Background: an optimization exercise with open tools, aiming at small area and a short achievable clock period. Do not read the settings as production practice.
At most, simulation tests tie the RTL to the original design; equivalence was not proved.
Not every run is shown, and edits may drop behaviour that the tests do not exercise.
Only the layout flow was run in runs 10 and 11; the RTL was not checked for function there.
In runs 7 to 11 the design's own scripts or RTL, not TritonCTS, make the clock network.
The flow treats the clock pin as an ideal source. Dropping or thinning the clock tree relies on that and would not hold on a real chip.
Power is estimated from default activity; no workload was simulated.

==> flow/design.v <==
module alu_top (
    input             clk,
    input      [3:0]  control,
    input             CI,
    input      [31:0] DATA_A,
    input      [31:0] DATA_B,
    output reg [31:0] OUT,
    output reg        CO,
    output reg        OVF,
    output reg        N,
    output reg        Z
);
reg  [3:0]  control_q;
reg         CI_q;
reg  [31:0] A_q, B_q;
wire [31:0] out_w;
wire        co_w, ovf_w, n_w, z_w;
always @(posedge clk) begin
    control_q <= control;
    CI_q      <= CI;
    A_q       <= DATA_A;
    B_q       <= DATA_B;
end
ALU #(.WIDTH(32)) alu (
    .control(control_q), .CI(CI_q), .DATA_A(A_q), .DATA_B(B_q),
    .OUT(out_w), .CO(co_w), .OVF(ovf_w), .N(n_w), .Z(z_w)
);
always @(posedge clk) begin
    OUT <= out_w;
    CO  <= co_w;
    OVF <= ovf_w;
    N   <= n_w;
    Z   <= z_w;
end
endmodule

module ALU #(parameter WIDTH=8)
    (
	  input [3:0] control,
	  input CI,
	  input [WIDTH-1:0] DATA_A,
	  input [WIDTH-1:0] DATA_B,
      output reg [WIDTH-1:0] OUT,
	  output reg CO,
	  output reg OVF,
	  output N, Z
    );
parameter AND=4'b0000,
		  EXOR=4'b0001,
		  SubtractionAB=4'b0010,
		  SubtractionBA=4'b0011,
		  Addition=4'b0100,
		  Addition_Carry=4'b0101,
		  SubtractionAB_Carry=4'b0110,
		  SubtractionBA_Carry=4'b0111,
		  ORR=4'b1100,
		  Move=4'b1101,
		  Bit_Clear=4'b1110,
		  Move_Not=4'b1111;
assign N = OUT[WIDTH-1];
assign Z = ~(|OUT);
always@(*) begin
	case(control)
		AND:begin
			OUT = DATA_A & DATA_B;
			CO = 1'b0;
			OVF = 1'b0;
		end
		EXOR:begin
			OUT = DATA_A ^ DATA_B;
			CO = 1'b0;
			OVF = 1'b0;
		end
		SubtractionAB:begin
			OUT = DATA_A - DATA_B;
			CO = ~N;  
			OVF = (DATA_A[WIDTH-1] & ~DATA_B[WIDTH-1] & ~OUT[WIDTH-1]) | (~DATA_A[WIDTH-1] & DATA_B[WIDTH-1] & OUT[WIDTH-1]);
		end
		SubtractionBA:begin
			OUT = DATA_B - DATA_A;
			CO = ~N;  
			OVF = (DATA_B[WIDTH-1] & ~DATA_A[WIDTH-1] & ~OUT[WIDTH-1]) | (~DATA_B[WIDTH-1] & DATA_A[WIDTH-1] & OUT[WIDTH-1]);
		end
		Addition:begin
			{CO,OUT} = DATA_A + DATA_B;
			OVF = (DATA_A[WIDTH-1] & DATA_B[WIDTH-1] & ~OUT[WIDTH-1]) | (~DATA_A[WIDTH-1] & ~DATA_B[WIDTH-1] & OUT[WIDTH-1]);
		end
		Addition_Carry:begin
			{CO,OUT} = DATA_A + DATA_B + CI;
			OVF = (DATA_A[WIDTH-1] & DATA_B[WIDTH-1] & ~OUT[WIDTH-1]) | (~DATA_A[WIDTH-1] & ~DATA_B[WIDTH-1] & OUT[WIDTH-1]);
		end
		SubtractionAB_Carry:begin
			OUT = DATA_A - DATA_B + CI - 1;
			CO = ~N;  
			OVF = (DATA_A[WIDTH-1] & ~DATA_B[WIDTH-1] & ~OUT[WIDTH-1]) | (~DATA_A[WIDTH-1] & DATA_B[WIDTH-1] & OUT[WIDTH-1]);
		end
		SubtractionBA_Carry:begin
			OUT = DATA_B - DATA_A + CI - 1;
			CO = ~N;  
			OVF = (DATA_B[WIDTH-1] & ~DATA_A[WIDTH-1] & ~OUT[WIDTH-1]) | (~DATA_B[WIDTH-1] & DATA_A[WIDTH-1] & OUT[WIDTH-1]);
		end
		ORR:begin
			OUT = DATA_A | DATA_B;
			CO = 1'b0;
			OVF = 1'b0;
		end
		Move:begin
			OUT = DATA_B;
			CO = 1'b0;
			OVF = 1'b0;
		end
		Bit_Clear:begin
			OUT = DATA_A ^ ~DATA_B;
			CO = 1'b0;
			OVF = 1'b0;
		end
		Move_Not:begin
			OUT = ~DATA_B;
			CO = 1'b0;
			OVF = 1'b0;
		end
		default:begin
		OUT = {WIDTH{1'b0}};
		CO = 1'b0;
		OVF = 1'b0;
		end
	endcase
end
endmodule	 
==> flow/run.sh <==
#!/bin/bash
# synth_recipe.tcl (not shown) runs the flow's synth.tcl, then flattens the netlist and writes it again
# the make line also repeats each setting of config.mk as NAME=value (left out here)
make -C /OpenROAD-flow-scripts/flow DESIGN_CONFIG=/design/flow/config.mk WORK_HOME=/design/flow/orfs CLKGATE_MAP_FILE= SYNTH_SCRIPT=/design/flow/synth_recipe.tcl finish
==> flow/config.mk <==
export PLATFORM = sky130hd
export DESIGN_NAME = alu_top
export DESIGN_NICKNAME = alu_top
export VERILOG_FILES = /design/flow/design.v
export SDC_FILE = /design/flow/constraint.sdc
export NUM_CORES = 4
export LEC_CHECK = 0
export CAP_MARGIN = 20
export CORE_MARGIN = 2
export CORE_UTILIZATION = 40
export SLEW_MARGIN = 20
==> flow/constraint.sdc <==
create_clock -name core_clock -period 10.0 [get_ports {clk}]
set_input_delay 2.0000 -clock core_clock [delete_from_list [all_inputs] [get_ports {clk}]]
set_output_delay 2.0000 -clock core_clock [all_outputs]
set_load 0.01 [all_outputs]
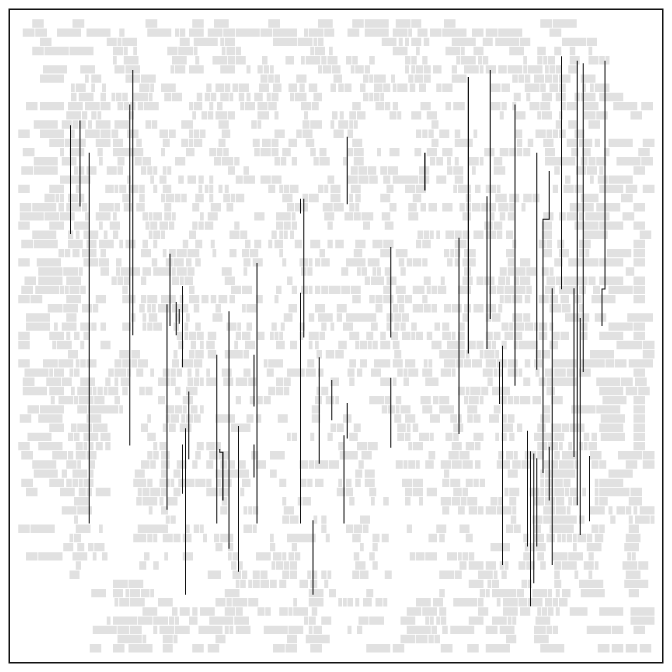
(run_1/layer_met4.png)
- nets with wire on the layer: 45
- share of all routed wire: 3.6%
- main direction: vertical

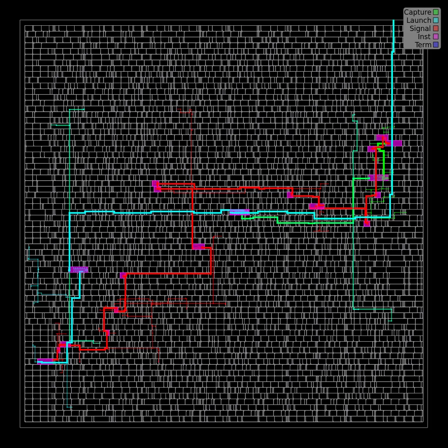
(run_1/worst_path.png)
fin cells: 2458
PnR worst setup slack: 3.67 ns
post-layout min period: 6.33 ns
total negative slack: 0 ns

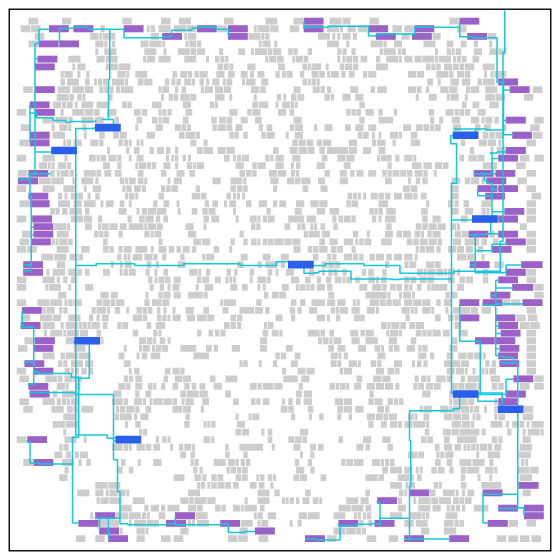
(run_1/clk_routes.png)
- clock wires: cyan (length 1850 µm)
- flip-flops: purple (count 104)
- clock drivers: blue (count 9)
- flops lie: widely spread
- routed clock nets: 10
Clk pwr share: 19.3%
skew final: 0.0145 ns

run 1: state kept, by name (all words and copies together) (netlist names):
register	count
A_q	32
B_q	32
CI_q	1
CO	1
N	1
OUT	31
OVF	1
Z	1
control_q	4
run 1: per-stage QoR:
step / instance area, µm² / hold slack, ns / utilization (%)
6_report: 16000 / 0.741 / 45.3
5_1_grt: 16000 / 0.779 / 45.3
4_1_cts: 16000 / 0.750 / 45.3
3_5_place_dp: 15700 / 0.727 / 44.5
3_3_place_gp: 15700 / 0.710 / 44.5
2_1_floorplan: 14300 / 0.590 / -
run 1: per-layer routing:
metal  vias up  track usage (%)  routed length, µm  share of wire [%]
li1       7365                -                  -                  -
met1      7870             50.2              29700                 44
met2       957             50.8              27100                 40
met3       123             9.79               7710                 12
met4         0             13.0               2430                3.6
met5         -                0                  0                  0
run 1: area by class of cell:
cell class | count | share of cell area, %
multi-input cells | 1634 | 71.2
flip-flops and latches | 104 | 13.0
repair buffers | 134 | 7.91
well taps | 461 | 3.60
inverters | 109 | 2.55
clock buffers | 10 | 1.43
clock inverters | 6 | 0.312
run 1: cell families (layout without fill, tap and decap cells):
kind of cell,Yosys count,in the layout,share of synthesized area [%]
buffers and inverters,213,259,5.87
multiplexers,13,13,0.928
XOR/XNOR,169,169,10.5
flip-flops,104,104,14.6
AO/OA/AOI/OAI,617,617,29.0
adder cells (fa/ha/maj),143,143,12.7
AND/OR/NAND/NOR,692,692,26.4
run 1: synth_stat cells, types with 30 or more instances:
library cell / instances
a21oi_1: 154
and3_1: 30
clkbuf_1: 67
dfxtp_1: 104
ha_1: 140
inv_1: 102
nand2_1: 148
nand3_1: 49
nand4_1: 37
nor2_1: 116
nor2b_1: 31
nor3_1: 72
nor4_1: 53
o211ai_1: 33
o21ai_0: 121
o31ai_1: 32
xnor2_1: 105
xor2_1: 62
run 1: worst max-delay path, delay by kind of cell (launching register included):
family	cells	cell delay (ns)
compound gates	7	3.11
xor+xnor	1	0.46
fa+ha+maj	1	0.70
buf+inv	2	0.31
flops	1	0.46
simple gates	4	1.20
run 1: power by group:
group	switching, W	internal [W]
clock network	0.000192	0.000173
logic	0.000670	0.000366
registers	0.0000351	0.000454
total	0.000897	0.000993
run 1: final timing paths:
path | from | endpoint | slack (ns) | cells past startpoint
hold reg to reg | A_q[31] | OVF | 0.74 | 2
setup / recovery | B_q[10] | Z | 3.67 | 15
setup reg to reg | B_q[10] | Z | 3.67 | 15
hold / removal | A_q[31] | OVF | 0.74 | 2
==> flow_summary.yaml, run 1 <==
die:
  die_area_um2: 37300
  start_util_pct: 40.4
  rows: 69
  die_y_um: 193
  io_pins: 106
  fp.dieW_um: 193
job:
  max_cap_violations: 0
global_route:
  globalRouteOverflowTotal: 0
  antenna_found_initial: 0
  grt_max_degree: 41
  grt_use_total_pct: 35.4
  grt_pass1_wl_um: 97100
  grt_pass1_vias: 14700
placement:
  dp_slack_ns: 3.89
  dpl.cell_count: 2442
  place_hpwl_um: 52600
  routabilityCongestion: 1.07
  io_buffer_count: 105
detailed_routing:
  ant_nets: 0
  drt_wl_total_um: 66900
  wire_per_inst_um: 27.2
  drc: 0
  firstDrtPassIters: 6
  via_per_inst: 6.64
  via_count: 16300
synth:
  syn-cell-area_um2: 14300
  synth_top_area_share_pct: 14.6
  synth_nets: 2164
  syn_inst: 1951
  synth-main-ff-cell: "dfxtp_1"
  synth.avg_cell_area_um2: 7.33
  synth_area_leaders: "dfxtp_1 (15%), ha_1 (12%), xnor2_1 (6.4%)"
  yosysWarnings: 2
  synth.ff_latch_count: 104
  ys_types: 100
  yosysSeqAreaShare_pct: 14.6
  yosysTopAreaCell: "dfxtp_1"
outcome:
  status: "finished clean"
worst_setup_path:
  crit_slowest_cell: "a2111oi_2"
  end_kind: "flop"
  cpPeakStageDelay_ns: 0.84
  startpoint_type: "flop"
  crit_chain: "inv_1 -> ha_1 -> inv_2 -> a21oi_1 -> o31ai_1 -> a2111oi_2 -> xnor2_1 -> a221oi_1 -> o211ai_1 -> a31o_2 -> a211o_1 -> or4_1 -> nor4_1 -> nand4b_1 -> nor4b_2"
  required_ns: 10.31
  critical_path_class: "flop to flop"
  worstPathMaxFanout: 17
  crit_arrival_ns: 6.63
timing:
  min_period_over_period_pct: 63.3
  grt_setup_unrepaired: "false"
  final_max_slew_viol_count: 0
  worst_pin_slew_ns: 1.06
  relSlewSlack_pct: 28.3
  finalHoldViolations: 0
  setup_violations: 0
  max_freq_ghz: 0.158
cts:
  cts_sinks: 104
  cts_resized: 0
  cts_hold_buf: 0
  cts_buffers: 9
  clock_latency_ns: 0.40
  cts_tree: "built"
  path_clk_slew_ns: 0.08
  clockBufferDepth: 2
layout:
  fin_nets: 2205
  area_growth_pct: 12.2
  n_fill_cell: 3657
  final_cell_mix: "a21oi_1 (154), nand2_1 (148), ha_1 (140)"
  final_common_cell: "a21oi_1"
  seq_area_um2: 2080
  multi_input_area_um2: 11400
pwr:
  power_density_nw_per_um2: 118
  p_leak_nw: 6.19
worst_hold_path:
  hp-class: "flop to flop"
## Run 2: what changed since run 1
==> flow/design.v (replaced) <==
module alu_top (
    input             clk,
    input      [3:0]  control,
    input             CI,
    input      [31:0] DATA_A,
    input      [31:0] DATA_B,
    output reg [31:0] OUT,
    output reg        CO,
    output reg        OVF,
    output reg        N,
    output reg        Z
);
reg  [3:0]  control_q;
reg         CI_q;
reg  [31:0] A_q, B_q;
wire [31:0] out_w;
wire        co_w, ovf_w, n_w, z_w;
always @(posedge clk) begin
    control_q <= control;
    CI_q      <= CI;
    A_q       <= DATA_A;
    B_q       <= DATA_B;
end
ALU #(.WIDTH(32)) alu (
    .control(control_q), .CI(CI_q), .DATA_A(A_q), .DATA_B(B_q),
    .OUT(out_w), .CO(co_w), .OVF(ovf_w), .N(n_w), .Z(z_w)
);
always @(posedge clk) begin
    OUT <= out_w;
    CO  <= co_w;
    OVF <= ovf_w;
    N   <= n_w;
    Z   <= z_w;
end
endmodule

module ALU #(parameter WIDTH=8)
    (
	  input [3:0] control,
	  input CI,
	  input [WIDTH-1:0] DATA_A,
	  input [WIDTH-1:0] DATA_B,
      output [WIDTH-1:0] OUT,
	  output CO,
	  output OVF,
	  output N, Z
    );
wire c3 = control[3], c2 = control[2], c1 = control[1], c0 = control[0];
wire arith = ~c3 & (c2 | c1);
wire sub   = c1;                        
wire inv   = c1 & c0;                   
wire cin   = ~c2 | ((c1 | c0) & CI);    
wire k     = cin ^ inv;                 
wire [WIDTH-1:0] X = DATA_A;
wire [WIDTH-1:0] Y = DATA_B ^ {WIDTH{sub}};
wire [WIDTH:0] sum = {1'b0, X} + {1'b0, Y} + {{WIDTH{1'b0}}, k};
wire [WIDTH-1:0] S = sum[WIDTH-1:0];
wire c_out = sum[WIDTH];
wire c_msb = S[WIDTH-1] ^ X[WIDTH-1] ^ Y[WIDTH-1];    
reg [WIDTH-1:0] L;
always @(*) begin
	case ({c3, c1, c0})
		3'b000: L = DATA_A & DATA_B;
		3'b001: L = DATA_A ^ DATA_B;
		3'b100: L = DATA_A | DATA_B;
		3'b101: L = DATA_B;
		3'b110: L = DATA_A ^ ~DATA_B;
		3'b111: L = ~DATA_B;
		default: L = {WIDTH{1'b0}};
	endcase
end
wire lvalid = (c3 & c2) | (~c3 & ~c2 & ~c1);    
wire [WIDTH-1:0] LM = L & {WIDTH{lvalid}};
assign OUT = arith ? (S ^ {WIDTH{inv}}) : LM;
assign N = OUT[WIDTH-1];
wire [WIDTH-1:0] P = X ^ Y;
wire [WIDTH-1:0] T = inv ? (X & Y) : (X | Y);
wire [WIDTH-1:0] Tprev = {T[WIDTH-2:0], k};
wire [WIDTH-1:0] zbit_a = ~(P ^ Tprev ^ {WIDTH{inv}});
assign Z = arith ? &zbit_a : ~|LM;
wire addop = ~c3 & c2 & ~c1;                    
assign CO  = arith & (sub ? ~OUT[WIDTH-1] : c_out);
assign OVF = arith & (c_msb ^ c_out);
endmodule
--- a/flow/config.mk
+++ b/flow/config.mk
@@ -5,6 +5,7 @@
 export SDC_FILE = /design/flow/constraint.sdc
 export NUM_CORES = 4
 export LEC_CHECK = 0
+export ABC_CLOCK_PERIOD_IN_PS = 2000
 export CAP_MARGIN = 20
 export CORE_MARGIN = 2
 export CORE_UTILIZATION = 40
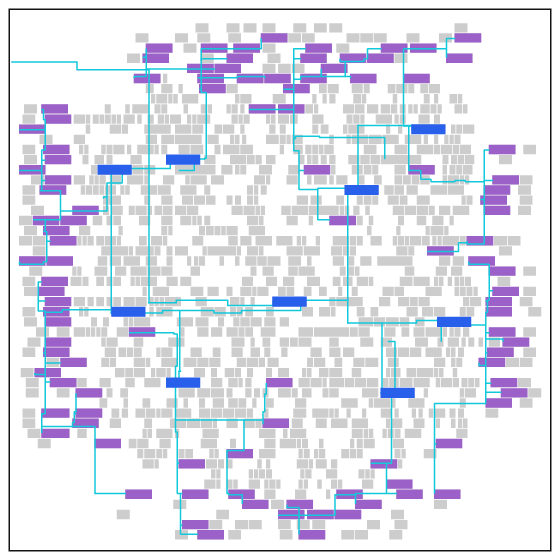
(run_2/clk_routes.png)
- clock wires: cyan (length 1420 µm)
- clock drivers: blue (count 9)
- flip-flops: purple (count 104)
- routed clock nets: 10
Skew-Pair Late Insertion Delay: 0.36 ns
Clk pwr share: 27.8%

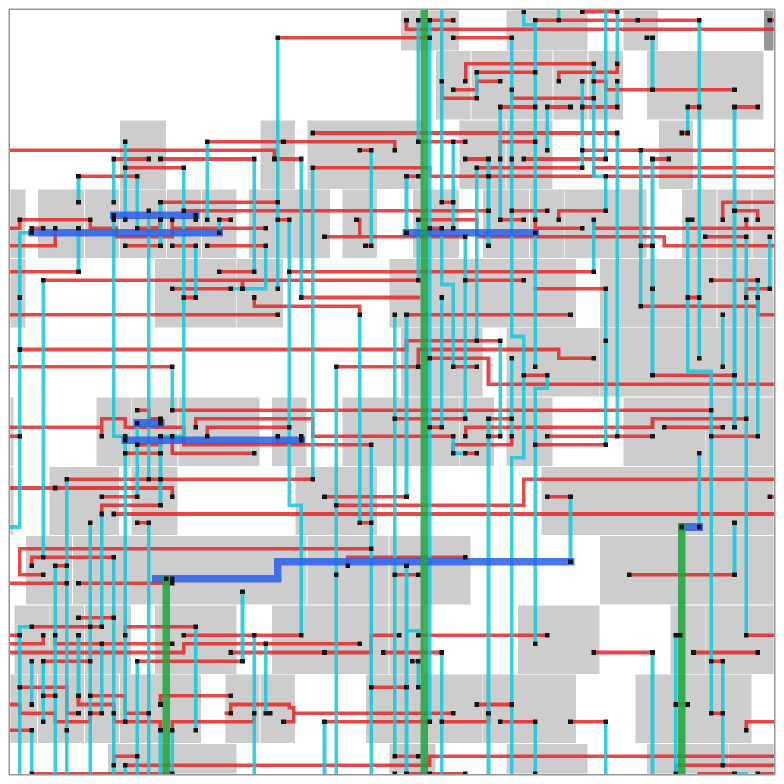
(run_2/detail.png)
Region (21, 94) to (51, 124) µm. Cells in grey, sequential cells in the stronger grey; small squares are vias.
- metal 1: red
- metal 2: cyan
- metal 4: green
- metal 3: blue
- sequential cells in the window: 0
- cells with their middle in the window: 71
- most frequent: a21oi_1 (9)

==> flow_summary.yaml, run 2 <==
outcome:
  status: "finished clean"
timing:
  max_freq_ghz: 0.236
  worst_clock_skew_ns: 0.00794
  final_max_slew_viol_count: 0
  relSlewSlack_pct: 40.5
  fin_tns_setup_ns: 0
  finalHoldViolations: 0
  setup_violations: 0
  grt_setup_unrepaired: "false"
layout:
  final_common_cell: "clkdlybuf4s50_1"
  n_fill_cell: 1932
  reg_top3: "A_q: 32 flops, B_q: 32 flops, OUT: 31 flops"
  final_cell_mix: "clkdlybuf4s50_1 (105), dfxtp_1 (102), a21oi_1 (94)"
die:
  io_pins: 106
  die_y_um: 145
  start_util_pct: 40.8
  fp.dieW_um: 145
  rows: 51
worst_setup_path:
  cpPeakStageDelay_ns: 0.62
  required_ns: 10.23
  reg2reg_from: "control_q[1]"
  end_kind: "flop"
  rr_worst_depth: 14
  crit_slowest_cell: "buf_4"
  startpoint_type: "flop"
synth:
  synthTopCellsByCount: "dfxtp_1 (104), a21oi_1 (94), xor2_1 (90)"
  synth_area_leaders: "dfxtp_1 (26%), ha_1 (9.9%), xor2_1 (9.9%)"
  yosysTopAreaCell: "dfxtp_1"
  yosysMostFrequentCell: "dfxtp_1"
  synth-main-ff-cell: "dfxtp_1"
  synth_nets: 1120
  yosysSeqAreaShare_pct: 26.2
  syn-cell-area_um2: 7940
detailed_routing:
  ant_nets: 0
  wire_per_inst_um: 15.6
  firstDrtPassIters: 5
  drc: 0
global_route:
  grt_pass1_wl_um: 32700
  grt_use_total_pct: 19.9
  use_met2_pct: 32.2
  gr-max-usage-layer: "met2"
  globalRouteOverflowTotal: 0
pwr:
  p_leak_nw: 4.12
cts:
  path_clk_slew_ns: 0.07
  cts_hold_buf: 0
  cts_buffers: 9
worst_hold_path:
  worstHoldStart: "A_q[27]"
  hp-class: "flop to flop"
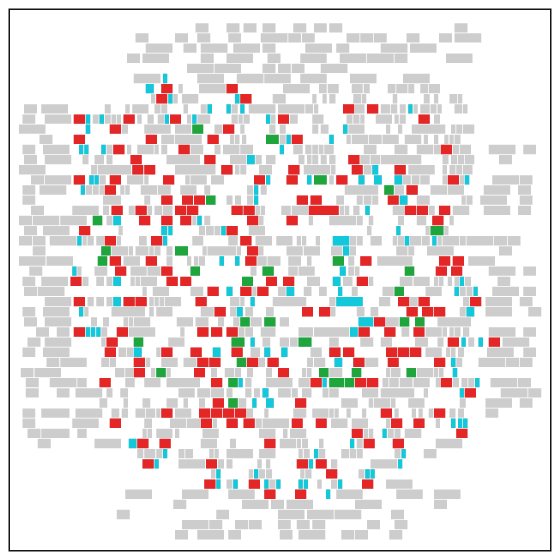
(run_2/logic_types.png)
- XOR/XNOR gates: red (cells 171; most used xor2_1)
- NAND gates: cyan (cells 112; most used nand2_1; where widely spread)
- AND-OR and OR-AND gates: green (cells 32; most used a21o_1)

-- run 2: changes by cell type after synthesis, moves of 39 or more --
cell / change
a21oi_1: -60
clkbuf_1: -47
ha_1: -77
nand2_1: -65
nand3_1: -39
nor3_1: -59
nor4_1: -45
o21ai_0: -69
-- run 2: where the power goes --
group	switching, W	internal, W
Combinational	0.000276	0.000251
Clock	0.000164	0.000228
Sequential	0.0000318	0.000459
Total	0.000472	0.000938
-- run 2: worst max-delay path, delay by kind of cell, from the launching register on --
kind / cells / cell delay (ns)
muxes: 1 / 0.16
DFF: 1 / 0.31
buffers and inverters: 1 / 0.62
AOI/OAI and AO/OA: 9 / 1.92
xor gates and xnor gates: 1 / 0.15
adders and majority gates: 2 / 0.89
-- run 2: per-layer routing --
layer | vias to the layer above | part of all wire, % | wire, µm
li1 | 3451 | - | -
met1 | 3127 | 47 | 9570
met2 | 208 | 46 | 9400
met3 | 32 | 5.4 | 1110
met4 | 0 | 2.4 | 486
met5 | - | 0 | 0
-- run 2: final cells by class --
type	count	area [µm²]	share of cell area, %
Multi-Input combinational cell	750	5300	56.3
Clock inverter	6	90.1	0.957
Inverter	70	263	2.79
Timing Repair Buffer	113	1110	11.8
Sequential cell	104	2080	22.1
Tap cell	265	332	3.52
Clock buffer	10	239	2.54
-- run 2: worst max path at each step --
stage | from | to | slack (ns)
2_1_floorplan | control_q[1] | OUT[18] | 5.80
3_3_place_gp | control_q[1] | OUT[18] | 5.82
3_5_place_dp | control_q[1] | OUT[18] | 5.77
4_1_cts | control_q[1] | OUT[18] | 5.76
5_1_grt | control_q[1] | OUT[18] | 5.52
6_report | control_q[1] | OUT[18] | 5.76
-- run 2: per-stage QoR --
step / area (µm²) / setup WS (ns) / cells / utilization (%)
global placement: 9090 / 5.82 / 1302 / 46.7
floorplan: 7940 / 5.80 / 985 / -
CTS: 9420 / 5.76 / 1318 / 48.4
detailed placement: 9090 / 5.77 / 1302 / 46.7
finish: 9420 / 5.76 / 1318 / 48.4
global route: 9420 / 5.52 / 1318 / 48.4
-- run 2: cell families after synthesis --
logic type	Yosys count	share of synthesized area (%)
AO/OA/AOI/OAI	239	18.9
XOR/XNOR	171	19.0
adder cells (fa/ha/maj)	65	10.4
buffers and inverters	131	7.16
flip-flops	104	26.2
multiplexers	31	3.91
AND/OR/NAND/NOR	244	14.3
## Run 3: what changed since run 2
--- a/flow/config.mk
+++ b/flow/config.mk
@@ -5,7 +5,6 @@
 export SDC_FILE = /design/flow/constraint.sdc
 export NUM_CORES = 4
 export LEC_CHECK = 0
-export ABC_CLOCK_PERIOD_IN_PS = 2000
 export CAP_MARGIN = 20
 export CORE_MARGIN = 2
 export CORE_UTILIZATION = 40
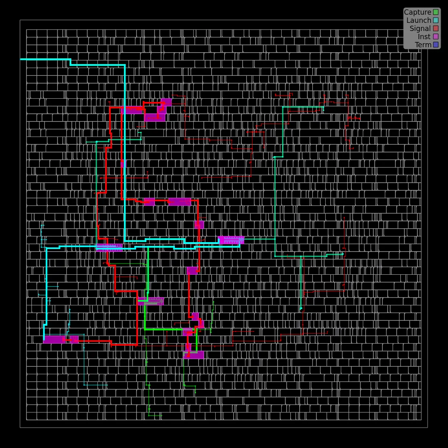
(run_3/worst_path.png)
fin cells: 1318
final core utilization: 48.4%
PnR worst setup slack: 5.76 ns
post-layout min period: 4.24 ns

==> flow_summary.yaml, run 3 <==
die:
  io_pins: 106
  coreArea_um2: 19500
  die_area_um2: 21000
  rows: 51
  start_util_pct: 40.8
  die_y_um: 145
  fp.dieW_um: 145
timing:
  grt_setup_unrepaired: "false"
  max_freq_ghz: 0.236
  relSlewSlack_pct: 40.5
  min_period_over_period_pct: 42.4
  finalHoldViolations: 0
  worst_pin_slew_ns: 0.889
  whs_ns: 0.658
  fin_tns_setup_ns: 0
  setup_violations: 0
  worst_clock_skew_ns: 0.00794
  final_max_slew_viol_count: 0
global_route:
  grt_pass1_vias: 6284
  grt_max_degree: 88
  globalRouteOverflowTotal: 0
  grt_pass1_wl_um: 32700
  antenna_found_initial: 0
  grt_use_total_pct: 19.9
synth:
  synth.avg_cell_area_um2: 8.06
  yosysMostFrequentCell: "dfxtp_1"
  syn_inst: 985
  syn-cell-area_um2: 7940
  synth_top_area_share_pct: 26.2
  yosysTopAreaCell: "dfxtp_1"
  yosysSeqAreaShare_pct: 26.2
  synth.ff_latch_count: 104
  ys_types: 68
  synth_area_leaders: "dfxtp_1 (26%), ha_1 (9.9%), xor2_1 (9.9%)"
  synth_nets: 1120
  synth-main-ff-cell: "dfxtp_1"
  synthTopCellsByCount: "dfxtp_1 (104), a21oi_1 (94), xor2_1 (90)"
  yosysWarnings: 2
cts:
  cts_tree: "built"
  cts_buffers: 9
  cts_hold_buf: 0
  path_clk_slew_ns: 0.07
  cts_sinks: 104
  cts_resized: 0
  clockBufferDepth: 2
  postCtsSetupBuffers: 0
  clock_latency_ns: 0.36
layout:
  drive_gt1_share_pct: 4.27
  n_fill_cell: 1932
  area_growth_pct: 18.7
  final_area_um2: 9420
  final_cell_mix: "clkdlybuf4s50_1 (105), dfxtp_1 (102), a21oi_1 (94)"
  final_common_cell: "clkdlybuf4s50_1"
  reg_top3: "A_q: 32 flops, B_q: 32 flops, OUT: 31 flops"
  diodes: 0
  fin_nets: 1183
worst_setup_path:
  end_kind: "flop"
  required_ns: 10.23
  startpoint_type: "flop"
  crit_arrival_ns: 4.47
  critical_path_class: "flop to flop"
  worstPathMaxFanout: 54
pwr:
  power_density_nw_per_um2: 150
  p_leak_nw: 4.12
placement:
  placed_area_um2: 9090
  dp_slack_ns: 5.77
  place_hpwl_um: 15400
  io_buffer_count: 105
  routabilityCongestion: 0.889
detailed_routing:
  via_per_inst: 5.17
  dr_wl_met2_um: 9400
  firstDrtPassIters: 5
  maxUsedRoutingLayer: "met4"
  drc: 0
  via_count: 6818
  route.met3.wl_um: 1110
  ant_nets: 0
  met1_length_um: 9570
  wire_per_inst_um: 15.6
  drt_wl_total_um: 20600
outcome:
  status: "finished clean"
job:
  max_cap_violations: 0
worst_hold_path:
  hp-class: "flop to flop"
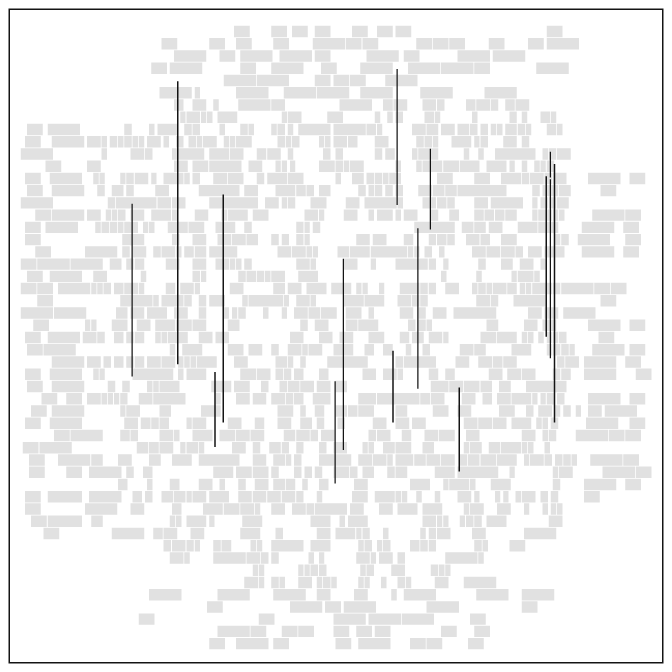
(run_3/layer_met4.png)
- main direction: vertical
- wire length on this layer: 486 µm
- longest straight run: 62.6 µm

==> run 3: metrics by stage <==
stage / std cells / utilization, %
after floorplan: 985 / -
after global placement: 1302 / 46.7
after detailed placement: 1302 / 46.7
after CTS: 1318 / 48.4
after global routing: 1318 / 48.4
final: 1318 / 48.4
==> run 3: worst max-delay path, stage by stage (launching register included) <==
cell and delay (ns):
dfxtp_2 0.31, buf_4 0.62, mux2i_1 0.16, a211o_1 0.34, fa_1 0.44, fa_1 0.45
a21oi_1 0.26, o211a_1 0.26, o31ai_4 0.10, a31o_2 0.28, a21bo_2 0.23, a31oi_1 0.23
o21ai_0 0.14, xnor2_1 0.15, o21ai_0 0.08
==> run 3: worst paths after layout <==
path                                end  slack (ns)          from  cells past startpoint
worst max register to register  OUT[18]        5.76  control_q[1]                     14
worst min register to register  OUT[27]        0.66       A_q[27]                      3
worst min-delay path            OUT[27]        0.66       A_q[27]                      3
worst max-delay path            OUT[18]        5.76  control_q[1]                     14
==> run 3: layout make-up <==
| class | count | area (µm²) | area share (%) |
|---|---|---|---|
| Inverter | 70 | 263 | 2.79 |
| Timing Repair Buffer | 113 | 1110 | 11.8 |
| Tap cell | 265 | 332 | 3.52 |
| Clock buffer | 10 | 239 | 2.54 |
| Sequential cell | 104 | 2080 | 22.1 |
| Multi-Input combinational cell | 750 | 5300 | 56.3 |
| Clock inverter | 6 | 90.1 | 0.957 |
==> run 3: cells by family after synthesis <==
group / synth area share, %
xor gates and xnor gates: 19.0
buffers and inverters: 7.16
and+or+nand+nor: 14.3
adders and majority gates: 10.4
DFF: 26.2
AOI/OAI and AO/OA: 18.9
muxes: 3.91
==> run 3: report_power, final <==
group          internal (W)  leakage, nW  switching [W]
registers          0.000459        0.875      0.0000318
clock network      0.000228        0.159       0.000164
logic              0.000251         3.09       0.000276
total              0.000938         4.12       0.000472
==> run 3: layer usage <==
metal  up-vias  track usage (%)
met1      3127             26.7
li1       3451                -
met3        32             3.59
met5         -                0
met4         0             7.00
met2       208             32.2
==> run 4: a larger rewrite; changed files in full <==
==> flow/design.v <==
module alu_top (
    input             clk,
    input      [3:0]  control,
    input             CI,
    input      [31:0] DATA_A,
    input      [31:0] DATA_B,
    output reg [31:0] OUT,
    output reg        CO,
    output reg        OVF,
    output reg        N,
    output reg        Z
);
reg  [3:0]  control_q;
reg         CI_q;
reg  [31:0] A_q, B_q;
wire [31:0] out_w;
wire        co_w, ovf_w, n_w, z_w;
always @(posedge clk) begin
    control_q <= control;
    CI_q      <= CI;
    A_q       <= DATA_A;
    B_q       <= DATA_B;
end
ALU #(.WIDTH(32)) alu (
    .control(control_q), .CI(CI_q), .DATA_A(A_q), .DATA_B(B_q),
    .OUT(out_w), .CO(co_w), .OVF(ovf_w), .N(n_w), .Z(z_w)
);
always @(posedge clk) begin
    OUT <= out_w;
    CO  <= co_w;
    OVF <= ovf_w;
    N   <= n_w;
    Z   <= z_w;
end
endmodule

module ALU #(parameter WIDTH=8)
    (
	  input [3:0] control,
	  input CI,
	  input [WIDTH-1:0] DATA_A,
	  input [WIDTH-1:0] DATA_B,
      output [WIDTH-1:0] OUT,
	  output CO,
	  output OVF,
	  output N, Z
    );
generate if (WIDTH == 32) begin : g_fast
wire c3 = control[3], c2 = control[2], c1 = control[1], c0 = control[0];
wire arith = ~c3 & (c2 | c1);                
wire sub   = c1;                             
wire inv   = arith & c1 & c0;                
wire cin   = ~c2 | ((c1 | c0) & CI);
wire k     = arith & (cin ^ inv);            
wire addop = ~c3 & c2 & ~c1;                 
wire subop = arith & c1;
wire [WIDTH-1:0] a = DATA_A;
wire [WIDTH-1:0] y = DATA_B ^ {WIDTH{sub}};
wire [WIDTH-1:0] p = a ^ y;
wire [WIDTH-1:0] g = a & y & {WIDTH{arith}};
wire [WIDTH-1:0] t = a | y;
wire l_and = ~c3 & ~c2 & ~c1 & ~c0;
wire l_xor = (~c3 & ~c2 & ~c1 & c0) | (c3 & c2 & c1 & ~c0);    
wire l_orr = c3 & c2 & ~c1 & ~c0;
wire l_mov = c3 & c2 & c0;                                      
wire [WIDTH-1:0] q = ({WIDTH{arith}} & (p ^ {WIDTH{inv}}))
                   | ({WIDTH{l_and}} & (a & y))
                   | ({WIDTH{l_xor}} & p)
                   | ({WIDTH{l_orr}} & t)
                   | ({WIDTH{l_mov}} & y);
wire [31:0] G0 = {g[30:0], k};
wire [31:0] P0 = {p[30:0], 1'b0};
wire G1_1 = G0[1] | (P0[1] & G0[0]);
wire G1_3 = G0[3] | (P0[3] & G0[2]);
wire P1_3 = P0[3] & P0[2];
wire G1_5 = G0[5] | (P0[5] & G0[4]);
wire P1_5 = P0[5] & P0[4];
wire G1_7 = G0[7] | (P0[7] & G0[6]);
wire P1_7 = P0[7] & P0[6];
wire G1_9 = G0[9] | (P0[9] & G0[8]);
wire P1_9 = P0[9] & P0[8];
wire G1_11 = G0[11] | (P0[11] & G0[10]);
wire P1_11 = P0[11] & P0[10];
wire G1_13 = G0[13] | (P0[13] & G0[12]);
wire P1_13 = P0[13] & P0[12];
wire G1_15 = G0[15] | (P0[15] & G0[14]);
wire P1_15 = P0[15] & P0[14];
wire G1_17 = G0[17] | (P0[17] & G0[16]);
wire P1_17 = P0[17] & P0[16];
wire G1_19 = G0[19] | (P0[19] & G0[18]);
wire P1_19 = P0[19] & P0[18];
wire G1_21 = G0[21] | (P0[21] & G0[20]);
wire P1_21 = P0[21] & P0[20];
wire G1_23 = G0[23] | (P0[23] & G0[22]);
wire P1_23 = P0[23] & P0[22];
wire G1_25 = G0[25] | (P0[25] & G0[24]);
wire P1_25 = P0[25] & P0[24];
wire G1_27 = G0[27] | (P0[27] & G0[26]);
wire P1_27 = P0[27] & P0[26];
wire G1_29 = G0[29] | (P0[29] & G0[28]);
wire P1_29 = P0[29] & P0[28];
wire G1_31 = G0[31] | (P0[31] & G0[30]);
wire P1_31 = P0[31] & P0[30];
wire G2_3 = G1_3 | (P1_3 & G1_1);
wire G2_7 = G1_7 | (P1_7 & G1_5);
wire P2_7 = P1_7 & P1_5;
wire G2_11 = G1_11 | (P1_11 & G1_9);
wire P2_11 = P1_11 & P1_9;
wire G2_15 = G1_15 | (P1_15 & G1_13);
wire P2_15 = P1_15 & P1_13;
wire G2_19 = G1_19 | (P1_19 & G1_17);
wire P2_19 = P1_19 & P1_17;
wire G2_23 = G1_23 | (P1_23 & G1_21);
wire P2_23 = P1_23 & P1_21;
wire G2_27 = G1_27 | (P1_27 & G1_25);
wire P2_27 = P1_27 & P1_25;
wire G2_31 = G1_31 | (P1_31 & G1_29);
wire P2_31 = P1_31 & P1_29;
wire G3_7 = G2_7 | (P2_7 & G2_3);
wire G3_15 = G2_15 | (P2_15 & G2_11);
wire P3_15 = P2_15 & P2_11;
wire G3_23 = G2_23 | (P2_23 & G2_19);
wire P3_23 = P2_23 & P2_19;
wire G3_31 = G2_31 | (P2_31 & G2_27);
wire P3_31 = P2_31 & P2_27;
wire G4_15 = G3_15 | (P3_15 & G3_7);
wire G4_31 = G3_31 | (P3_31 & G3_23);
wire P4_31 = P3_31 & P3_23;
wire G5_31 = G4_31 | (P4_31 & G4_15);
wire G6_23 = G3_23 | (P3_23 & G4_15);
wire G7_11 = G2_11 | (P2_11 & G3_7);
wire G7_19 = G2_19 | (P2_19 & G4_15);
wire G7_27 = G2_27 | (P2_27 & G6_23);
wire G8_5 = G1_5 | (P1_5 & G2_3);
wire G8_9 = G1_9 | (P1_9 & G3_7);
wire G8_13 = G1_13 | (P1_13 & G7_11);
wire G8_17 = G1_17 | (P1_17 & G4_15);
wire G8_21 = G1_21 | (P1_21 & G7_19);
wire G8_25 = G1_25 | (P1_25 & G6_23);
wire G8_29 = G1_29 | (P1_29 & G7_27);
wire G9_2 = G0[2] | (P0[2] & G1_1);
wire G9_4 = G0[4] | (P0[4] & G2_3);
wire G9_6 = G0[6] | (P0[6] & G8_5);
wire G9_8 = G0[8] | (P0[8] & G3_7);
wire G9_10 = G0[10] | (P0[10] & G8_9);
wire G9_12 = G0[12] | (P0[12] & G7_11);
wire G9_14 = G0[14] | (P0[14] & G8_13);
wire G9_16 = G0[16] | (P0[16] & G4_15);
wire G9_18 = G0[18] | (P0[18] & G8_17);
wire G9_20 = G0[20] | (P0[20] & G7_19);
wire G9_22 = G0[22] | (P0[22] & G8_21);
wire G9_24 = G0[24] | (P0[24] & G6_23);
wire G9_26 = G0[26] | (P0[26] & G8_25);
wire G9_28 = G0[28] | (P0[28] & G7_27);
wire G9_30 = G0[30] | (P0[30] & G8_29);
wire [31:0] c;   
assign c[0] = G0[0];
assign c[1] = G1_1;
assign c[2] = G9_2;
assign c[3] = G2_3;
assign c[4] = G9_4;
assign c[5] = G8_5;
assign c[6] = G9_6;
assign c[7] = G3_7;
assign c[8] = G9_8;
assign c[9] = G8_9;
assign c[10] = G9_10;
assign c[11] = G7_11;
assign c[12] = G9_12;
assign c[13] = G8_13;
assign c[14] = G9_14;
assign c[15] = G4_15;
assign c[16] = G9_16;
assign c[17] = G8_17;
assign c[18] = G9_18;
assign c[19] = G7_19;
assign c[20] = G9_20;
assign c[21] = G8_21;
assign c[22] = G9_22;
assign c[23] = G6_23;
assign c[24] = G9_24;
assign c[25] = G8_25;
assign c[26] = G9_26;
assign c[27] = G7_27;
assign c[28] = G9_28;
assign c[29] = G8_29;
assign c[30] = G9_30;
assign c[31] = G5_31;
assign OUT = q ^ c;
assign N = OUT[WIDTH-1];
wire [WIDTH-1:0] tq = inv ? g : (t & {WIDTH{arith}});
wire [WIDTH-1:0] pc = {tq[WIDTH-2:0], k};
assign Z = ~|(q ^ pc);
wire c32 = g[WIDTH-1] | (p[WIDTH-1] & c[WIDTH-1]);
assign CO  = (addop & c32) | (subop & ~OUT[WIDTH-1]);
assign OVF = arith & (c[WIDTH-1] ^ c32);
end else begin : g_generic
reg [WIDTH-1:0] R; reg RC, RV;
always @(*) begin
	RC = 1'b0; RV = 1'b0;
	case (control)
		4'b0000: R = DATA_A & DATA_B;
		4'b0001: R = DATA_A ^ DATA_B;
		4'b0010: R = DATA_A - DATA_B;
		4'b0011: R = DATA_B - DATA_A;
		4'b0100: {RC, R} = DATA_A + DATA_B;
		4'b0101: {RC, R} = DATA_A + DATA_B + CI;
		4'b0110: R = DATA_A - DATA_B + CI - 1;
		4'b0111: R = DATA_B - DATA_A + CI - 1;
		4'b1100: R = DATA_A | DATA_B;
		4'b1101: R = DATA_B;
		4'b1110: R = DATA_A ^ ~DATA_B;
		4'b1111: R = ~DATA_B;
		default: R = {WIDTH{1'b0}};
	endcase
	case (control)
		4'b0010, 4'b0110: begin RC = ~R[WIDTH-1]; RV = (DATA_A[WIDTH-1] & ~DATA_B[WIDTH-1] & ~R[WIDTH-1]) | (~DATA_A[WIDTH-1] & DATA_B[WIDTH-1] & R[WIDTH-1]); end
		4'b0011, 4'b0111: begin RC = ~R[WIDTH-1]; RV = (DATA_B[WIDTH-1] & ~DATA_A[WIDTH-1] & ~R[WIDTH-1]) | (~DATA_B[WIDTH-1] & DATA_A[WIDTH-1] & R[WIDTH-1]); end
		4'b0100, 4'b0101: RV = (DATA_A[WIDTH-1] & DATA_B[WIDTH-1] & ~R[WIDTH-1]) | (~DATA_A[WIDTH-1] & ~DATA_B[WIDTH-1] & R[WIDTH-1]);
		default: ;
	endcase
end
assign OUT = R; assign CO = RC; assign OVF = RV;
assign N = R[WIDTH-1];
assign Z = ~|R;
end endgenerate
endmodule
==> flow/config.mk <==
export PLATFORM = sky130hd
export DESIGN_NAME = alu_top
export DESIGN_NICKNAME = alu_top
export VERILOG_FILES = /design/flow/design.v
export SDC_FILE = /design/flow/constraint.sdc
export NUM_CORES = 4
export LEC_CHECK = 0
export ABC_AREA = 1
export CAP_MARGIN = 20
export CORE_MARGIN = 2
export CORE_UTILIZATION = 40
export SLEW_MARGIN = 20
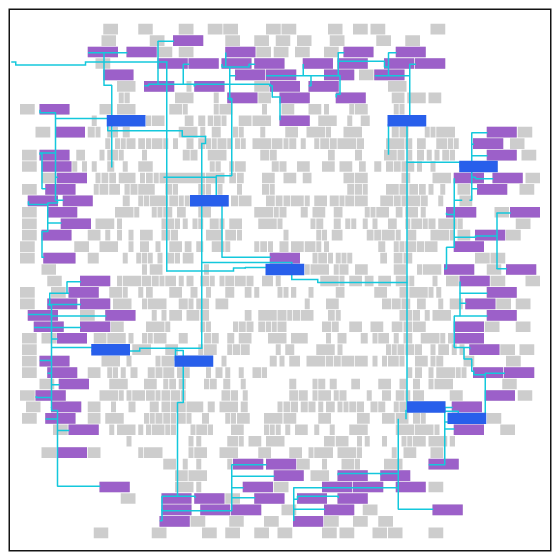
(run_4/clk_routes.png)
- clock wires: cyan (length 1290 µm)
- clock drivers: blue (count 9)
- flip-flops: purple (count 104)
- flops lie: widely spread
- routed clock nets: 10

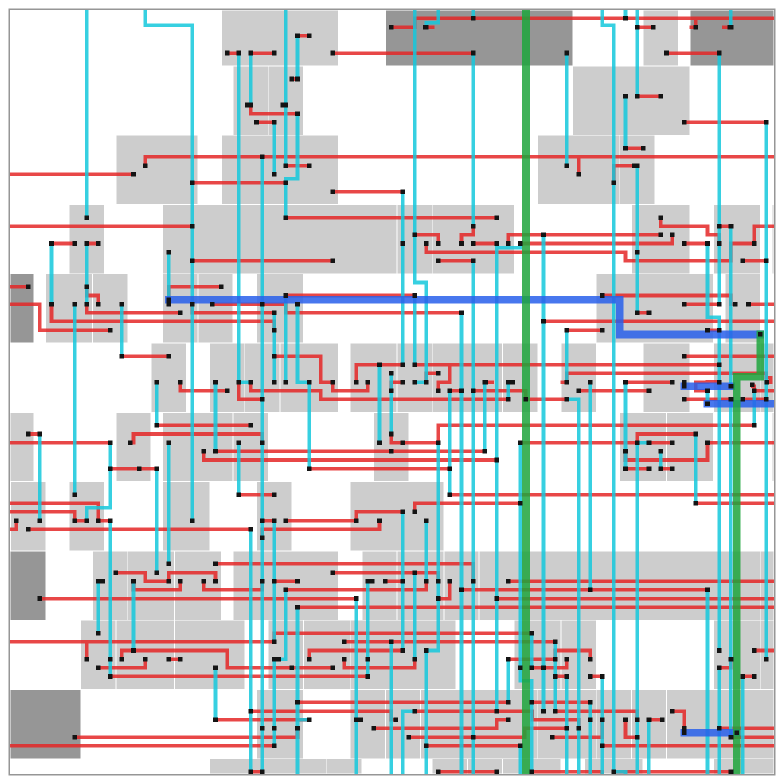
(run_4/detail.png)
Region (17, 81) to (47, 111) µm. Cells in grey, sequential cells in the stronger grey; small squares are vias.
- metal 1: red
- metal 3: blue
- metal 4: green
- metal 2: cyan
- cells with their middle in the window: 69
- sequential cells in the window: 1
- netlist names of flops here include: `B_q` (1)
- most frequent: nand2_1 (14), inv_1 (13), nand3_1 (8)

==> flow_summary.yaml, run 4 <==
outcome:
  status: "finished clean"
layout:
  fin_nets: 1005
  reg_top3: "A_q: 32 flops, B_q: 32 flops, OUT: 31 flops"
  final_cell_mix: "inv_1 (137), clkdlybuf4s50_1 (105), dfxtp_1 (103)"
  diodes: 0
  final_common_cell: "inv_1"
  fin_util_pct: 50.5
global_route:
  grt_pass1_vias: 5045
  grt_use_total_pct: 19.3
  grt_max_degree: 39
  antenna_found_initial: 0
  grt_pass1_wl_um: 25000
detailed_routing:
  via_per_inst: 4.88
  ant_nets: 0
  firstDrtPassIters: 5
  drt_wl_total_um: 15600
  via_count: 5192
synth:
  syn_inst: 781
  synth.avg_cell_area_um2: 7.91
  yosysSeqAreaShare_pct: 33.7
  yosysMostFrequentCell: "inv_1"
  synth_nets: 915
  synth.ff_latch_count: 104
  synth_top_area_share_pct: 33.7
  synth-main-ff-cell: "dfxtp_1"
  syn-cell-area_um2: 6180
  synthTopCellsByCount: "inv_1 (137), dfxtp_1 (104), nand2_1 (102)"
placement:
  place_hpwl_um: 11400
  io_buffer_count: 105
  placed_area_um2: 7340
timing:
  setup_violations: 0
  max_freq_ghz: 0.237
  min_period_over_period_pct: 42.2
  fin_tns_setup_ns: 0
cts:
  cts_buffers: 9
  cts_resized: 0
  cts_tree: "built"
  path_clk_slew_ns: 0.07
  postCtsSetupBuffers: 0
  cts_hold_buf: 0
  clockBufferDepth: 2
  clock_latency_ns: 0.36
worst_setup_path:
  startpoint_type: "flop"
  r2r_slack_ns: 5.78
  critical_path_class: "flop to flop"
  end_kind: "flop"
  reg2reg_from: "control_q[1]"
  required_ns: 10.30
pwr:
  power_density_nw_per_um2: 162
  p_leak_nw: 3.52
die:
  start_util_pct: 40.8
  rows: 45
  die_area_um2: 16500
  io_pins: 106
worst_hold_path:
  worstHoldStart: "control_q[2]"
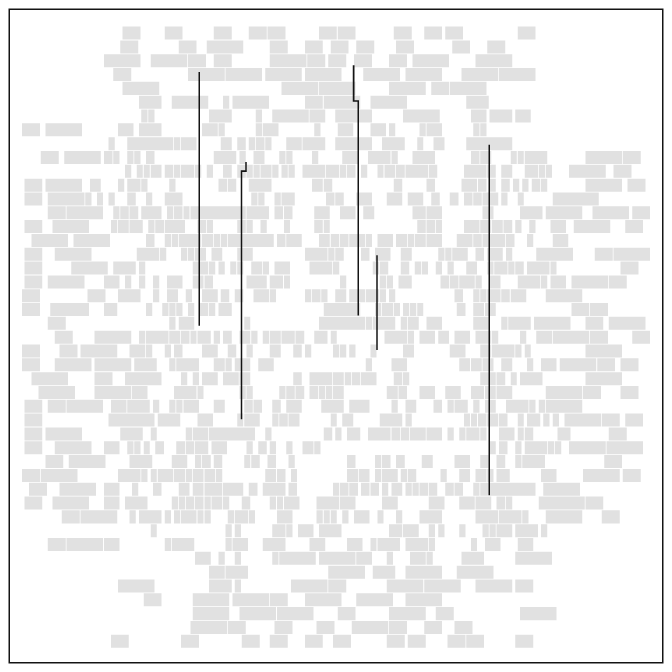
(run_4/layer_met4.png)
- nets with wire on the layer: 4
- longest straight run: 68.7 µm
- share of all routed wire: 1.5%

==> run 4: cell count changes in the layout (fill, tap and decap cells not counted), sizes merged, moves of 12 or more <==
cell    previous run  this run
a21oi             94        51
mux2i             31         0
xnor2             80        43
xor2              90        41
o22ai              9        38
inv               72       142
nand2             83       113
a21o              20         0
nor2              81        31
o221ai             0        12
==> run 4: worst max path at each step <==
stage               slack [ns]          from  endpoint
floorplan                 7.23  control_q[1]   OUT[30]
global placement          5.91  control_q[1]         Z
detailed placement        5.77  control_q[1]         Z
CTS                       5.75  control_q[1]         Z
global route              5.23  control_q[1]         Z
finish                    5.78  control_q[1]         Z
==> run 4: layer usage <==
metal | global-route usage [%] | up-vias | share of wire [%]
li1 | - | 2726 | -
met4 | 5.69 | 0 | 1.5
met1 | 25.1 | 2308 | 47
met3 | 3.71 | 14 | 5.3
met5 | 0 | - | 0
met2 | 32.8 | 144 | 47
==> run 4: power breakdown <==
| group | internal (W) | total [W] | switching [W] |
|---|---|---|---|
| Combinational | 0.000184 | 0.000396 | 0.000212 |
| Sequential | 0.000466 | 0.000484 | 0.0000178 |
| Clock | 0.000197 | 0.000358 | 0.000161 |
| Total | 0.000847 | 0.00124 | 0.000391 |
==> run 4: area by class of cell <==
class | count | area [µm²]
Tap cell | 188 | 235
Sequential cell | 104 | 2080
Clock buffer | 9 | 225
Multi-Input combinational cell | 508 | 3420
Timing Repair Buffer | 109 | 1080
Fill cell | 1496 | 7500
Clock inverter | 7 | 77.6
Inverter | 139 | 522
==> run 4: cells by family (layout without fill, tap and decap cells) <==
group                    after synthesis  count (layout)  synth area share, %
AO/OA/AOI/OAI                        178             178                 17.0
XOR/XNOR                              84              84                 11.9
adder cells (fa/ha/maj)               64              64                 13.0
buffers and inverters                169             264                 11.0
flip-flops                           104             104                 33.7
AND/OR/NAND/NOR                      182             182                 13.5
==> run 4: stage by stage <==
step | std cells | hold slack (ns) | setup slack, ns
global placement | 1048 | 0.646 | 5.91
global route | 1064 | 0.698 | 5.23
floorplan | 781 | 0.575 | 7.23
finish | 1064 | 0.646 | 5.78
CTS | 1064 | 0.647 | 5.75
detailed placement | 1048 | 0.628 | 5.77
==> run 4: critical path: stages, from the launching register on <==
cell	delay (ns)
dfxtp_2	0.31
buf_4	0.49
nand3_2	0.75
inv_1	0.40
buf_4	0.35
nor2_2	0.10
inv_1	0.76
o22ai_1	0.19
xor2_1	0.22
nor4_1	0.37
nand3b_1	0.11
nor2_1	0.09
## Run 5: what changed since run 4
==> flow/flow/run.sh (new file) <==
#!/bin/bash
# Standard ORFS layout, with small fast port buffers and timing repair aimed
# below the clock period (the design is built and signed off at the design's period).
set -euo pipefail
bash standard.sh \
  "BUFFER_PORTS_ARGS=-buffer_cell sky130_fd_sc_hd__buf_1" \
  "SETUP_SLACK_MARGIN=7" \
  finish > make_finish.log 2>&1
==> flow/standard.sh (new file) <==
#!/bin/bash
# synth_recipe.tcl (not shown) runs the flow's synth.tcl, then flattens the netlist and writes it again
# the make line also repeats each setting of config.mk as NAME=value (left out here)
make -C /OpenROAD-flow-scripts/flow DESIGN_CONFIG=/design/flow/config.mk WORK_HOME=/design/flow/orfs CLKGATE_MAP_FILE= SYNTH_SCRIPT=/design/flow/synth_recipe.tcl "${@:-finish}"
removed: flow/run.sh
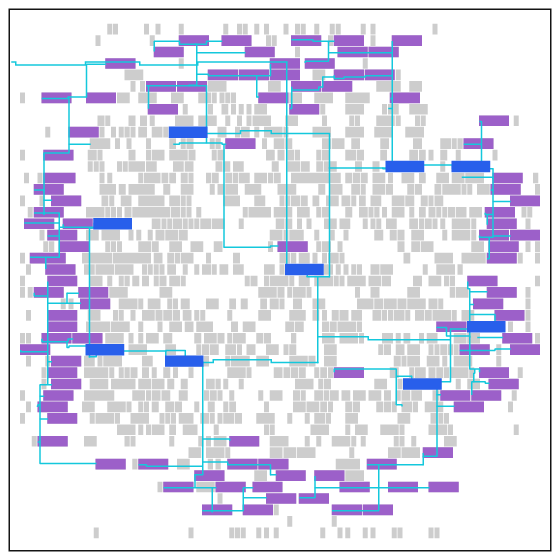
(run_5/clk_routes.png)
Clk pwr share: 28.5%
skew final: 0.0116 ns
clock group power: 0.000334 W

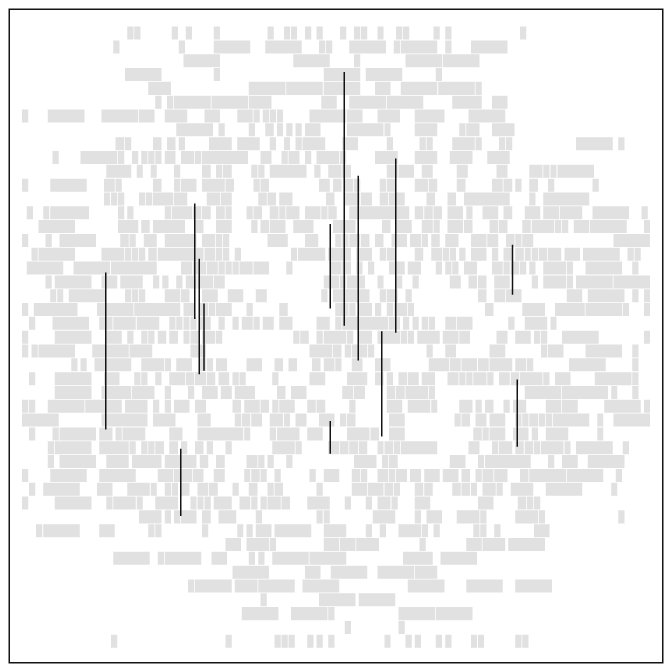
(run_5/layer_met4.png)
- main direction: vertical
- longest straight run: 49.6 µm
- share of all routed wire: 1.7%

==> flow_summary.yaml, run 5 <==
outcome:
  status: "finished clean"
detailed_routing:
  firstDrtPassIters: 5
  via_per_inst: 5.12
  ant_nets: 0
  wire_per_inst_um: 15.8
  drt_wl_total_um: 17100
pwr:
  power_density_nw_per_um2: 161
  p_leak_nw: 3.32
placement:
  routabilityCongestion: 0.864
  place_hpwl_um: 11200
  io_buffer_count: 105
global_route:
  grt_pass1_vias: 5208
  globalRouteOverflowTotal: 0
  grt_pass1_wl_um: 26500
  grtUsageMet3_pct: 4.67
  antenna_found_initial: 0
  gr-usage-met1_pct: 27.1
  use_met2_pct: 34.5
  grt_max_degree: 33
  grt_use_total_pct: 20.7
  gr-max-usage-layer: "met2"
worst_setup_path:
  critPathCapture: "Z"
  r2r-end: "Z"
  crit_cells: 1
  crit_path_start: "Z"
  r2r_slack_ns: 7.11
  worstPathMaxFanout: 1
  critical_path_class: "flop to output port"
  required_ns: 8.00
  cpPeakStageDelay_ns: 0.37
  end_kind: "output port"
  reg2reg_from: "control_q[0]"
  crit_slowest_cell: "dfxtp_1"
  cpLargestDelayFamily: "flip-flops"
  startpoint_type: "flop"
  crit_arrival_ns: 0.89
  rr_worst_depth: 10
layout:
  final_area_um2: 7290
  reg_top3: "A_q: 32 flops, B_q: 32 flops, OUT: 31 flops"
  diodes: 0
  drive_gt1_share_pct: 9.09
  area_growth_pct: 17.9
  fin_util_pct: 48.1
  final_cell_mix: "inv_1 (131), buf_1 (105), dfxtp_1 (102)"
synth:
  synth-main-ff-cell: "dfxtp_1"
  yosysMostFrequentCell: "inv_1"
  synth.avg_cell_area_um2: 7.91
  ys_types: 40
  syn_inst: 781
  yosysWarnings: 1
  syn-cell-area_um2: 6180
  synth.ff_latch_count: 104
  yosysTopAreaCell: "dfxtp_1"
  synth_nets: 915
  synth_area_leaders: "dfxtp_1 (34%), ha_1 (13%), inv_1 (8.3%)"
  synthTopCellsByCount: "inv_1 (137), dfxtp_1 (104), nand2_1 (102)"
  yosysSeqAreaShare_pct: 33.7
die:
  fp.dieW_um: 128
  start_util_pct: 40.8
  die_y_um: 128
  rows: 45
  coreArea_um2: 15100
  die_area_um2: 16500
cts:
  cts_tree: "built"
  clockBufferDepth: 2
  cts_sinks: 104
  cts_buffers: 9
  path_clk_slew_ns: 0.07
  clock_latency_ns: 0.36
  cts_hold_buf: 0
timing:
  period_needed_ns: 2.89
  relSlewSlack_pct: 54.1
  finalHoldViolations: 0
  min_period_over_period_pct: 28.9
  max_freq_ghz: 0.345
  setup_violations: 0
  worst_pin_slew_ns: 0.687
  final_max_slew_viol_count: 0
worst_hold_path:
  hp-class: "flop to flop"
job:
  max_cap_violations: 0
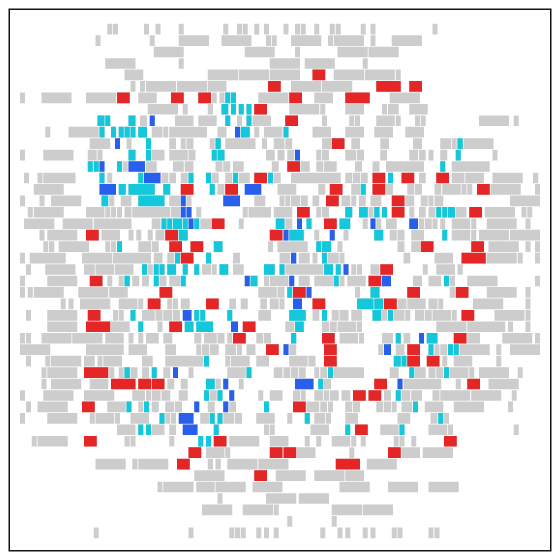
(run_5/logic_types.png)
- XOR/XNOR gates: red (cells 84; most used xnor2_1)
- NOR gates: blue (cells 40; most used nor2_1)
- NAND gates: cyan (cells 140; most used nand2_1)
commonest non-fill, non-tap cell in the layout: inv_1
multi-input combinational area share: 48.9%
fin cells: 1079

-- run 5: worst min-delay path by stage --
| stage | start | slack, ns | depth (start not counted) | endpoint |
|---|---|---|---|---|
| floorplan | control_q[2] | 0.57 | 4 | CO |
| global placement | control_q[2] | 0.63 | 4 | CO |
| detailed placement | control_q[2] | 0.63 | 4 | CO |
| CTS | control_q[2] | 0.65 | 4 | CO |
| global route | control_q[2] | 0.69 | 4 | CO |
| finish | control_q[2] | 0.64 | 4 | CO |
-- run 5: power breakdown --
group | internal, W | leakage (nW) | total (W) | switching, W
combinational | 0.000132 | 2.32 | 0.000353 | 0.000222
sequential | 0.000466 | 0.876 | 0.000487 | 0.0000205
clock | 0.000176 | 0.131 | 0.000334 | 0.000158
-- run 5: logic make-up after synthesis --
| logic type | synth area share, % |
|---|---|
| xor+xnor | 11.9 |
| flops | 33.7 |
| simple gates | 13.5 |
| fa+ha+maj | 13.0 |
| buf+inv | 11.0 |
| compound gates | 17.0 |
-- run 5: what timing repair did --
item | 4_1_cts | 5_1_grt
gates cloned | 5 | 2
endpoints found under the setup margin | 35 | 11
setup buffers | 3 | 6
hold endpoints to repair | 0 | 0
pin swaps | 3 | 4
resized for setup | 15 | 21
-- run 5: final cells by class --
| class | instances | area [µm²] |
|---|---|---|
| multi-input combinational | 511 | 3560 |
| clock inverter | 6 | 45.0 |
| inverter | 139 | 529 |
| fill | 1547 | 7860 |
| timing repair buffer | 119 | 574 |
| tap | 188 | 235 |
| clock buffer | 10 | 239 |
| timing repair inverter | 2 | 15.0 |
| sequential | 104 | 2090 |
-- run 5: through the flow --
step	power [W]	worst slack, ns	cells	hold WS [ns]
2_1_floorplan	0.000727	7.23	781	0.575
3_3_place_gp	0.000824	6.26	1047	0.632
3_5_place_dp	0.000824	6.15	1047	0.632
4_1_cts	0.00117	6.98	1071	0.652
5_1_grt	0.00124	6.99	1079	0.688
6_report	0.00117	7.11	1079	0.644
-- run 5: metal layers --
metal	routed length, µm	up-vias
li1	-	2760
met1	7520	2500
met2	7980	233
met3	1300	31
met4	286	0
met5	0	-
-- run 5: worst min-delay path, cell delays in order, from the launching register on --
cell and delay (ns):
dfxtp_1 0.38, nand2_1 0.10, nor2_1 0.04, nand2_1 0.05, nand2_1 0.04
## Run 6: what changed since run 5
==> flow/flow/run.sh (replaced) <==
#!/bin/bash
# ORFS layout through standard.sh, with three changes: the logic is mapped by
# this flow's own ABC script (flow/abc.script; the registers come out as in the standard
# synthesis), the ports get small fast buffers, and timing repair aims below the clock
# period (the design is still built and signed off at the design's period).
set -euo pipefail
here=$(pwd)
export MY_ABC_SCRIPT=$here/flow/abc.script
bash standard.sh \
  "SYNTH_SCRIPT=$here/flow/synth.tcl" \
  "ADDER_MAP_FILE=" \
  "BUFFER_PORTS_ARGS=-buffer_cell sky130_fd_sc_hd__buf_1" \
  "SETUP_SLACK_MARGIN=7" \
  finish > make_finish.log 2>&1
==> flow/flow/abc.script (new file) <==
strash; &get -n; &deepsyn -T 30; &put; dch; map -a; topo
==> flow/flow/synth.tcl (new file) <==
proc synth {args} { yosys synth -nofsm -noshare {*}$args }
# Map the logic with this flow's own ABC script instead of ORFS's.
proc abc {args} {
  set i [lsearch -exact $args -script]
  if {$i >= 0} { lset args [expr {$i + 1}] $::env(MY_ABC_SCRIPT) }
  yosys abc {*}$args
}
source $::env(SCRIPTS_DIR)/synth.tcl
# left out here: clear keep_hierarchy, flatten, clean up, hide names made inside functions, write 1_2_yosys.v
--- a/flow/config.mk
+++ b/flow/config.mk
@@ -5,7 +5,6 @@
 export SDC_FILE = /design/flow/constraint.sdc
 export NUM_CORES = 4
 export LEC_CHECK = 0
-export ABC_AREA = 1
 export CAP_MARGIN = 20
 export CORE_MARGIN = 2
 export CORE_UTILIZATION = 40
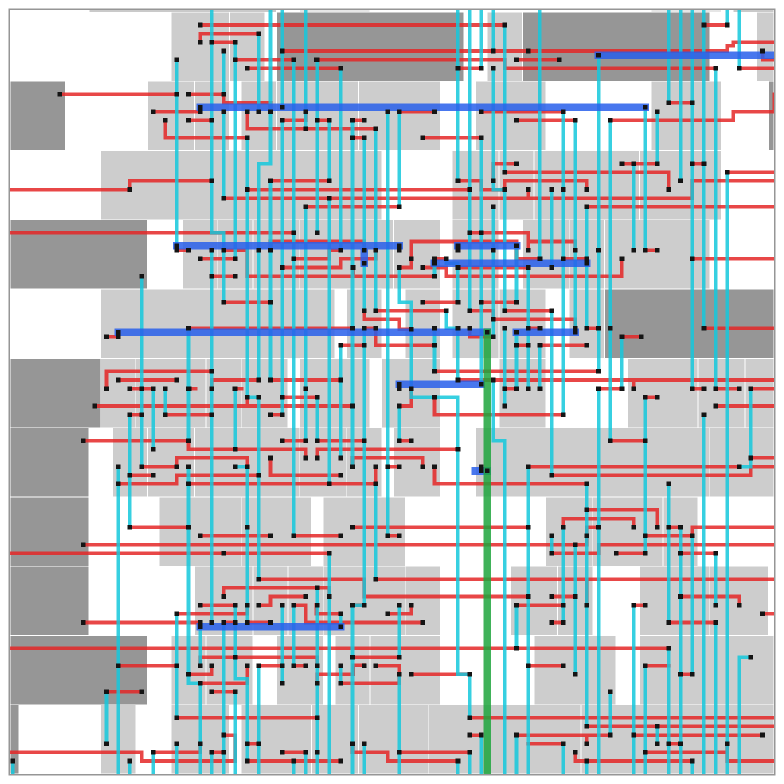
(run_6/detail.png)
Region (13, 68) to (43, 98) µm. Cells in grey, sequential cells in the stronger grey; small squares are vias.
- metal 4: green
- metal 1: red
- metal 2: cyan
- metal 3: blue
- sequential cells in the window: 5
- most frequent: nand2_1 (10), o21ai_0 (9), buf_4 (9)
- netlist names of flops here include: `OUT` (3)
- cells with their middle in the window: 81

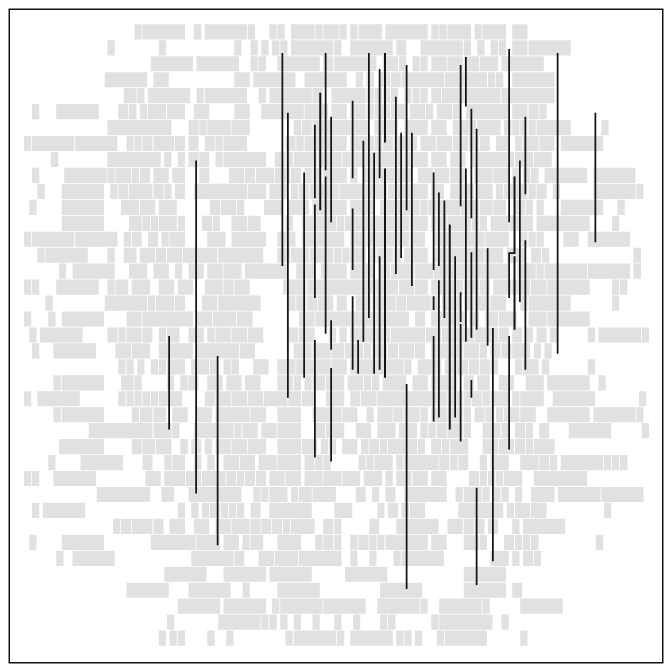
(run_6/layer_met4.png)
- longest straight run: 56.4 µm
- share of all routed wire: 7.1%
- nets with wire on the layer: 54

==> flow_summary.yaml, run 6 <==
synth:
  synth_area_leaders: "dfxtp_1 (45%), o21ai_0 (11%), nand2_1 (8.4%)"
  ys_types: 31
  yosysMostFrequentCell: "dfxtp_1"
  synth_nets: 663
  synth_top_area_share_pct: 45.3
  synth.ff_latch_count: 104
  yosysWarnings: 1
  yosysSeqAreaShare_pct: 45.3
  synth-main-ff-cell: "dfxtp_1"
  syn_inst: 593
  syn-cell-area_um2: 4590
detailed_routing:
  wire_per_inst_um: 18.3
  via_count: 5657
layout:
  diodes: 0
  area_growth_pct: 61.6
  final_common_cell: "buf_4"
timing:
  fin_ws_ns: 2.78
  fin_tns_setup_ns: 0
  grt_setup_unrepaired: "true"
  min_period_over_period_pct: 72.2
  whs_ns: 0.599
  worst_clock_skew_ns: 0.0102
  worst_pin_slew_ns: 1.04
die:
  rows: 39
  coreArea_um2: 11300
  die_y_um: 111
  fp.dieW_um: 111
worst_setup_path:
  crit_arrival_ns: 7.43
  end_kind: "flop"
  worstPathMaxFanout: 4
  critical_path_class: "flop to flop"
  required_ns: 10.22
cts:
  clockBufferDepth: 2
  clock_latency_ns: 0.37
  path_clk_slew_ns: 0.08
  cts_tree: "built"
placement:
  routabilityCongestion: 0.908
  place_hpwl_um: 9660
  dp_slack_ns: 1.88
  io_buffer_count: 105
global_route:
  globalRouteOverflowTotal: 0
worst_hold_path:
  hp-class: "flop to flop"
outcome:
  status: "finished clean"
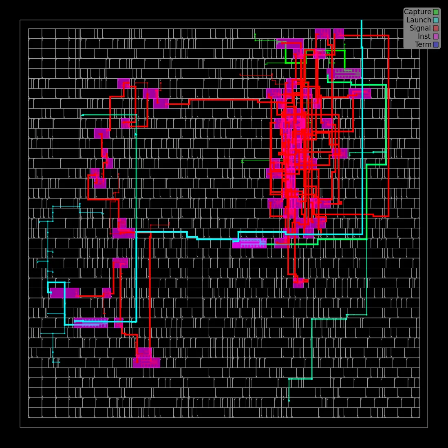
(run_6/worst_path.png)
final core utilization: 65.6%
post-layout min period: 7.22 ns
fin cells: 1033

-- run 6: cell count changes after synthesis, sizes merged, moves of 17 or more --
cell,previous run,this run
inv,139,0
ha,64,0
clkinv,0,57
o21ai,52,101
nor2,31,68
o22ai,38,11
xnor2,43,17
a21oi,51,29
buf,18,1
-- run 6: report_power, final --
| part | internal [W] | switching [W] |
|---|---|---|
| Combinational | 0.000180 | 0.000203 |
| Sequential | 0.000459 | 0.0000265 |
| Clock | 0.000222 | 0.000161 |
| Total | 0.000861 | 0.000390 |
-- run 6: metrics by stage --
step           std cells  power (W)  cell area (µm²)
3_3_place_gp         846   0.000710             5290
3_5_place_dp         846   0.000712             5290
2_1_floorplan        593   0.000634             4680
5_1_grt             1033    0.00130             7420
4_1_cts             1012    0.00120             7080
6_report            1033    0.00125             7420
-- run 6: layer usage --
metal | routed length, µm | GRT usage [%] | vias to the layer above
met2 | 8840 | 47.1 | 400
met4 | 1350 | 21.2 | 0
li1 | - | - | 2584
met3 | 1780 | 8.75 | 127
met5 | 0 | 0 | -
met1 | 6910 | 31.4 | 2546
-- run 6: timing repair --
| action | 4_1_cts | 5_1_grt |
|---|---|---|
| gates resized for setup | 72 | 42 |
| setup endpoints to repair | 29 | 29 |
| gates cloned | 2 | 0 |
| hold buffers | 0 | 0 |
| setup buffers | 148 | 21 |
| pin swaps | 39 | 33 |
-- run 6: critical path: cells and delay by family (launching register included) --
family / cells / cell delay [ns]
buffers and inverters: 41 / 4.68
adder cells (fa/ha/maj): 3 / 0.66
AND/OR/NAND/NOR: 6 / 0.65
AO/OA/AOI/OAI: 7 / 0.56
flip-flops: 1 / 0.36
XOR/XNOR: 1 / 0.15
-- run 6: cell families after synthesis --
| family | count (synthesis) | share of synthesized area, % |
|---|---|---|
| adder cells (fa/ha/maj) | 4 | 0.871 |
| AND/OR/NAND/NOR | 194 | 16.7 |
| flip-flops | 104 | 45.3 |
| AO/OA/AOI/OAI | 181 | 22.3 |
| XOR/XNOR | 52 | 9.91 |
| buffers and inverters | 58 | 4.82 |
-- run 6: cell type report --
| class | instances | area [µm²] |
|---|---|---|
| repair inverters | 1 | 5.00 |
| fillers | 908 | 3900 |
| flip-flops and latches | 104 | 2090 |
| clock inverters | 7 | 103 |
| inverters | 57 | 236 |
| well taps | 143 | 179 |
| multi-input cells | 431 | 2640 |
| repair buffers | 281 | 1950 |
| clock buffers | 9 | 225 |
-- run 6: worst paths after layout --
path / from / endpoint / slack, ns / cells after the start
worst max-delay path: control_q[2] / OUT[9] / 2.78 / 58
worst min register to register: B_q[3] / OUT[3] / 0.60 / 2
worst max register to register: control_q[2] / OUT[9] / 2.78 / 58
worst min-delay path: B_q[3] / OUT[3] / 0.60 / 2
## Run 7: what changed since run 6
==> flow/flow/run.sh (replaced) <==
#!/bin/bash
# Standard ORFS layout through standard.sh, with three changes: the ports get
# small fast buffers, the clock tree is one level of four clkbuf_16 (flow/cts_manual.tcl),
# and timing repair aims below the clock period (the design is still built and signed
# off at the design's period).
set -euo pipefail
here=$(pwd)
bash standard.sh \
  "BUFFER_PORTS_ARGS=-buffer_cell sky130_fd_sc_hd__buf_1" \
  "PRE_CTS_TCL=$here/flow/cts_manual.tcl" \
  "SETUP_SLACK_MARGIN=7" \
  finish > make_finish.log 2>&1
==> flow/flow/cts_manual.tcl (new file) <==
# Read by ORFS's CTS step (PRE_CTS_TCL). Replaces clock_tree_synthesis with a one-level
# clock tree: the clock port drives four clkbuf_16, each of which drives the registers of
# one quadrant of the placement (split at the median x, then at the median y). Every
# register sees the same single buffer stage, so the tree adds no deliberate skew.
proc clock_tree_synthesis { args } {
  set block [ord::get_db_block]
  set master [[ord::get_db] findMaster sky130_fd_sc_hd__clkbuf_16]
  set clknet [[$block findBTerm clk] getNet]
  set sinks {}
  foreach it [$clknet getITerms] {
    set bb [[$it getInst] getBBox]
    lappend sinks [list $it [expr {([$bb xMin] + [$bb xMax]) / 2}] [expr {([$bb yMin] + [$bb yMax]) / 2}]]
  }
  set sorted [lsort -integer -index 1 $sinks]
  set half [expr {[llength $sorted] / 2}]
  set groups {}
  foreach col [list [lrange $sorted 0 [expr {$half - 1}]] [lrange $sorted $half end]] {
    set col [lsort -integer -index 2 $col]
    set h [expr {[llength $col] / 2}]
    lappend groups [lrange $col 0 [expr {$h - 1}]] [lrange $col $h end]
  }
  set g 0
  foreach grp $groups {
    set inst [odb::dbInst_create $block $master clkbuf_q$g]
    set net [odb::dbNet_create $block clknet_q$g]
    $net setSigType CLOCK
    [$inst findITerm A] connect $clknet
    [$inst findITerm X] connect $net
    set sx 0
    set sy 0
    foreach s $grp {
      set it [lindex $s 0]
      $it disconnect
      $it connect $net
      set sx [expr {$sx + [lindex $s 1]}]
      set sy [expr {$sy + [lindex $s 2]}]
    }
    set m [llength $grp]
    $inst setLocation [expr {$sx / $m}] [expr {$sy / $m}]
    $inst setPlacementStatus PLACED
    incr g
  }
  puts "cts_manual: clock port drives $g clkbuf_16, [llength $sinks] registers"
  set_propagated_clock [all_clocks]
}
--- a/flow/config.mk
+++ b/flow/config.mk
@@ -5,6 +5,7 @@
 export SDC_FILE = /design/flow/constraint.sdc
 export NUM_CORES = 4
 export LEC_CHECK = 0
+export ABC_AREA = 1
 export CAP_MARGIN = 20
 export CORE_MARGIN = 2
 export CORE_UTILIZATION = 40
removed: flow/flow/abc.script
removed: flow/flow/synth.tcl
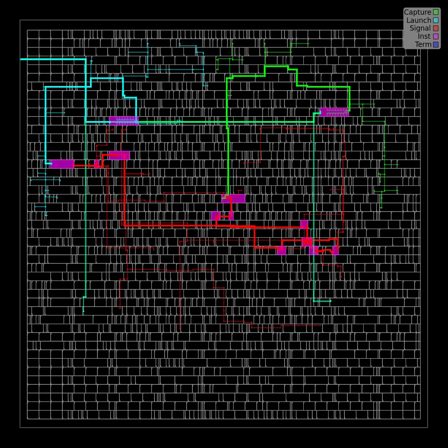
(run_7/worst_path.png)
post-layout min period: 2.82 ns
final core utilization: 47.5%

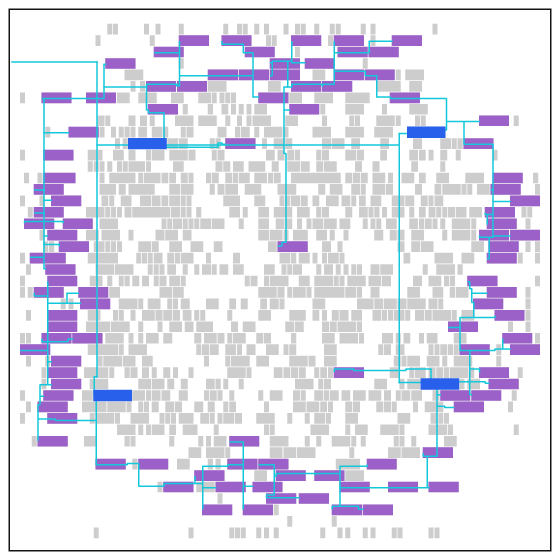
(run_7/clk_routes.png)
- clock wires: cyan (length 1060 µm)
- clock drivers: blue (count 4)
- flip-flops: purple (count 104)
- flops lie: widely spread

==> flow_summary.yaml, run 7 <==
synth:
  synthMuxAreaShare_pct: 0
  yosysMostFrequentCell: "inv_1"
  synth.avg_cell_area_um2: 7.91
  synth-simple-area-share_pct: 13.5
  synthTopCellsByCount: "inv_1 (137), dfxtp_1 (104), nand2_1 (102)"
  synth.ff_latch_count: 104
  synth-compound-area-share_pct: 17.0
  synth-main-ff-cell: "dfxtp_1"
  synth_top_family_by_area: "compound AO/OA/AOI/OAI gates"
  synth_edf_count: 0
  yosysTopAreaCell: "dfxtp_1"
  syn-cell-area_um2: 6180
  synth_xor_area_share_pct: 11.9
  synth_area_leaders: "dfxtp_1 (34%), ha_1 (13%), inv_1 (8.3%)"
  yosysSeqAreaShare_pct: 33.7
  synthArstFlopShare_pct: 0
  synth_adder_area_share_pct: 13.0
  synth_nets: 915
  yosysWarnings: 1
  synth_top_area_share_pct: 33.7
  syn_inst: 781
  ys_types: 40
layout:
  final_common_cell: "inv_1"
  n_fill_cell: 1551
  drive_gt1_share_pct: 8.87
  diodes: 0
  area_growth_pct: 16.3
  final_area_um2: 7190
  reg_top3: "A_q: 32 flops, B_q: 32 flops, OUT: 31 flops"
  fin_nets: 1027
  final_cell_mix: "inv_1 (133), buf_1 (105), dfxtp_1 (102)"
detailed_routing:
  via_per_inst: 5.07
  drc: 0
  ant_nets: 0
  drt_iter0_drc: 457
  wire_per_inst_um: 15.6
  firstDrtPassIters: 6
cts:
  path_clk_slew_ns: 0.10
  clock_latency_ns: 0.16
  cts_hold_buf: 0
die:
  coreArea_um2: 15100
  start_util_pct: 40.8
  fp.dieW_um: 128
  die_y_um: 128
  io_pins: 106
  rows: 45
  die_area_um2: 16500
worst_hold_path:
  hp-class: "flop to flop"
worst_setup_path:
  reg2reg_from: "control_q[0]"
  crit_chain: "inv_1 -> nand3_4 -> clkinvlp_4 -> a21oi_1 -> o211ai_1 -> xor2_1 -> nor4_1 -> nand3b_1 -> nor2_1"
  required_ns: 10.10
  critical_path_class: "flop to flop"
  critPathCapture: "Z"
  cpPeakStageDelay_ns: 0.53
  crit_slowest_cell: "dfxtp_1"
  rr_worst_depth: 9
  startpoint_type: "flop"
  crit_path_start: "control_q[0]"
  end_kind: "flop"
  r2r-end: "Z"
  crit_arrival_ns: 2.92
  worstPathMaxFanout: 14
  r2r_slack_ns: 7.18
timing:
  min_period_over_period_pct: 28.2
  setup_violations: 0
  fin_tns_setup_ns: 0
  worst_pin_slew_ns: 0.717
  relSlewSlack_pct: 52.1
  final_max_slew_viol_count: 0
  grt_setup_unrepaired: "false"
  worst_clock_skew_ns: 0.00778
  max_freq_ghz: 0.355
  finalHoldViolations: 0
job:
  max_cap_violations: 0
global_route:
  grt_pass1_vias: 5231
  antenna_found_initial: 0
  grt_max_degree: 33
  grt_use_total_pct: 19.8
  globalRouteOverflowTotal: 0
  grt_pass1_wl_um: 26500
placement:
  place_hpwl_um: 11200
  placed_area_um2: 6680
  io_buffer_count: 105
  routabilityCongestion: 0.864
outcome:
  status: "finished clean"
pwr:
  power_density_nw_per_um2: 141
  ir_drop_v: 0.000109
  p_leak_nw: 3.29
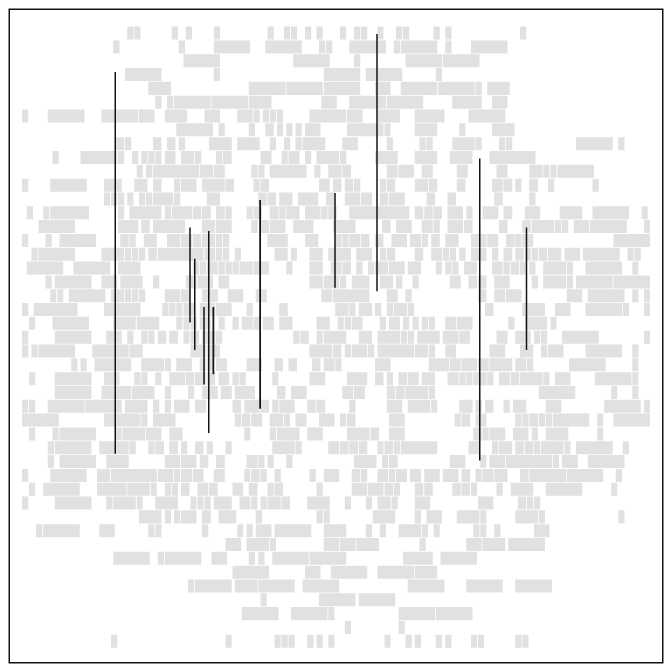
(run_7/layer_met4.png)
- share of all routed wire: 2.2%
- nets with wire on the layer: 10
- wire length on this layer: 371 µm
- main direction: vertical
total number of vias: 5471
drt total wl: 16800 µm

==> run 7: area by class of cell <==
cell class              instances  area (µm²)  area share (%)
multi-input cells             511        3560            49.5
well taps                     188         235            3.27
plain buffers                   4         100            1.39
flip-flops and latches        104        2090            29.0
repair buffers                131         656            9.12
inverters                     139         536            7.45
repair inverters                2        15.0           0.209
==> run 7: worst max-delay path: cells and delay by family (launching register included) <==
kind                      cells  cell delay [ns]
and+or+nand+nor               4             0.99
buffers and inverters         2             0.62
AOI/OAI and AO/OA             2             0.43
DFF                           1             0.53
xor gates and xnor gates      1             0.18
==> run 7: worst min-delay path by stage <==
| stage | slack [ns] | end | cells after the start | start |
|---|---|---|---|---|
| after global routing | 0.70 | CO | 4 | control_q[2] |
| after floorplan | 0.57 | CO | 4 | control_q[2] |
| after CTS | 0.66 | CO | 4 | control_q[2] |
| after global placement | 0.63 | CO | 4 | control_q[2] |
| after detailed placement | 0.63 | CO | 4 | control_q[2] |
| final | 0.65 | CO | 4 | control_q[2] |
==> run 7: metal layers <==
metal  GRT usage [%]  share of wire [%]  vias up
met5               0                  0        -
met4            3.88                2.2        0
met3            1.38                6.5       25
met2            34.2                 46      216
met1            27.3                 45     2470
li1                -                  -     2760
==> run 7: logic make-up (layout without fill, tap and decap cells) <==
kind of cell | count (synthesis) | after routing
buffers and inverters | 169 | 276
adders and majority gates | 64 | 64
AOI/OAI and AO/OA | 178 | 178
DFF | 104 | 104
and+or+nand+nor | 182 | 185
xor gates and xnor gates | 84 | 84
==> run 7: what timing repair did <==
| item | in CTS | in global routing |
|---|---|---|
| resized for setup | 15 | 20 |
| pin swaps | 3 | 5 |
| gates cloned | 5 | 1 |
| endpoints found under the setup margin | 35 | 14 |
| buffers inserted | 8 | 14 |
==> run 7: per-stage QoR <==
| step | hold WS (ns) | cells | util [%] | total power [W] | worst slack (ns) |
|---|---|---|---|---|---|
| 6_report | 0.654 | 1079 | 47.5 | 0.00101 | 7.18 |
| 5_1_grt | 0.699 | 1079 | 47.5 | 0.00108 | 6.99 |
| 4_1_cts | 0.658 | 1064 | 46.0 | 0.00101 | 7.01 |
| 3_5_place_dp | 0.632 | 1047 | 44.1 | 0.000824 | 6.15 |
| 3_3_place_gp | 0.632 | 1047 | 44.1 | 0.000824 | 6.26 |
| 2_1_floorplan | 0.575 | 781 | - | 0.000727 | 7.23 |
==> run 7: power breakdown <==
part	internal, W	total [W]	switching, W
Clock	0.0000736	0.000173	0.0000997
Sequential	0.000466	0.000486	0.0000202
Combinational	0.000134	0.000355	0.000221
Total	0.000673	0.00101	0.000341
## Run 8: what changed since run 7
--- a/flow/design.v
+++ b/flow/design.v
@@ -59,15 +59,13 @@
 wire [WIDTH-1:0] p = a ^ y;
 wire [WIDTH-1:0] g = a & y & {WIDTH{arith}};
 wire [WIDTH-1:0] t = a | y;
-wire l_and = ~c3 & ~c2 & ~c1 & ~c0;
-wire l_xor = (~c3 & ~c2 & ~c1 & c0) | (c3 & c2 & c1 & ~c0);    
-wire l_orr = c3 & c2 & ~c1 & ~c0;
-wire l_mov = c3 & c2 & c0;                                      
-wire [WIDTH-1:0] q = ({WIDTH{arith}} & (p ^ {WIDTH{inv}}))
-                   | ({WIDTH{l_and}} & (a & y))
-                   | ({WIDTH{l_xor}} & p)
-                   | ({WIDTH{l_orr}} & t)
-                   | ({WIDTH{l_mov}} & y);
+wire addlike = arith & ~c1;                           
+wire m11 = (~c3 & ~c2 & ~c1 & ~c0) | (arith & c1 & ~c0) | (c3 & c2 & ~(c1 & c0));   
+wire m00 = (arith & c1 & ~c0) | (c3 & c2 & c1);                         
+wire m10 = (~c3 & ~c2 & ~c1 & c0) | addlike | inv | (c3 & c2 & ~c1 & ~c0) | (c3 & c2 & c1 & c0);  
+wire m01 = (~c3 & ~c2 & ~c1 & c0) | addlike | inv | (c3 & c2 & ~c1);    
+wire [WIDTH-1:0] q = (a & DATA_B & {WIDTH{m11}}) | (a & ~DATA_B & {WIDTH{m10}})
+                   | (~a & DATA_B & {WIDTH{m01}}) | (~a & ~DATA_B & {WIDTH{m00}});
 wire [31:0] G0 = {g[30:0], k};
 wire [31:0] P0 = {p[30:0], 1'b0};
 wire G1_1 = G0[1] | (P0[1] & G0[0]);
==> flow/flow/run.sh (replaced) <==
#!/bin/bash
# ORFS layout through standard.sh, with these changes:
# - the ports get small fast buffers (buf_1);
# - the clock tree is one level of four clkbuf_16 (flow/cts_manual.tcl);
# - timing repair aims below the clock period (SETUP_SLACK_MARGIN); the design is still
#   built and signed off at the design's period;
# - if flow/abc.script exists, synthesis maps the logic with it instead of ORFS's ABC
#   script (flow/synth.tcl is synth_recipe.tcl with that one change; registers are as in
#   the standard synthesis).
set -euo pipefail
here=$(pwd)
export MY_ABC_SCRIPT=$here/flow/abc.script
bash standard.sh \
  "SYNTH_SCRIPT=$here/flow/synth.tcl" \
  "ADDER_MAP_FILE=" \
  "BUFFER_PORTS_ARGS=-buffer_cell sky130_fd_sc_hd__buf_1" \
  "PRE_CTS_TCL=$here/flow/cts_manual.tcl" \
  "SETUP_SLACK_MARGIN=7.3" \
  finish > make_finish.log 2>&1
==> flow/flow/abc.script (new file) <==
strash; dch -f; map -B 0.5; topo; stime -c; buffer -c; upsize -c; dnsize -c
==> flow/flow/synth.tcl (new file) <==
proc synth {args} { yosys synth -nofsm -noshare {*}$args }
# Map the logic with this flow's own ABC script instead of ORFS's.
proc abc {args} {
  set i [lsearch -exact $args -script]
  if {$i >= 0} { lset args [expr {$i + 1}] $::env(MY_ABC_SCRIPT) }
  yosys abc {*}$args
}
source $::env(SCRIPTS_DIR)/synth.tcl
# left out here: clear keep_hierarchy, flatten, clean up, hide names made inside functions, write 1_2_yosys.v
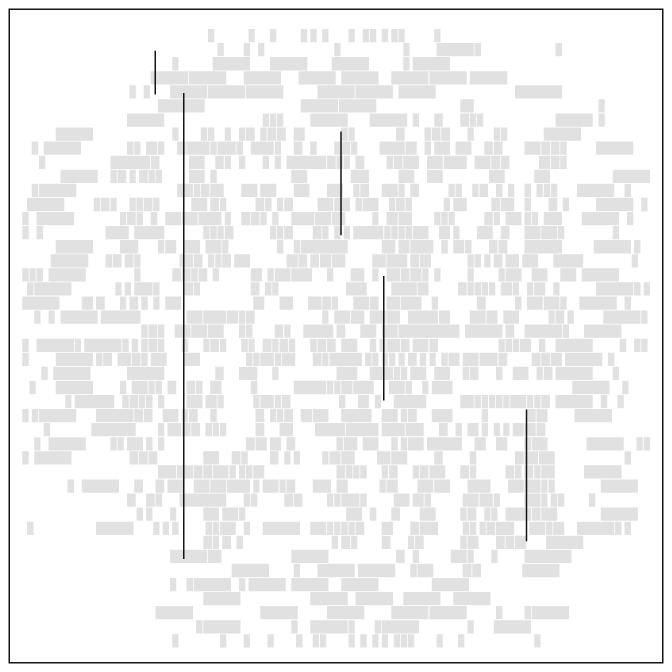
(run_8/layer_met4.png)
- main direction: vertical
- wire length on this layer: 167 µm
- share of all routed wire: 1.1%
- longest straight run: 89.8 µm

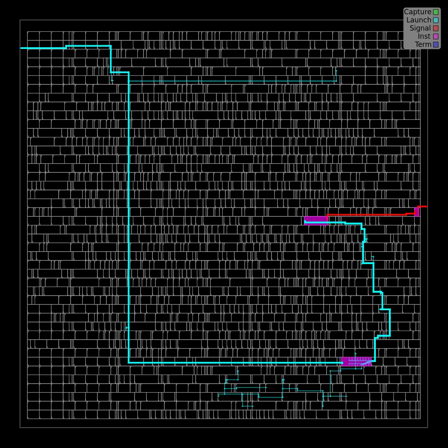
(run_8/worst_path.png)
fin cells: 1076
final core utilization: 47.0%
post-layout min period: 2.66 ns
PnR worst setup slack: 7.34 ns

==> flow_summary.yaml, run 8 <==
outcome:
  status: "finished clean"
layout:
  final_area_um2: 6820
  diodes: 0
  reg_top3: "A_q: 32 flops, B_q: 32 flops, OUT: 31 flops"
  multi_input_area_um2: 3500
  seq_area_um2: 2090
  drive_gt1_share_pct: 12.3
  final_cell_mix: "nand2_1 (174), buf_1 (105), dfxtp_1 (102)"
  n_fill_cell: 1511
  area_growth_pct: 14.7
detailed_routing:
  met1_length_um: 7140
  drt_wl_total_um: 15700
  via_count: 5378
  dr_wl_met2_um: 7480
  wire_per_inst_um: 14.6
  drt_iter0_drc: 283
  drc: 0
  maxUsedRoutingLayer: "met4"
  ant_nets: 0
  firstDrtPassIters: 5
  via_per_inst: 5.00
  route.met3.wl_um: 899
die:
  io_pins: 106
  die_area_um2: 15900
  rows: 44
  start_util_pct: 41.0
  die_y_um: 126
  fp.dieW_um: 126
worst_setup_path:
  startpoint_type: "flop"
  crit_slowest_cell: "dfxtp_1"
  critical_path_class: "flop to output port"
  crit_arrival_ns: 0.66
  crit_chain: "buf_1"
  end_kind: "output port"
  cpPeakStageDelay_ns: 0.35
  cpLargestDelayFamily: "flip-flops"
  worstPathMaxFanout: 1
  required_ns: 8.00
  critPathBufInv: 1
synth:
  synth-main-ff-cell: "dfxtp_1"
  yosysWarnings: 1
  synth_edf_count: 0
  yosysTopAreaCell: "dfxtp_1"
  syn-cell-area_um2: 5950
  synthArstFlopShare_pct: 0
  synth_top_area_share_pct: 35.0
  synth.avg_cell_area_um2: 7.57
  synth.ff_latch_count: 104
  synth_nets: 856
  yosysMostFrequentCell: "nand2_1"
  synthTopCellsByCount: "nand2_1 (176), dfxtp_1 (104), a21oi_1 (68)"
  ys_types: 53
timing:
  final_max_slew_viol_count: 0
  max_freq_ghz: 0.376
  worst_clock_skew_ns: 0.00649
  grt_setup_unrepaired: "true"
  setup_violations: 0
  fin_tns_setup_ns: 0
  finalHoldViolations: 0
  worst_pin_slew_ns: 0.775
cts:
  clock_latency_ns: 0.16
  cts_hold_buf: 0
  path_clk_slew_ns: 0.09
global_route:
  grt_pass1_vias: 4846
  antenna_found_initial: 0
  grt_max_degree: 41
  grt_pass1_wl_um: 24100
pwr:
  p_total_w: 0.000956
  p_leak_nw: 3.04
  pwr-share-comb_pct: 31.5
  power_density_nw_per_um2: 140
  p_int_w: 0.000646
  ir_drop_v: 0.0000699
placement:
  dp_slack_ns: 5.96
  placed_area_um2: 6380
  dpl.cell_count: 1052
  routabilityCongestion: 0.841
  place_hpwl_um: 10300
  io_buffer_count: 105
job:
  max_cap_violations: 0
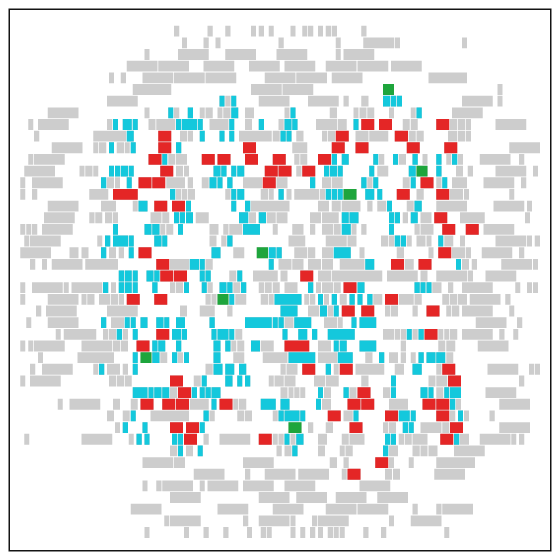
(run_8/logic_types.png)
- AND-OR and OR-AND gates: green (cells 7; most used a21o_1)
- NAND gates: cyan (cells 253; most used nand2_1)
- XOR/XNOR gates: red (cells 80; most used xor2_1)
commonest non-fill, non-tap cell in the layout: nand2_1
multi-input combinational area share: 51.3%

==> run 8: logic make-up (layout without fill, tap and decap cells) <==
group / Yosys count / count (layout) / share of synthesized area [%]
and+or+nand+nor: 344 / 345 / 26.6
muxes: 9 / 9 / 1.64
AOI/OAI and AO/OA: 158 / 159 / 17.0
buffers and inverters: 91 / 195 / 7.82
DFF: 104 / 104 / 35.0
xor gates and xnor gates: 80 / 80 / 12.0
==> run 8: layout make-up <==
| type | count | share of cell area, % |
|---|---|---|
| Multi-Input combinational cell | 593 | 51.3 |
| Sequential cell | 104 | 30.6 |
| Timing Repair Buffer | 121 | 8.40 |
| Inverter | 66 | 4.36 |
| Tap cell | 184 | 3.37 |
| Buffer | 4 | 1.47 |
| Timing Repair inverter | 4 | 0.513 |
==> run 8: per-layer routing <==
metal | vias to the layer above | GRT usage, %
met1 | 2419 | 24.8
met2 | 155 | 33.0
met3 | 13 | 1.27
li1 | 2791 | -
met5 | - | 0
met4 | 0 | 1.10
==> run 8: worst reg2reg max path: cells and delay by family, from the launching register on <==
family	cells	cell delay (ns)
AO/OA/AOI/OAI	4	0.52
XOR/XNOR	1	0.17
buffers and inverters	2	0.47
flip-flops	1	0.39
AND/OR/NAND/NOR	10	0.93
==> run 8: power groups by stage <==
stage	registers (W)	clock network (W)	logic, W
after global placement	0.000494	0	0.000278
after CTS	0.000486	0.000177	0.000288
after global routing	0.000492	0.000194	0.000332
final	0.000486	0.000169	0.000301
after detailed placement	0.000494	0	0.000278
after floorplan	0.000506	0	0.000195
==> run 8: path summary, 6_finish.rpt <==
path                  end  depth (start not counted)  slack [ns]          from
setup / recovery        Z                          1        7.34             Z
hold / removal        OVF                          3        0.62       A_q[31]
setup reg to reg  OUT[26]                         17        7.41  control_q[1]
hold reg to reg       OVF                          3        0.62       A_q[31]
==> run 8: timing repair <==
item	CTS	global route
resized for setup	19	19
pin swaps	2	2
setup buffers	1	11
gates cloned	3	5
hold endpoints to repair	0	0
endpoints found under the setup margin	35	18
==> run 8: through the flow <==
stage          util [%]  hold slack, ns
6_report           47.0           0.620
3_5_place_dp       43.9           0.610
5_1_grt            47.0           0.650
4_1_cts            45.5           0.626
2_1_floorplan         -           0.504
3_3_place_gp       43.9           0.609
## Run 9: what changed since run 8
==> flow/flow/abc.script (replaced) <==
strash; dch -f; map -D 2200 -B 0.9; topo; stime -c; buffer -c; upsize -c -D 2200; dnsize -c -D 2200
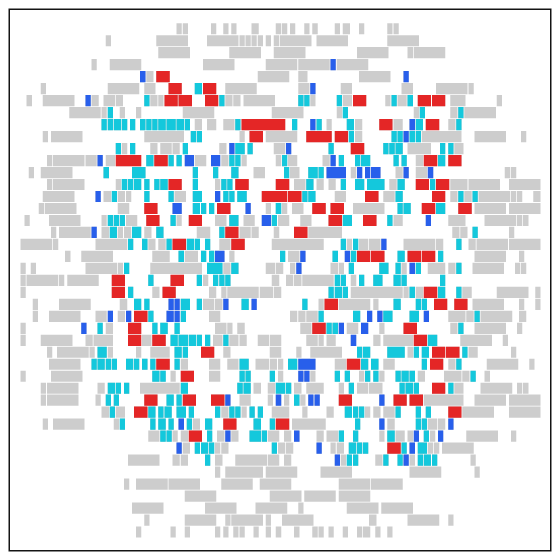
(run_9/logic_types.png)
- XOR/XNOR gates: red (cells 82; most used xor2_1)
- NOR gates: blue (cells 68; most used nor2_1)
- NAND gates: cyan (cells 298; most used nand2_1)

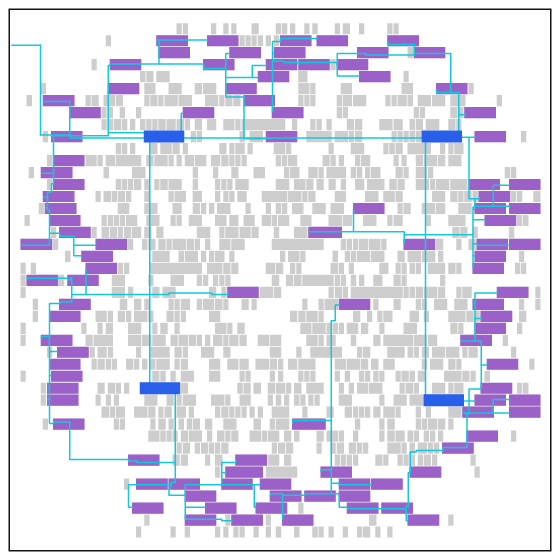
(run_9/clk_routes.png)
- clock wires: cyan (length 1120 µm)
- clock drivers: blue (count 4)
- flip-flops: purple (count 104)
- routed clock nets: 5
- flops lie: widely spread
Skew-Pair Late Insertion Delay: 0.16 ns
Clk pwr share: 18.8%
clock group power: 0.000176 W
skew final: 0.00783 ns

==> flow_summary.yaml, run 9 <==
synth:
  synth_area_leaders: "dfxtp_1 (37%), nand2_1 (15%), xor2_1 (9.3%)"
  synth.ff_latch_count: 104
  yosysWarnings: 1
  synthArstFlopShare_pct: 0
  yosysSeqAreaShare_pct: 37.0
  synth_edf_count: 0
  yosysMostFrequentCell: "nand2_1"
  synth_top_area_share_pct: 37.0
  syn_inst: 808
  synth.avg_cell_area_um2: 6.96
  synthTopCellsByCount: "nand2_1 (231), dfxtp_1 (104), inv_1 (72)"
  yosysTopAreaCell: "dfxtp_1"
  synth_nets: 878
  synth-main-ff-cell: "dfxtp_1"
  ys_types: 35
cts:
  path_clk_slew_ns: 0.10
outcome:
  status: "finished clean"
pwr:
  power_density_nw_per_um2: 140
  p_total_w: 0.000939
  p_leak_nw: 3.09
  ir_drop_v: 0.0000834
layout:
  final_cell_mix: "nand2_1 (212), dfxtp_1 (101), buf_1 (98)"
  final_common_cell: "nand2_1"
  n_fill_cell: 1386
  drive_gt1_share_pct: 11.4
  area_growth_pct: 19.5
  reg_top3: "A_q: 32 flops, B_q: 32 flops, OUT: 31 flops"
  fin_nets: 987
  diodes: 0
worst_setup_path:
  worstPathMaxFanout: 1
  critical_path_class: "flop to output port"
  rr_worst_depth: 13
  cpLargestDelayFamily: "flip-flops"
  end_kind: "output port"
  crit_cells: 1
  critPathCapture: "Z"
  crit_arrival_ns: 0.68
  critPathBufInv: 1
  reg2reg_from: "control_q[1]"
  crit_chain: "buf_2"
  required_ns: 8.00
  r2r-end: "Z"
  startpoint_type: "flop"
die:
  coreArea_um2: 13800
  fp.dieW_um: 123
  rows: 43
  start_util_pct: 40.7
  io_pins: 106
  die_area_um2: 15000
global_route:
  grt_max_degree: 39
  grt_pass1_vias: 4855
  grt_pass1_wl_um: 23200
  grt_use_total_pct: 18.9
timing:
  max_freq_ghz: 0.373
  min_period_over_period_pct: 26.8
  final_max_slew_viol_count: 0
  whs_ns: 0.642
  grt_setup_unrepaired: "true"
  fin_tns_setup_ns: 0
  worst_pin_slew_ns: 0.420
  relSlewSlack_pct: 72.0
  setup_violations: 0
detailed_routing:
  drt_wl_total_um: 14700
  drc: 0
  ant_nets: 0
  wire_per_inst_um: 13.4
  via_per_inst: 4.83
  drt_iter0_drc: 311
worst_hold_path:
  hp-class: "flop to flop"
job:
  max_cap_violations: 0
placement:
  dp_slack_ns: 6.35
  routabilityCongestion: 0.821
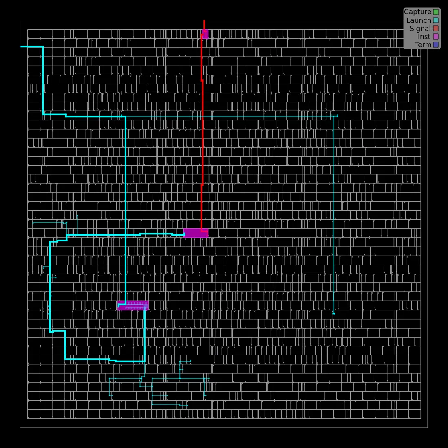
(run_9/worst_path.png)
PnR worst setup slack: 7.32 ns
final core utilization: 48.6%
fin cells: 1095
post-layout min period: 2.68 ns

-- run 9: cell types whose count changed in the layout (fill, tap and decap cells not counted), moves of 6 or more --
cell / previous run / this run
buf_1: 105 / 98
mux2_2: 0 / 6
nand2_1: 174 / 212
a21oi_2: 6 / 0
clkbuf_2: 0 / 6
xor2_1: 52 / 60
o21ai_0: 24 / 46
a22oi_1: 2 / 9
nand3_1: 40 / 57
xnor2_1: 26 / 18
o21ai_1: 14 / 4
nor4_2: 6 / 0
inv_1: 57 / 66
a21oi_1: 68 / 37
-- run 9: power by group --
group	leakage, nW	internal (W)	switching, W
Combinational	2.16	0.000110	0.000167
Sequential	0.877	0.000459	0.0000257
Clock	0.0493	0.0000737	0.000102
-- run 9: per-stage QoR --
step | cell area [µm²] | utilization (%) | std cells
CTS | 6490 | 47.0 | 1087
global placement | 6170 | 44.6 | 1072
floorplan | 5620 | - | 808
detailed placement | 6170 | 44.6 | 1072
global route | 6720 | 48.6 | 1095
finish | 6720 | 48.6 | 1095
-- run 9: worst register-to-register path, stage by stage (launching register included) --
cell       delay, ns
dfxtp_4         0.36
buf_4           0.15
bufbuf_16       0.31
nor2_1          0.10
nor2_1          0.05
o21ai_1         0.20
buf_6           0.27
a211oi_1        0.11
a31oi_1         0.28
xor2_1          0.21
nand4_1         0.13
nor2_1          0.14
nand2_1         0.10
nor2_1          0.11
-- run 9: routing by layer --
layer / GRT usage, % / part of all wire (%) / vias up
met2: 32.8 / 47 / 119
met3: 1.30 / 4.7 / 12
li1: - / - / 2819
met1: 26.5 / 47 / 2337
met4: 2.59 / 1.4 / 0
met5: 0 / 0 / -
-- run 9: final cells by class --
| type | count | area [µm²] | area share [%] |
|---|---|---|---|
| Tap cell | 180 | 225 | 3.35 |
| Buffer | 4 | 100 | 1.49 |
| Multi-Input combinational cell | 603 | 3310 | 49.2 |
| Timing Repair Buffer | 129 | 703 | 10.5 |
| Inverter | 73 | 290 | 4.32 |
| Timing Repair inverter | 2 | 10.0 | 0.149 |
| Sequential cell | 104 | 2090 | 31.1 |
-- run 9: how the worst min path moves through the flow --
stage | cells past startpoint | slack, ns | from | to
6_report | 3 | 0.64 | A_q[31] | OVF
5_1_grt | 3 | 0.70 | A_q[31] | OVF
4_1_cts | 3 | 0.65 | A_q[31] | OVF
3_5_place_dp | 3 | 0.62 | A_q[31] | OVF
3_3_place_gp | 3 | 0.63 | A_q[31] | OVF
2_1_floorplan | 3 | 0.55 | A_q[31] | OVF
-- run 9: logic make-up (layout without fill, tap and decap cells) --
logic type             count (synthesis)  count (layout)  synth area share (%)
XOR/XNOR                              82              82                  12.8
flip-flops                           104             104                  37.0
AND/OR/NAND/NOR                      379             379                  27.7
buffers and inverters                101             208                  7.16
AO/OA/AOI/OAI                        135             135                  13.9
multiplexers                           7               7                  1.38
-- run 9: repair_timing --
action,4_1_cts,5_1_grt
hold buffers,0,0
hold endpoints to repair,0,0
setup endpoints to repair,32,20
pin swaps,4,9
resized for setup,18,58
buffers inserted,7,7
gates cloned,4,1
## Run 10: what changed since run 9
--- a/flow/design.v
+++ b/flow/design.v
@@ -186,7 +186,7 @@
 assign c[31] = G5_31;
 assign OUT = q ^ c;
 assign N = OUT[WIDTH-1];
-wire [WIDTH-1:0] tq = inv ? g : (t & {WIDTH{arith}});
+wire [WIDTH-1:0] tq = ((a & y) | ({WIDTH{~inv}} & (a | y))) & {WIDTH{arith}};
 wire [WIDTH-1:0] pc = {tq[WIDTH-2:0], k};
 assign Z = ~|(q ^ pc);
 wire c32 = g[WIDTH-1] | (p[WIDTH-1] & c[WIDTH-1]);
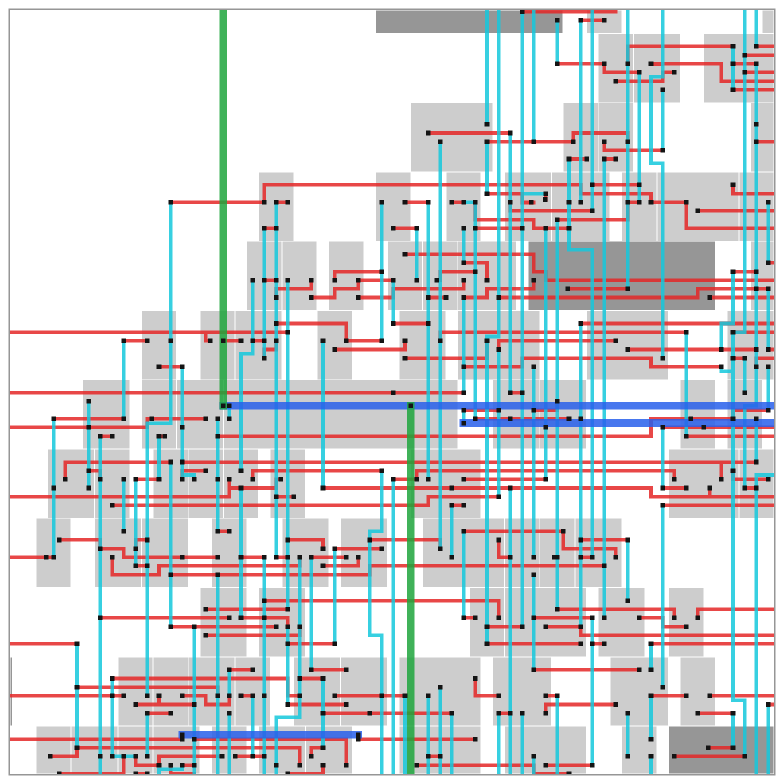
(run_10/detail.png)
Region (16, 77) to (46, 107) µm. Cells in grey, sequential cells in the stronger grey; small squares are vias.

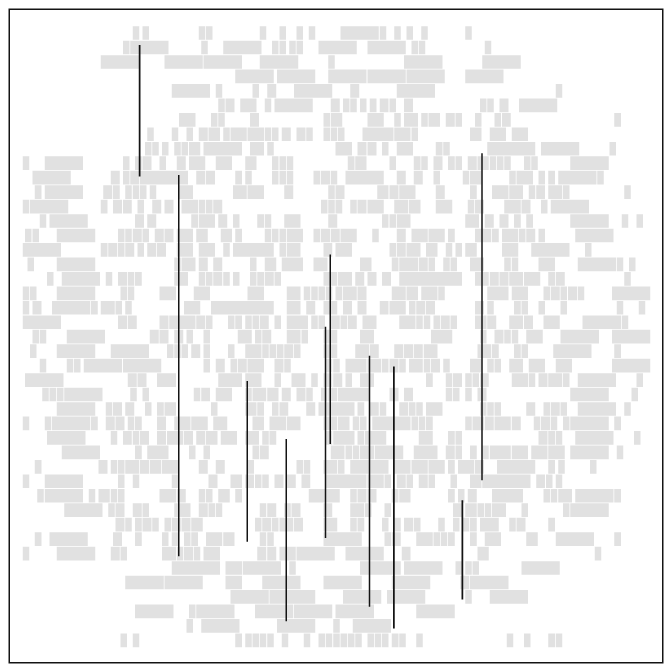
(run_10/layer_met4.png)
drt total wl: 15400 µm
total number of vias: 5474

==> flow_summary.yaml, run 10 <==
outcome:
  status: "finished clean"
layout:
  diodes: 0
  final_cell_mix: "nand2_1 (217), buf_1 (104), dfxtp_1 (100)"
  area_growth_pct: 19.8
  final_common_cell: "nand2_1"
  reg_top3: "A_q: 32 flops, B_q: 32 flops, OUT: 31 flops"
  layoutNonFillerInstCount: 1122
  fin_nets: 1014
pwr:
  ir_drop_v: 0.0000818
  power_density_nw_per_um2: 139
  p_leak_nw: 3.06
die:
  start_util_pct: 40.7
  io_pins: 106
  coreArea_um2: 13800
  fp.dieW_um: 123
  die_y_um: 123
worst_setup_path:
  cpPeakStageDelay_ns: 0.35
  crit_chain: "buf_1"
  crit_arrival_ns: 0.66
  startpoint_type: "flop"
  end_kind: "output port"
  critPathBufInv: 1
  crit_cells: 1
  required_ns: 8.00
  crit_slowest_cell: "dfxtp_1"
  critical_path_class: "flop to output port"
  worstPathMaxFanout: 1
  cpLargestDelayFamily: "flip-flops"
timing:
  max_freq_ghz: 0.376
  period_needed_ns: 2.66
  relSlewSlack_pct: 66.1
  min_period_over_period_pct: 26.6
  worst_clock_skew_ns: 0.0117
  worst_pin_slew_ns: 0.503
  setup_violations: 0
  whs_ns: 0.651
placement:
  routabilityCongestion: 0.841
  dpl.cell_count: 1093
  io_buffer_count: 105
detailed_routing:
  via_per_inst: 4.88
  wire_per_inst_um: 13.8
  drc: 0
  ant_nets: 0
global_route:
  grt_use_total_pct: 20.1
  grt_pass1_wl_um: 24400
  grt_max_degree: 47
  globalRouteOverflowTotal: 0
  grt_pass1_vias: 5039
  antenna_found_initial: 0
synth:
  synth_area_leaders: "dfxtp_1 (37%), nand2_1 (16%), xnor2_1 (7.3%)"
  synthTopCellsByCount: "nand2_1 (235), dfxtp_1 (104), inv_1 (84)"
  ys_types: 30
  synth.ff_latch_count: 104
  synth_top_area_share_pct: 37.0
  synth_nets: 897
  syn-cell-area_um2: 5630
  yosysWarnings: 1
  yosysTopAreaCell: "dfxtp_1"
  yosysSeqAreaShare_pct: 37.0
  yosysMostFrequentCell: "nand2_1"
  synthArstFlopShare_pct: 0
worst_hold_path:
  hp-class: "flop to flop"
  hold_depth: 3
cts:
  clock_latency_ns: 0.16
  cts_hold_buf: 0
  path_clk_slew_ns: 0.10
job:
  max_cap_violations: 0
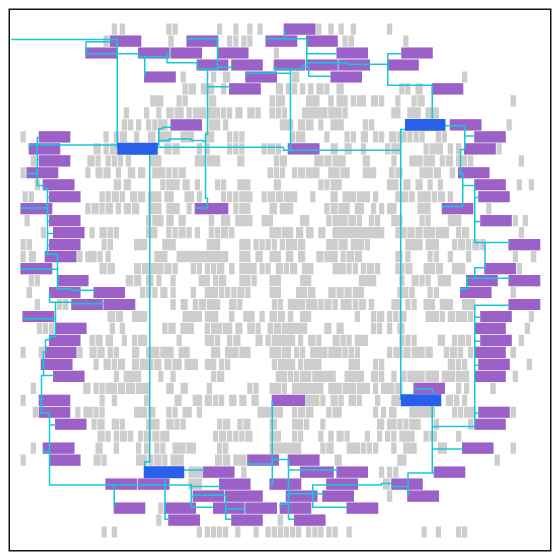
(run_10/clk_routes.png)
- clock wires: cyan (length 1040 µm)
- flip-flops: purple (count 104)
- clock drivers: blue (count 4)
- routed clock nets: 5
- flops lie: widely spread

-- run 10: cell count changes after synthesis, sizes merged, moves of 5 or more --
| cell | change |
|---|---|
| mux2 | -6 |
| a31oi | -8 |
| inv | +12 |
| a21oi | +21 |
| nor2 | -12 |
| o211ai | +10 |
| nor4 | +5 |
| o21ai | +18 |
| xor2 | -29 |
| a211oi | -7 |
| buf | -5 |
| or2 | -7 |
| a22oi | -8 |
| xnor2 | +25 |
-- run 10: per-layer routing --
| layer | share of wire, % | wire length (µm) | track usage, % | vias up |
|---|---|---|---|---|
| li1 | - | - | - | 2909 |
| met1 | 47 | 7230 | 27.6 | 2413 |
| met2 | 45 | 6980 | 34.2 | 131 |
| met3 | 5.3 | 825 | 1.63 | 21 |
| met4 | 2.7 | 410 | 4.81 | 0 |
| met5 | 0 | 0 | 0 | - |
-- run 10: where the power goes --
| group | total (W) | internal [W] | switching, W |
|---|---|---|---|
| Sequential | 0.000483 | 0.000459 | 0.0000243 |
| Combinational | 0.000284 | 0.000111 | 0.000173 |
| Clock | 0.000173 | 0.0000736 | 0.0000992 |
| Total | 0.000940 | 0.000643 | 0.000296 |
-- run 10: path summary, 6_finish.rpt --
path / startpoint / to / slack [ns]
setup / recovery: OUT[18] / OUT[18] / 7.34
hold / removal: control_q[3] / CO / 0.65
setup reg to reg: control_q[3] / Z / 7.47
hold reg to reg: control_q[3] / CO / 0.65
-- run 10: logic make-up after synthesis --
logic type,Yosys count,synth area share [%]
AND/OR/NAND/NOR,368,26.7
AO/OA/AOI/OAI,166,16.4
buffers and inverters,111,7.75
flip-flops,104,37.0
XOR/XNOR,78,12.1
-- run 10: worst reg2reg max path, delay by kind of cell, from the launching register on --
kind,cells,cell delay (ns)
buffers and inverters,2,0.50
XOR/XNOR,1,0.17
flip-flops,1,0.37
AND/OR/NAND/NOR,7,0.86
AO/OA/AOI/OAI,3,0.58
-- run 10: final cells by class --
type | instances | area (µm²) | share of cell area, %
Timing Repair Buffer | 136 | 723 | 10.7
Multi-Input combinational cell | 612 | 3280 | 48.5
Inverter | 85 | 327 | 4.84
Sequential cell | 104 | 2090 | 31.0
Timing Repair inverter | 1 | 7.51 | 0.111
Tap cell | 180 | 225 | 3.34
Buffer | 4 | 100 | 1.48
-- run 10: repair_timing --
action,4_1_cts,5_1_grt
cloned,4,0
endpoints found under the setup margin,36,17
setup buffers,4,17
pin swaps,2,13
resized for setup,24,42
-- run 10: through the flow --
stage | power [W] | util (%) | area, µm² | setup WS, ns
2_1_floorplan | 0.000671 | - | 5630 | 7.51
3_3_place_gp | 0.000748 | 44.7 | 6190 | 6.38
3_5_place_dp | 0.000748 | 44.7 | 6190 | 6.31
4_1_cts | 0.000931 | 46.8 | 6470 | 7.30
5_1_grt | 0.000998 | 48.8 | 6750 | 7.26
6_report | 0.000940 | 48.8 | 6750 | 7.34
## Run 11: what changed since run 10
--- a/flow/config.mk
+++ b/flow/config.mk
@@ -8,5 +8,6 @@
 export ABC_AREA = 1
 export CAP_MARGIN = 20
 export CORE_MARGIN = 2
-export CORE_UTILIZATION = 40
+export CORE_UTILIZATION = 72
+export PLACE_DENSITY = 0.8
 export SLEW_MARGIN = 20
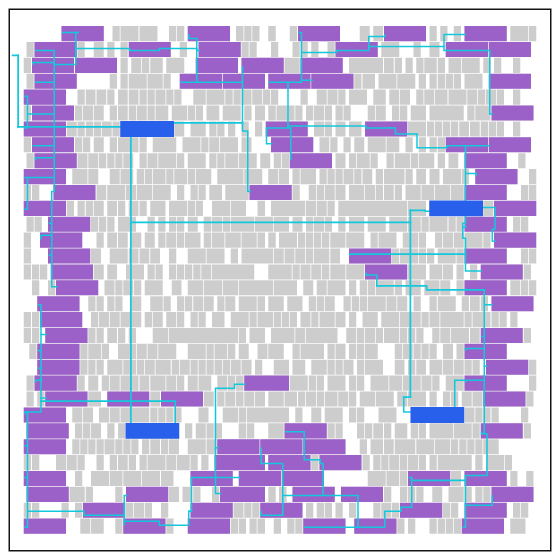
(run_11/clk_routes.png)
- flip-flops: purple (count 104)
- clock wires: cyan (length 877 µm)
- clock drivers: blue (count 4)
- flops lie: widely spread
- routed clock nets: 5

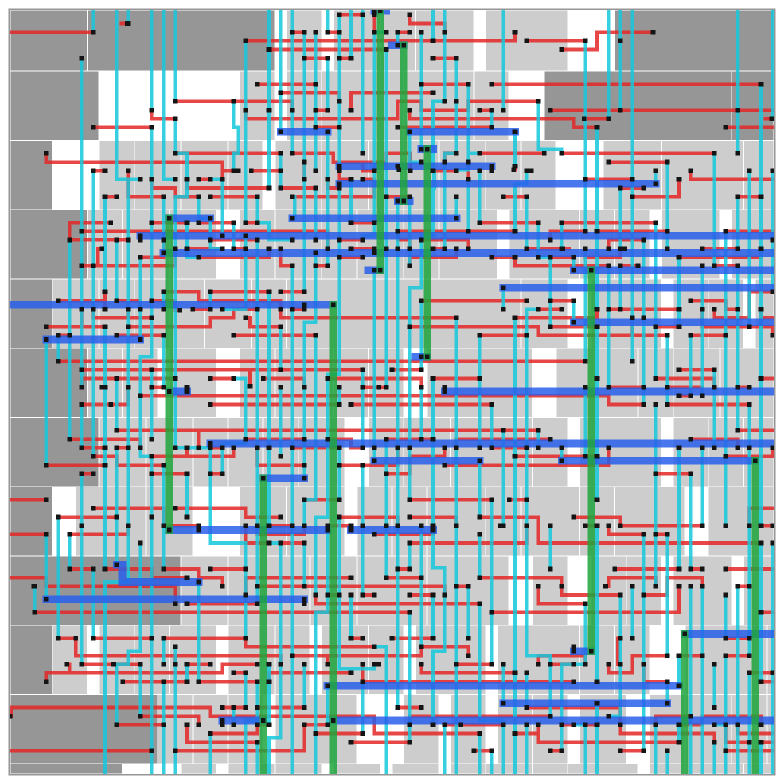
(run_11/detail.png)
Region (8, 54) to (38, 84) µm. Cells in grey, sequential cells in the stronger grey; small squares are vias.
- metal 3: blue
- metal 2: cyan
- metal 1: red
- metal 4: green
- cells with their middle in the window: 127
- most frequent: nand2_1 (45), inv_1 (14)
- netlist names of flops here include: `OUT` (3), `A_q` (2)
- sequential cells in the window: 5

==> flow_summary.yaml, run 11 <==
worst_setup_path:
  rr_worst_depth: 16
  cpLargestDelayFamily: "flip-flops"
  critPathBufInv: 1
  r2r-end: "CO"
  reg2reg_from: "control_q[1]"
  r2r_slack_ns: 7.37
  required_ns: 8.00
  crit_chain: "clkbuf_2"
synth:
  synth_top_area_share_pct: 37.0
  yosysMostFrequentCell: "nand2_1"
  synth_nets: 897
  ys_types: 30
detailed_routing:
  ant_nets: 0
  firstDrtPassIters: 6
outcome:
  status: "finished clean"
die:
  die_area_um2: 8550
  io_pins: 106
  coreArea_um2: 7650
  start_util_pct: 73.6
  fp.dieW_um: 92.4
timing:
  relSlewSlack_pct: 65.6
  grt_setup_unrepaired: "true"
  finalHoldViolations: 0
worst_hold_path:
  hold_depth: 2
layout:
  n_fill_cell: 440
  fin_nets: 1014
  diodes: 0
  final_common_cell: "nand2_1"
  drive_gt1_share_pct: 9.24
  area_growth_pct: 18.2
cts:
  path_clk_slew_ns: 0.10
  cts_hold_buf: 0
placement:
  routabilityCongestion: 0.900
  io_buffer_count: 105
global_route:
  grt_pass1_vias: 5523
  gr-max-usage-layer: "met2"
  antenna_found_initial: 0
  use_met2_pct: 63.6
  grt_pass1_wl_um: 24500
  globalRouteOverflowTotal: 0
  grtUsageMet3_pct: 3.25
pwr:
  seq_power_share_pct: 51.0
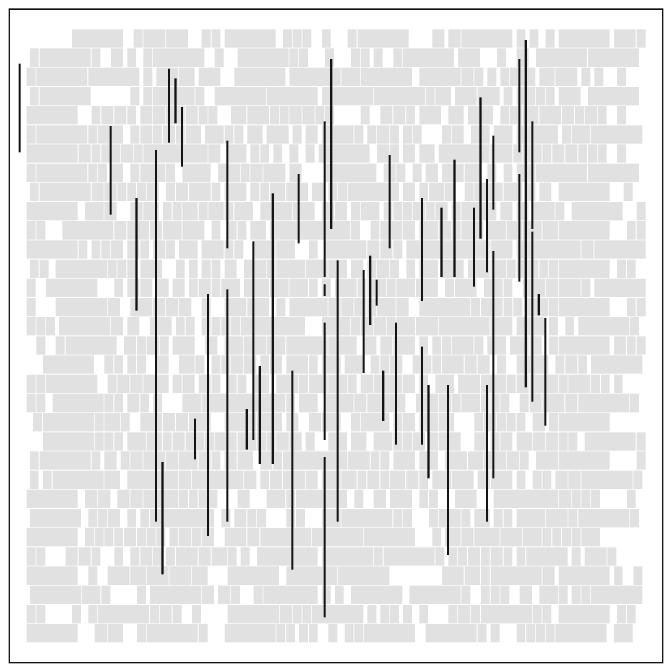
(run_11/layer_met4.png)
drt total wl: 15900 µm
total number of vias: 6127

[run 11: cell counts after synthesis]
Identical to the previous run, type by type.
[run 11: cell families after synthesis]
logic type             Yosys count  synth area share, %
AND/OR/NAND/NOR                368                 26.7
AO/OA/AOI/OAI                  166                 16.4
buffers and inverters          111                 7.75
flip-flops                     104                 37.0
XOR/XNOR                        78                 12.1
[run 11: how the worst max path moves through the flow]
| stage | startpoint | endpoint | slack (ns) | cells past startpoint |
|---|---|---|---|---|
| 3_5_place_dp | control_q[1] | OUT[30] | 6.39 | 22 |
| 2_1_floorplan | N | OUT[31] | 7.51 | 1 |
| 3_3_place_gp | control_q[1] | OUT[30] | 6.53 | 22 |
| 5_1_grt | control_q[1] | OVF | 7.25 | 17 |
| 6_report | Z | Z | 7.33 | 1 |
| 4_1_cts | Z | Z | 7.30 | 1 |
[run 11: area by class of cell]
| class | instances | area (µm²) | area share [%] |
|---|---|---|---|
| Tap cell | 102 | 128 | 1.92 |
| Timing Repair Buffer | 134 | 699 | 10.5 |
| Inverter | 85 | 332 | 4.98 |
| Timing Repair inverter | 3 | 17.5 | 0.263 |
| Sequential cell | 104 | 2090 | 31.4 |
| Buffer | 4 | 100 | 1.50 |
| Multi-Input combinational cell | 612 | 3290 | 49.4 |
[run 11: what timing repair did]
item                       4_1_cts  5_1_grt
setup endpoints to repair       34       11
buffers inserted                 3       15
pin swaps                        1       13
gates cloned                     6        0
resized for setup               28       48
[run 11: power groups by stage]
stage | clock (W) | sequential, W | combinational, W
final | 0.000172 | 0.000483 | 0.000292
after floorplan | 0 | 0.000503 | 0.000169
after CTS | 0.000174 | 0.000482 | 0.000266
after global placement | 0 | 0.000489 | 0.000245
after global routing | 0.000188 | 0.000488 | 0.000317
after detailed placement | 0 | 0.000491 | 0.000253
[run 11: metrics by stage]
| step | instance area (µm²) | setup WS [ns] | cells | hold slack (ns) |
|---|---|---|---|---|
| 2_1_floorplan | 5630 | 7.51 | 827 | 0.540 |
| 3_3_place_gp | 6100 | 6.53 | 1016 | 0.641 |
| 3_5_place_dp | 6100 | 6.39 | 1016 | 0.645 |
| 4_1_cts | 6400 | 7.30 | 1029 | 0.666 |
| 5_1_grt | 6660 | 7.25 | 1044 | 0.692 |
| 6_report | 6660 | 7.33 | 1044 | 0.667 |
[run 11: layer usage]
metal | up-vias | part of all wire (%)
met2 | 416 | 48
li1 | 2910 | -
met1 | 2690 | 36
met4 | 0 | 5.4
met3 | 111 | 10
met5 | - | 0

## Gallery

Zoomed window.
(a)
Region (16, 79) to (46, 109) µm. Cells in grey, sequential cells in the stronger grey; small squares are vias.
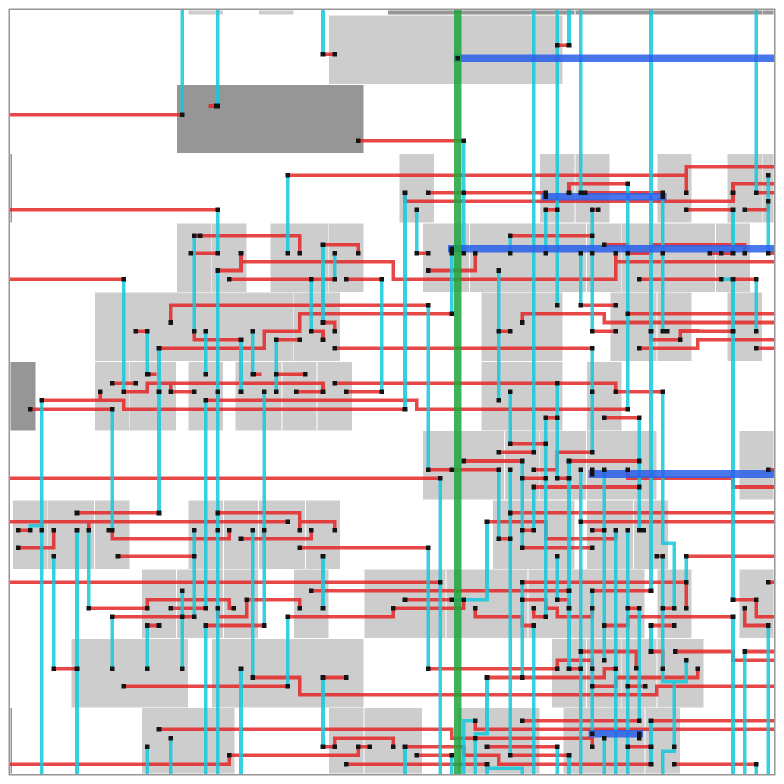
(b)
Region (33, 130) to (63, 160) µm. Cells in grey, sequential cells in the stronger grey; small squares are vias.
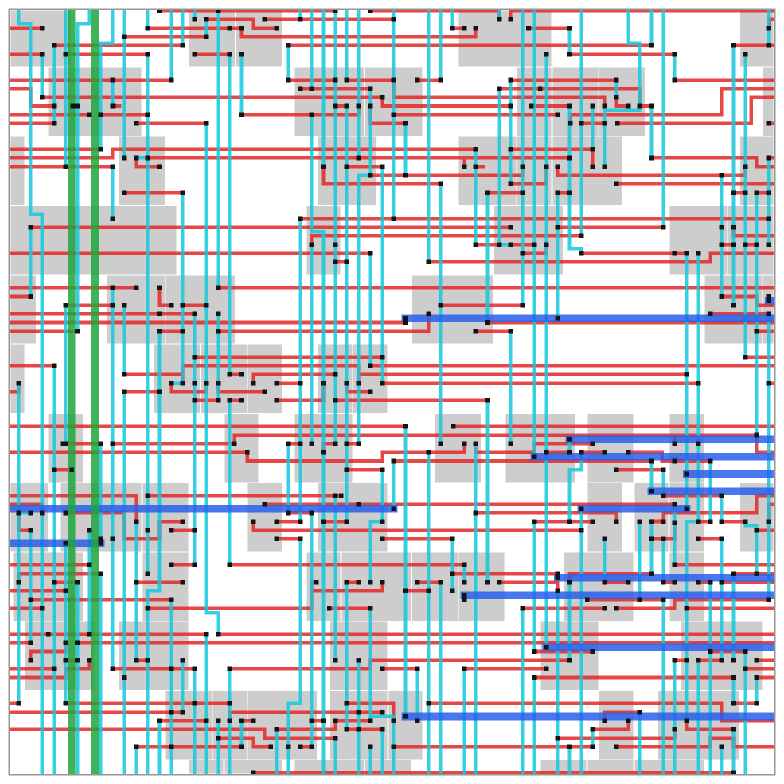
(c)
Region (17, 81) to (47, 111) µm. Cells in grey, sequential cells in the stronger grey; small squares are vias.
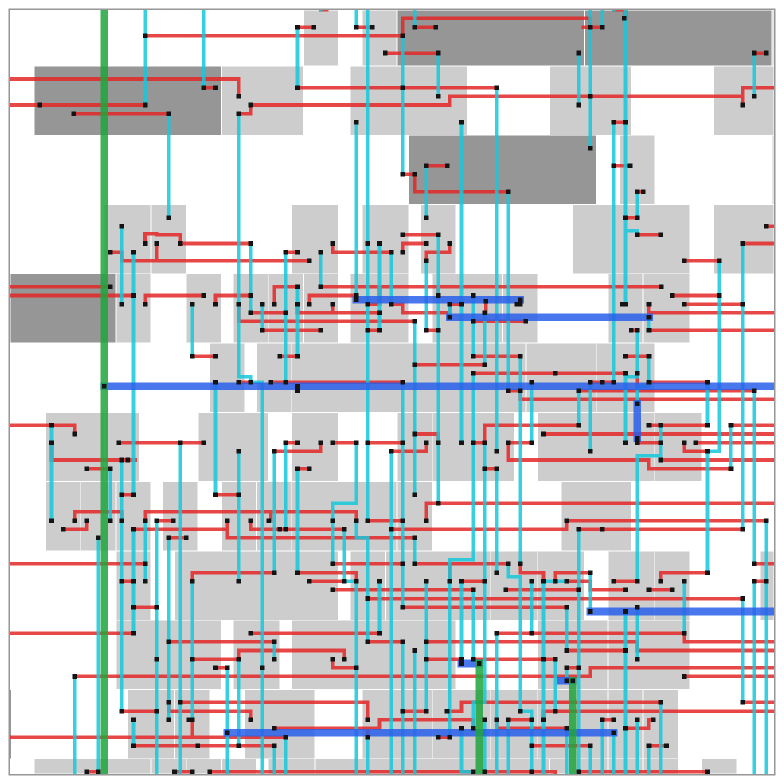
(d)
Region (16, 77) to (46, 107) µm. Cells in grey, sequential cells in the stronger grey; small squares are vias.
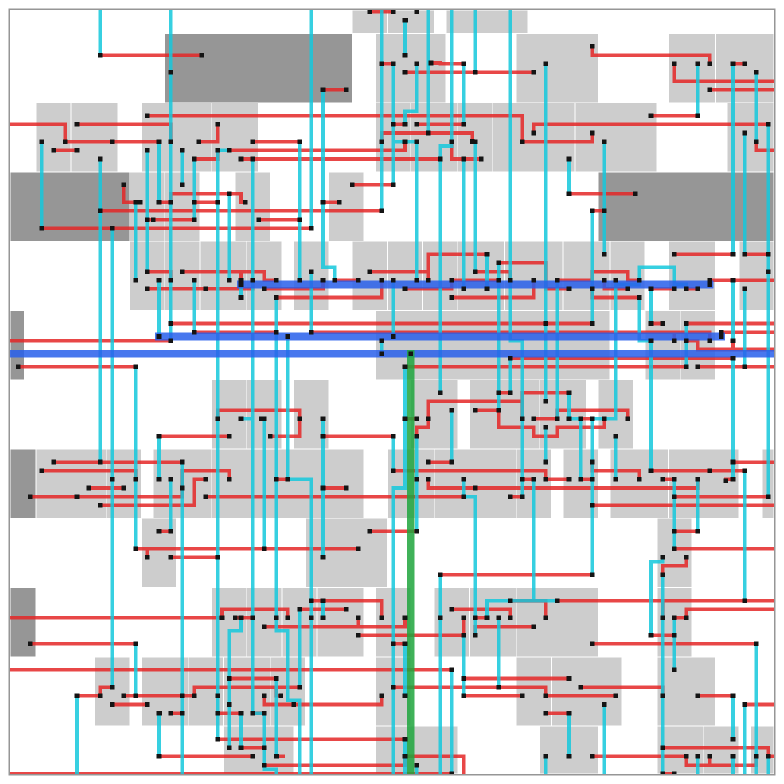
- run 9 = (d)
- run 1 = (b)
- run 7 = (c)
- run 8 = (a)

Key to (d):
- metal 1: red
- metal 3: blue
- metal 4: green
- metal 2: cyan
- netlist names of flops here include: `B_q` (2), `OUT` (1)
- most frequent: nand2_1 (29), nand3_1 (8)
- cells with their middle in the window: 82
- sequential cells in the window: 3


==> gallery <==
Gate-type map.
picture 1
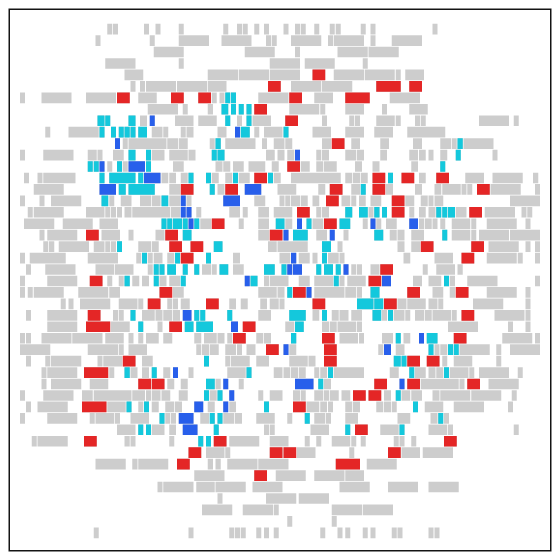
picture 2
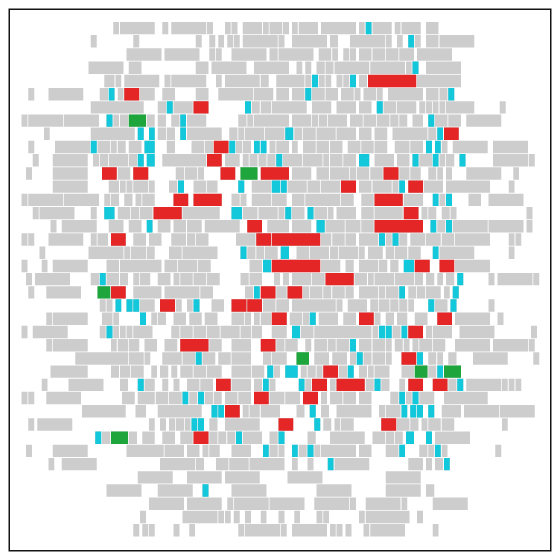
picture 3
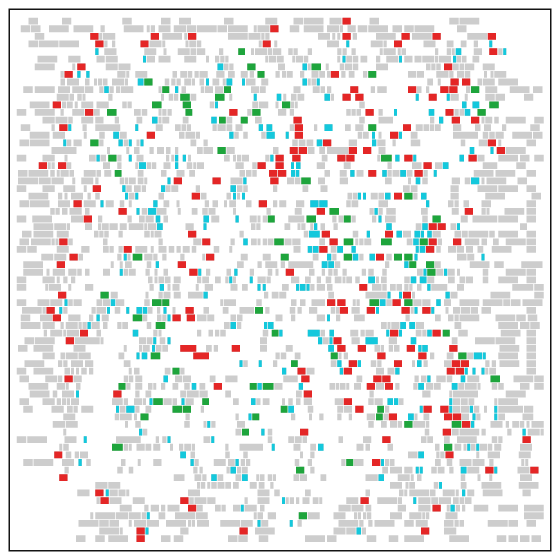
picture 4
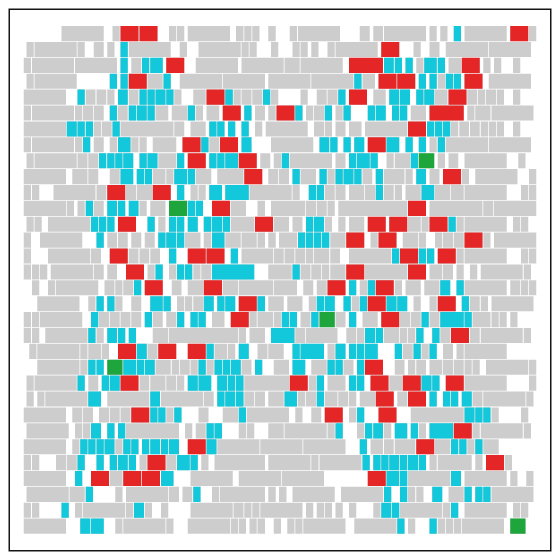
picture 5
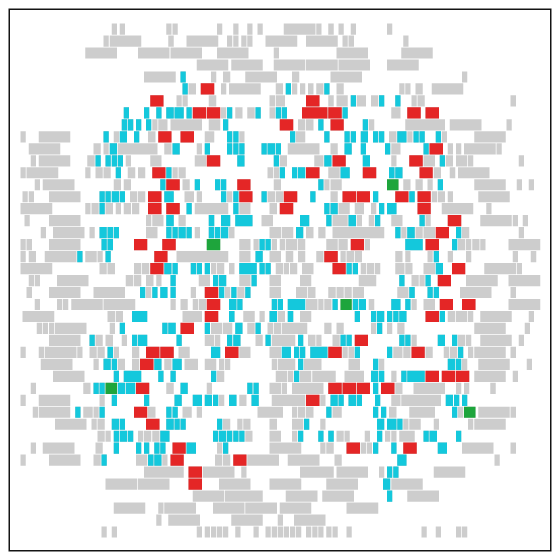
Of these, most cells: picture 3
For run 1, see picture 3.
For run 6, see picture 2.
For run 10, see picture 5.
For run 11, see picture 4.
For run 7, see picture 1.

Key to picture 5:
- NAND gates: cyan (cells 300; most used nand2_1)
- XOR/XNOR gates: red (cells 78; most used xnor2_1)
- AND-OR and OR-AND gates: green (cells 5)

==> port drivers added, routing unchanged <==
In the flow no input, the clock included, has a driving cell. The finished layouts below were timed again as built, in two steps.
Step 1 sets driving cells, clkbuf_16 on the clock port and buf_2 on the other inputs (assumed; they add their load-dependent delay and slew).
Step 2 also shifts input and output timing later by t, the mid clock arrival at the registers, as if the neighbouring blocks saw the same clock.
Slacks: no drivers / after step 1 / after step 2; pairs: no drivers / after step 1.
run | t, ns | setup slack, ns | worst hold slack (ns) | worst data-port slew with drivers (ns)
run 1 | 0.446 | 3.674 / 3.674 / 3.674 | 0.741 / 0.741 / 0.741 | 0.04
run 2 | 0.407 | 5.757 / 5.757 / 5.757 | 0.658 / 0.658 / 0.658 | 0.05
run 3 | 0.407 | 5.757 / 5.757 / 5.757 | 0.658 / 0.658 / 0.658 | 0.05
run 4 | 0.400 | 5.777 / 5.777 / 5.777 | 0.646 / 0.646 / 0.646 | 0.04
run 5 | 0.399 | 7.106 / 7.064 / 7.107 | 0.644 / 0.644 / 0.644 | 0.03
run 6 | 0.402 | 2.785 / 2.785 / 2.785 | 0.599 / 0.599 / 0.599 | 0.04
run 7 | 0.249 | 7.183 / 7.183 / 7.183 | 0.654 / 0.654 / 0.654 | 0.03
run 8 | 0.246 | 7.339 / 7.247 / 7.409 | 0.620 / 0.620 / 0.620 | 0.04
run 9 | 0.250 | 7.320 / 7.228 / 7.411 | 0.642 / 0.642 / 0.642 | 0.04
run 10 | 0.249 | 7.344 / 7.249 / 7.469 | 0.651 / 0.651 / 0.651 | 0.04
run 11 | 0.243 | 7.326 / 7.238 / 7.366 | 0.667 / 0.667 / 0.667 | 0.04
After both steps setup and hold are still met in every run listed.
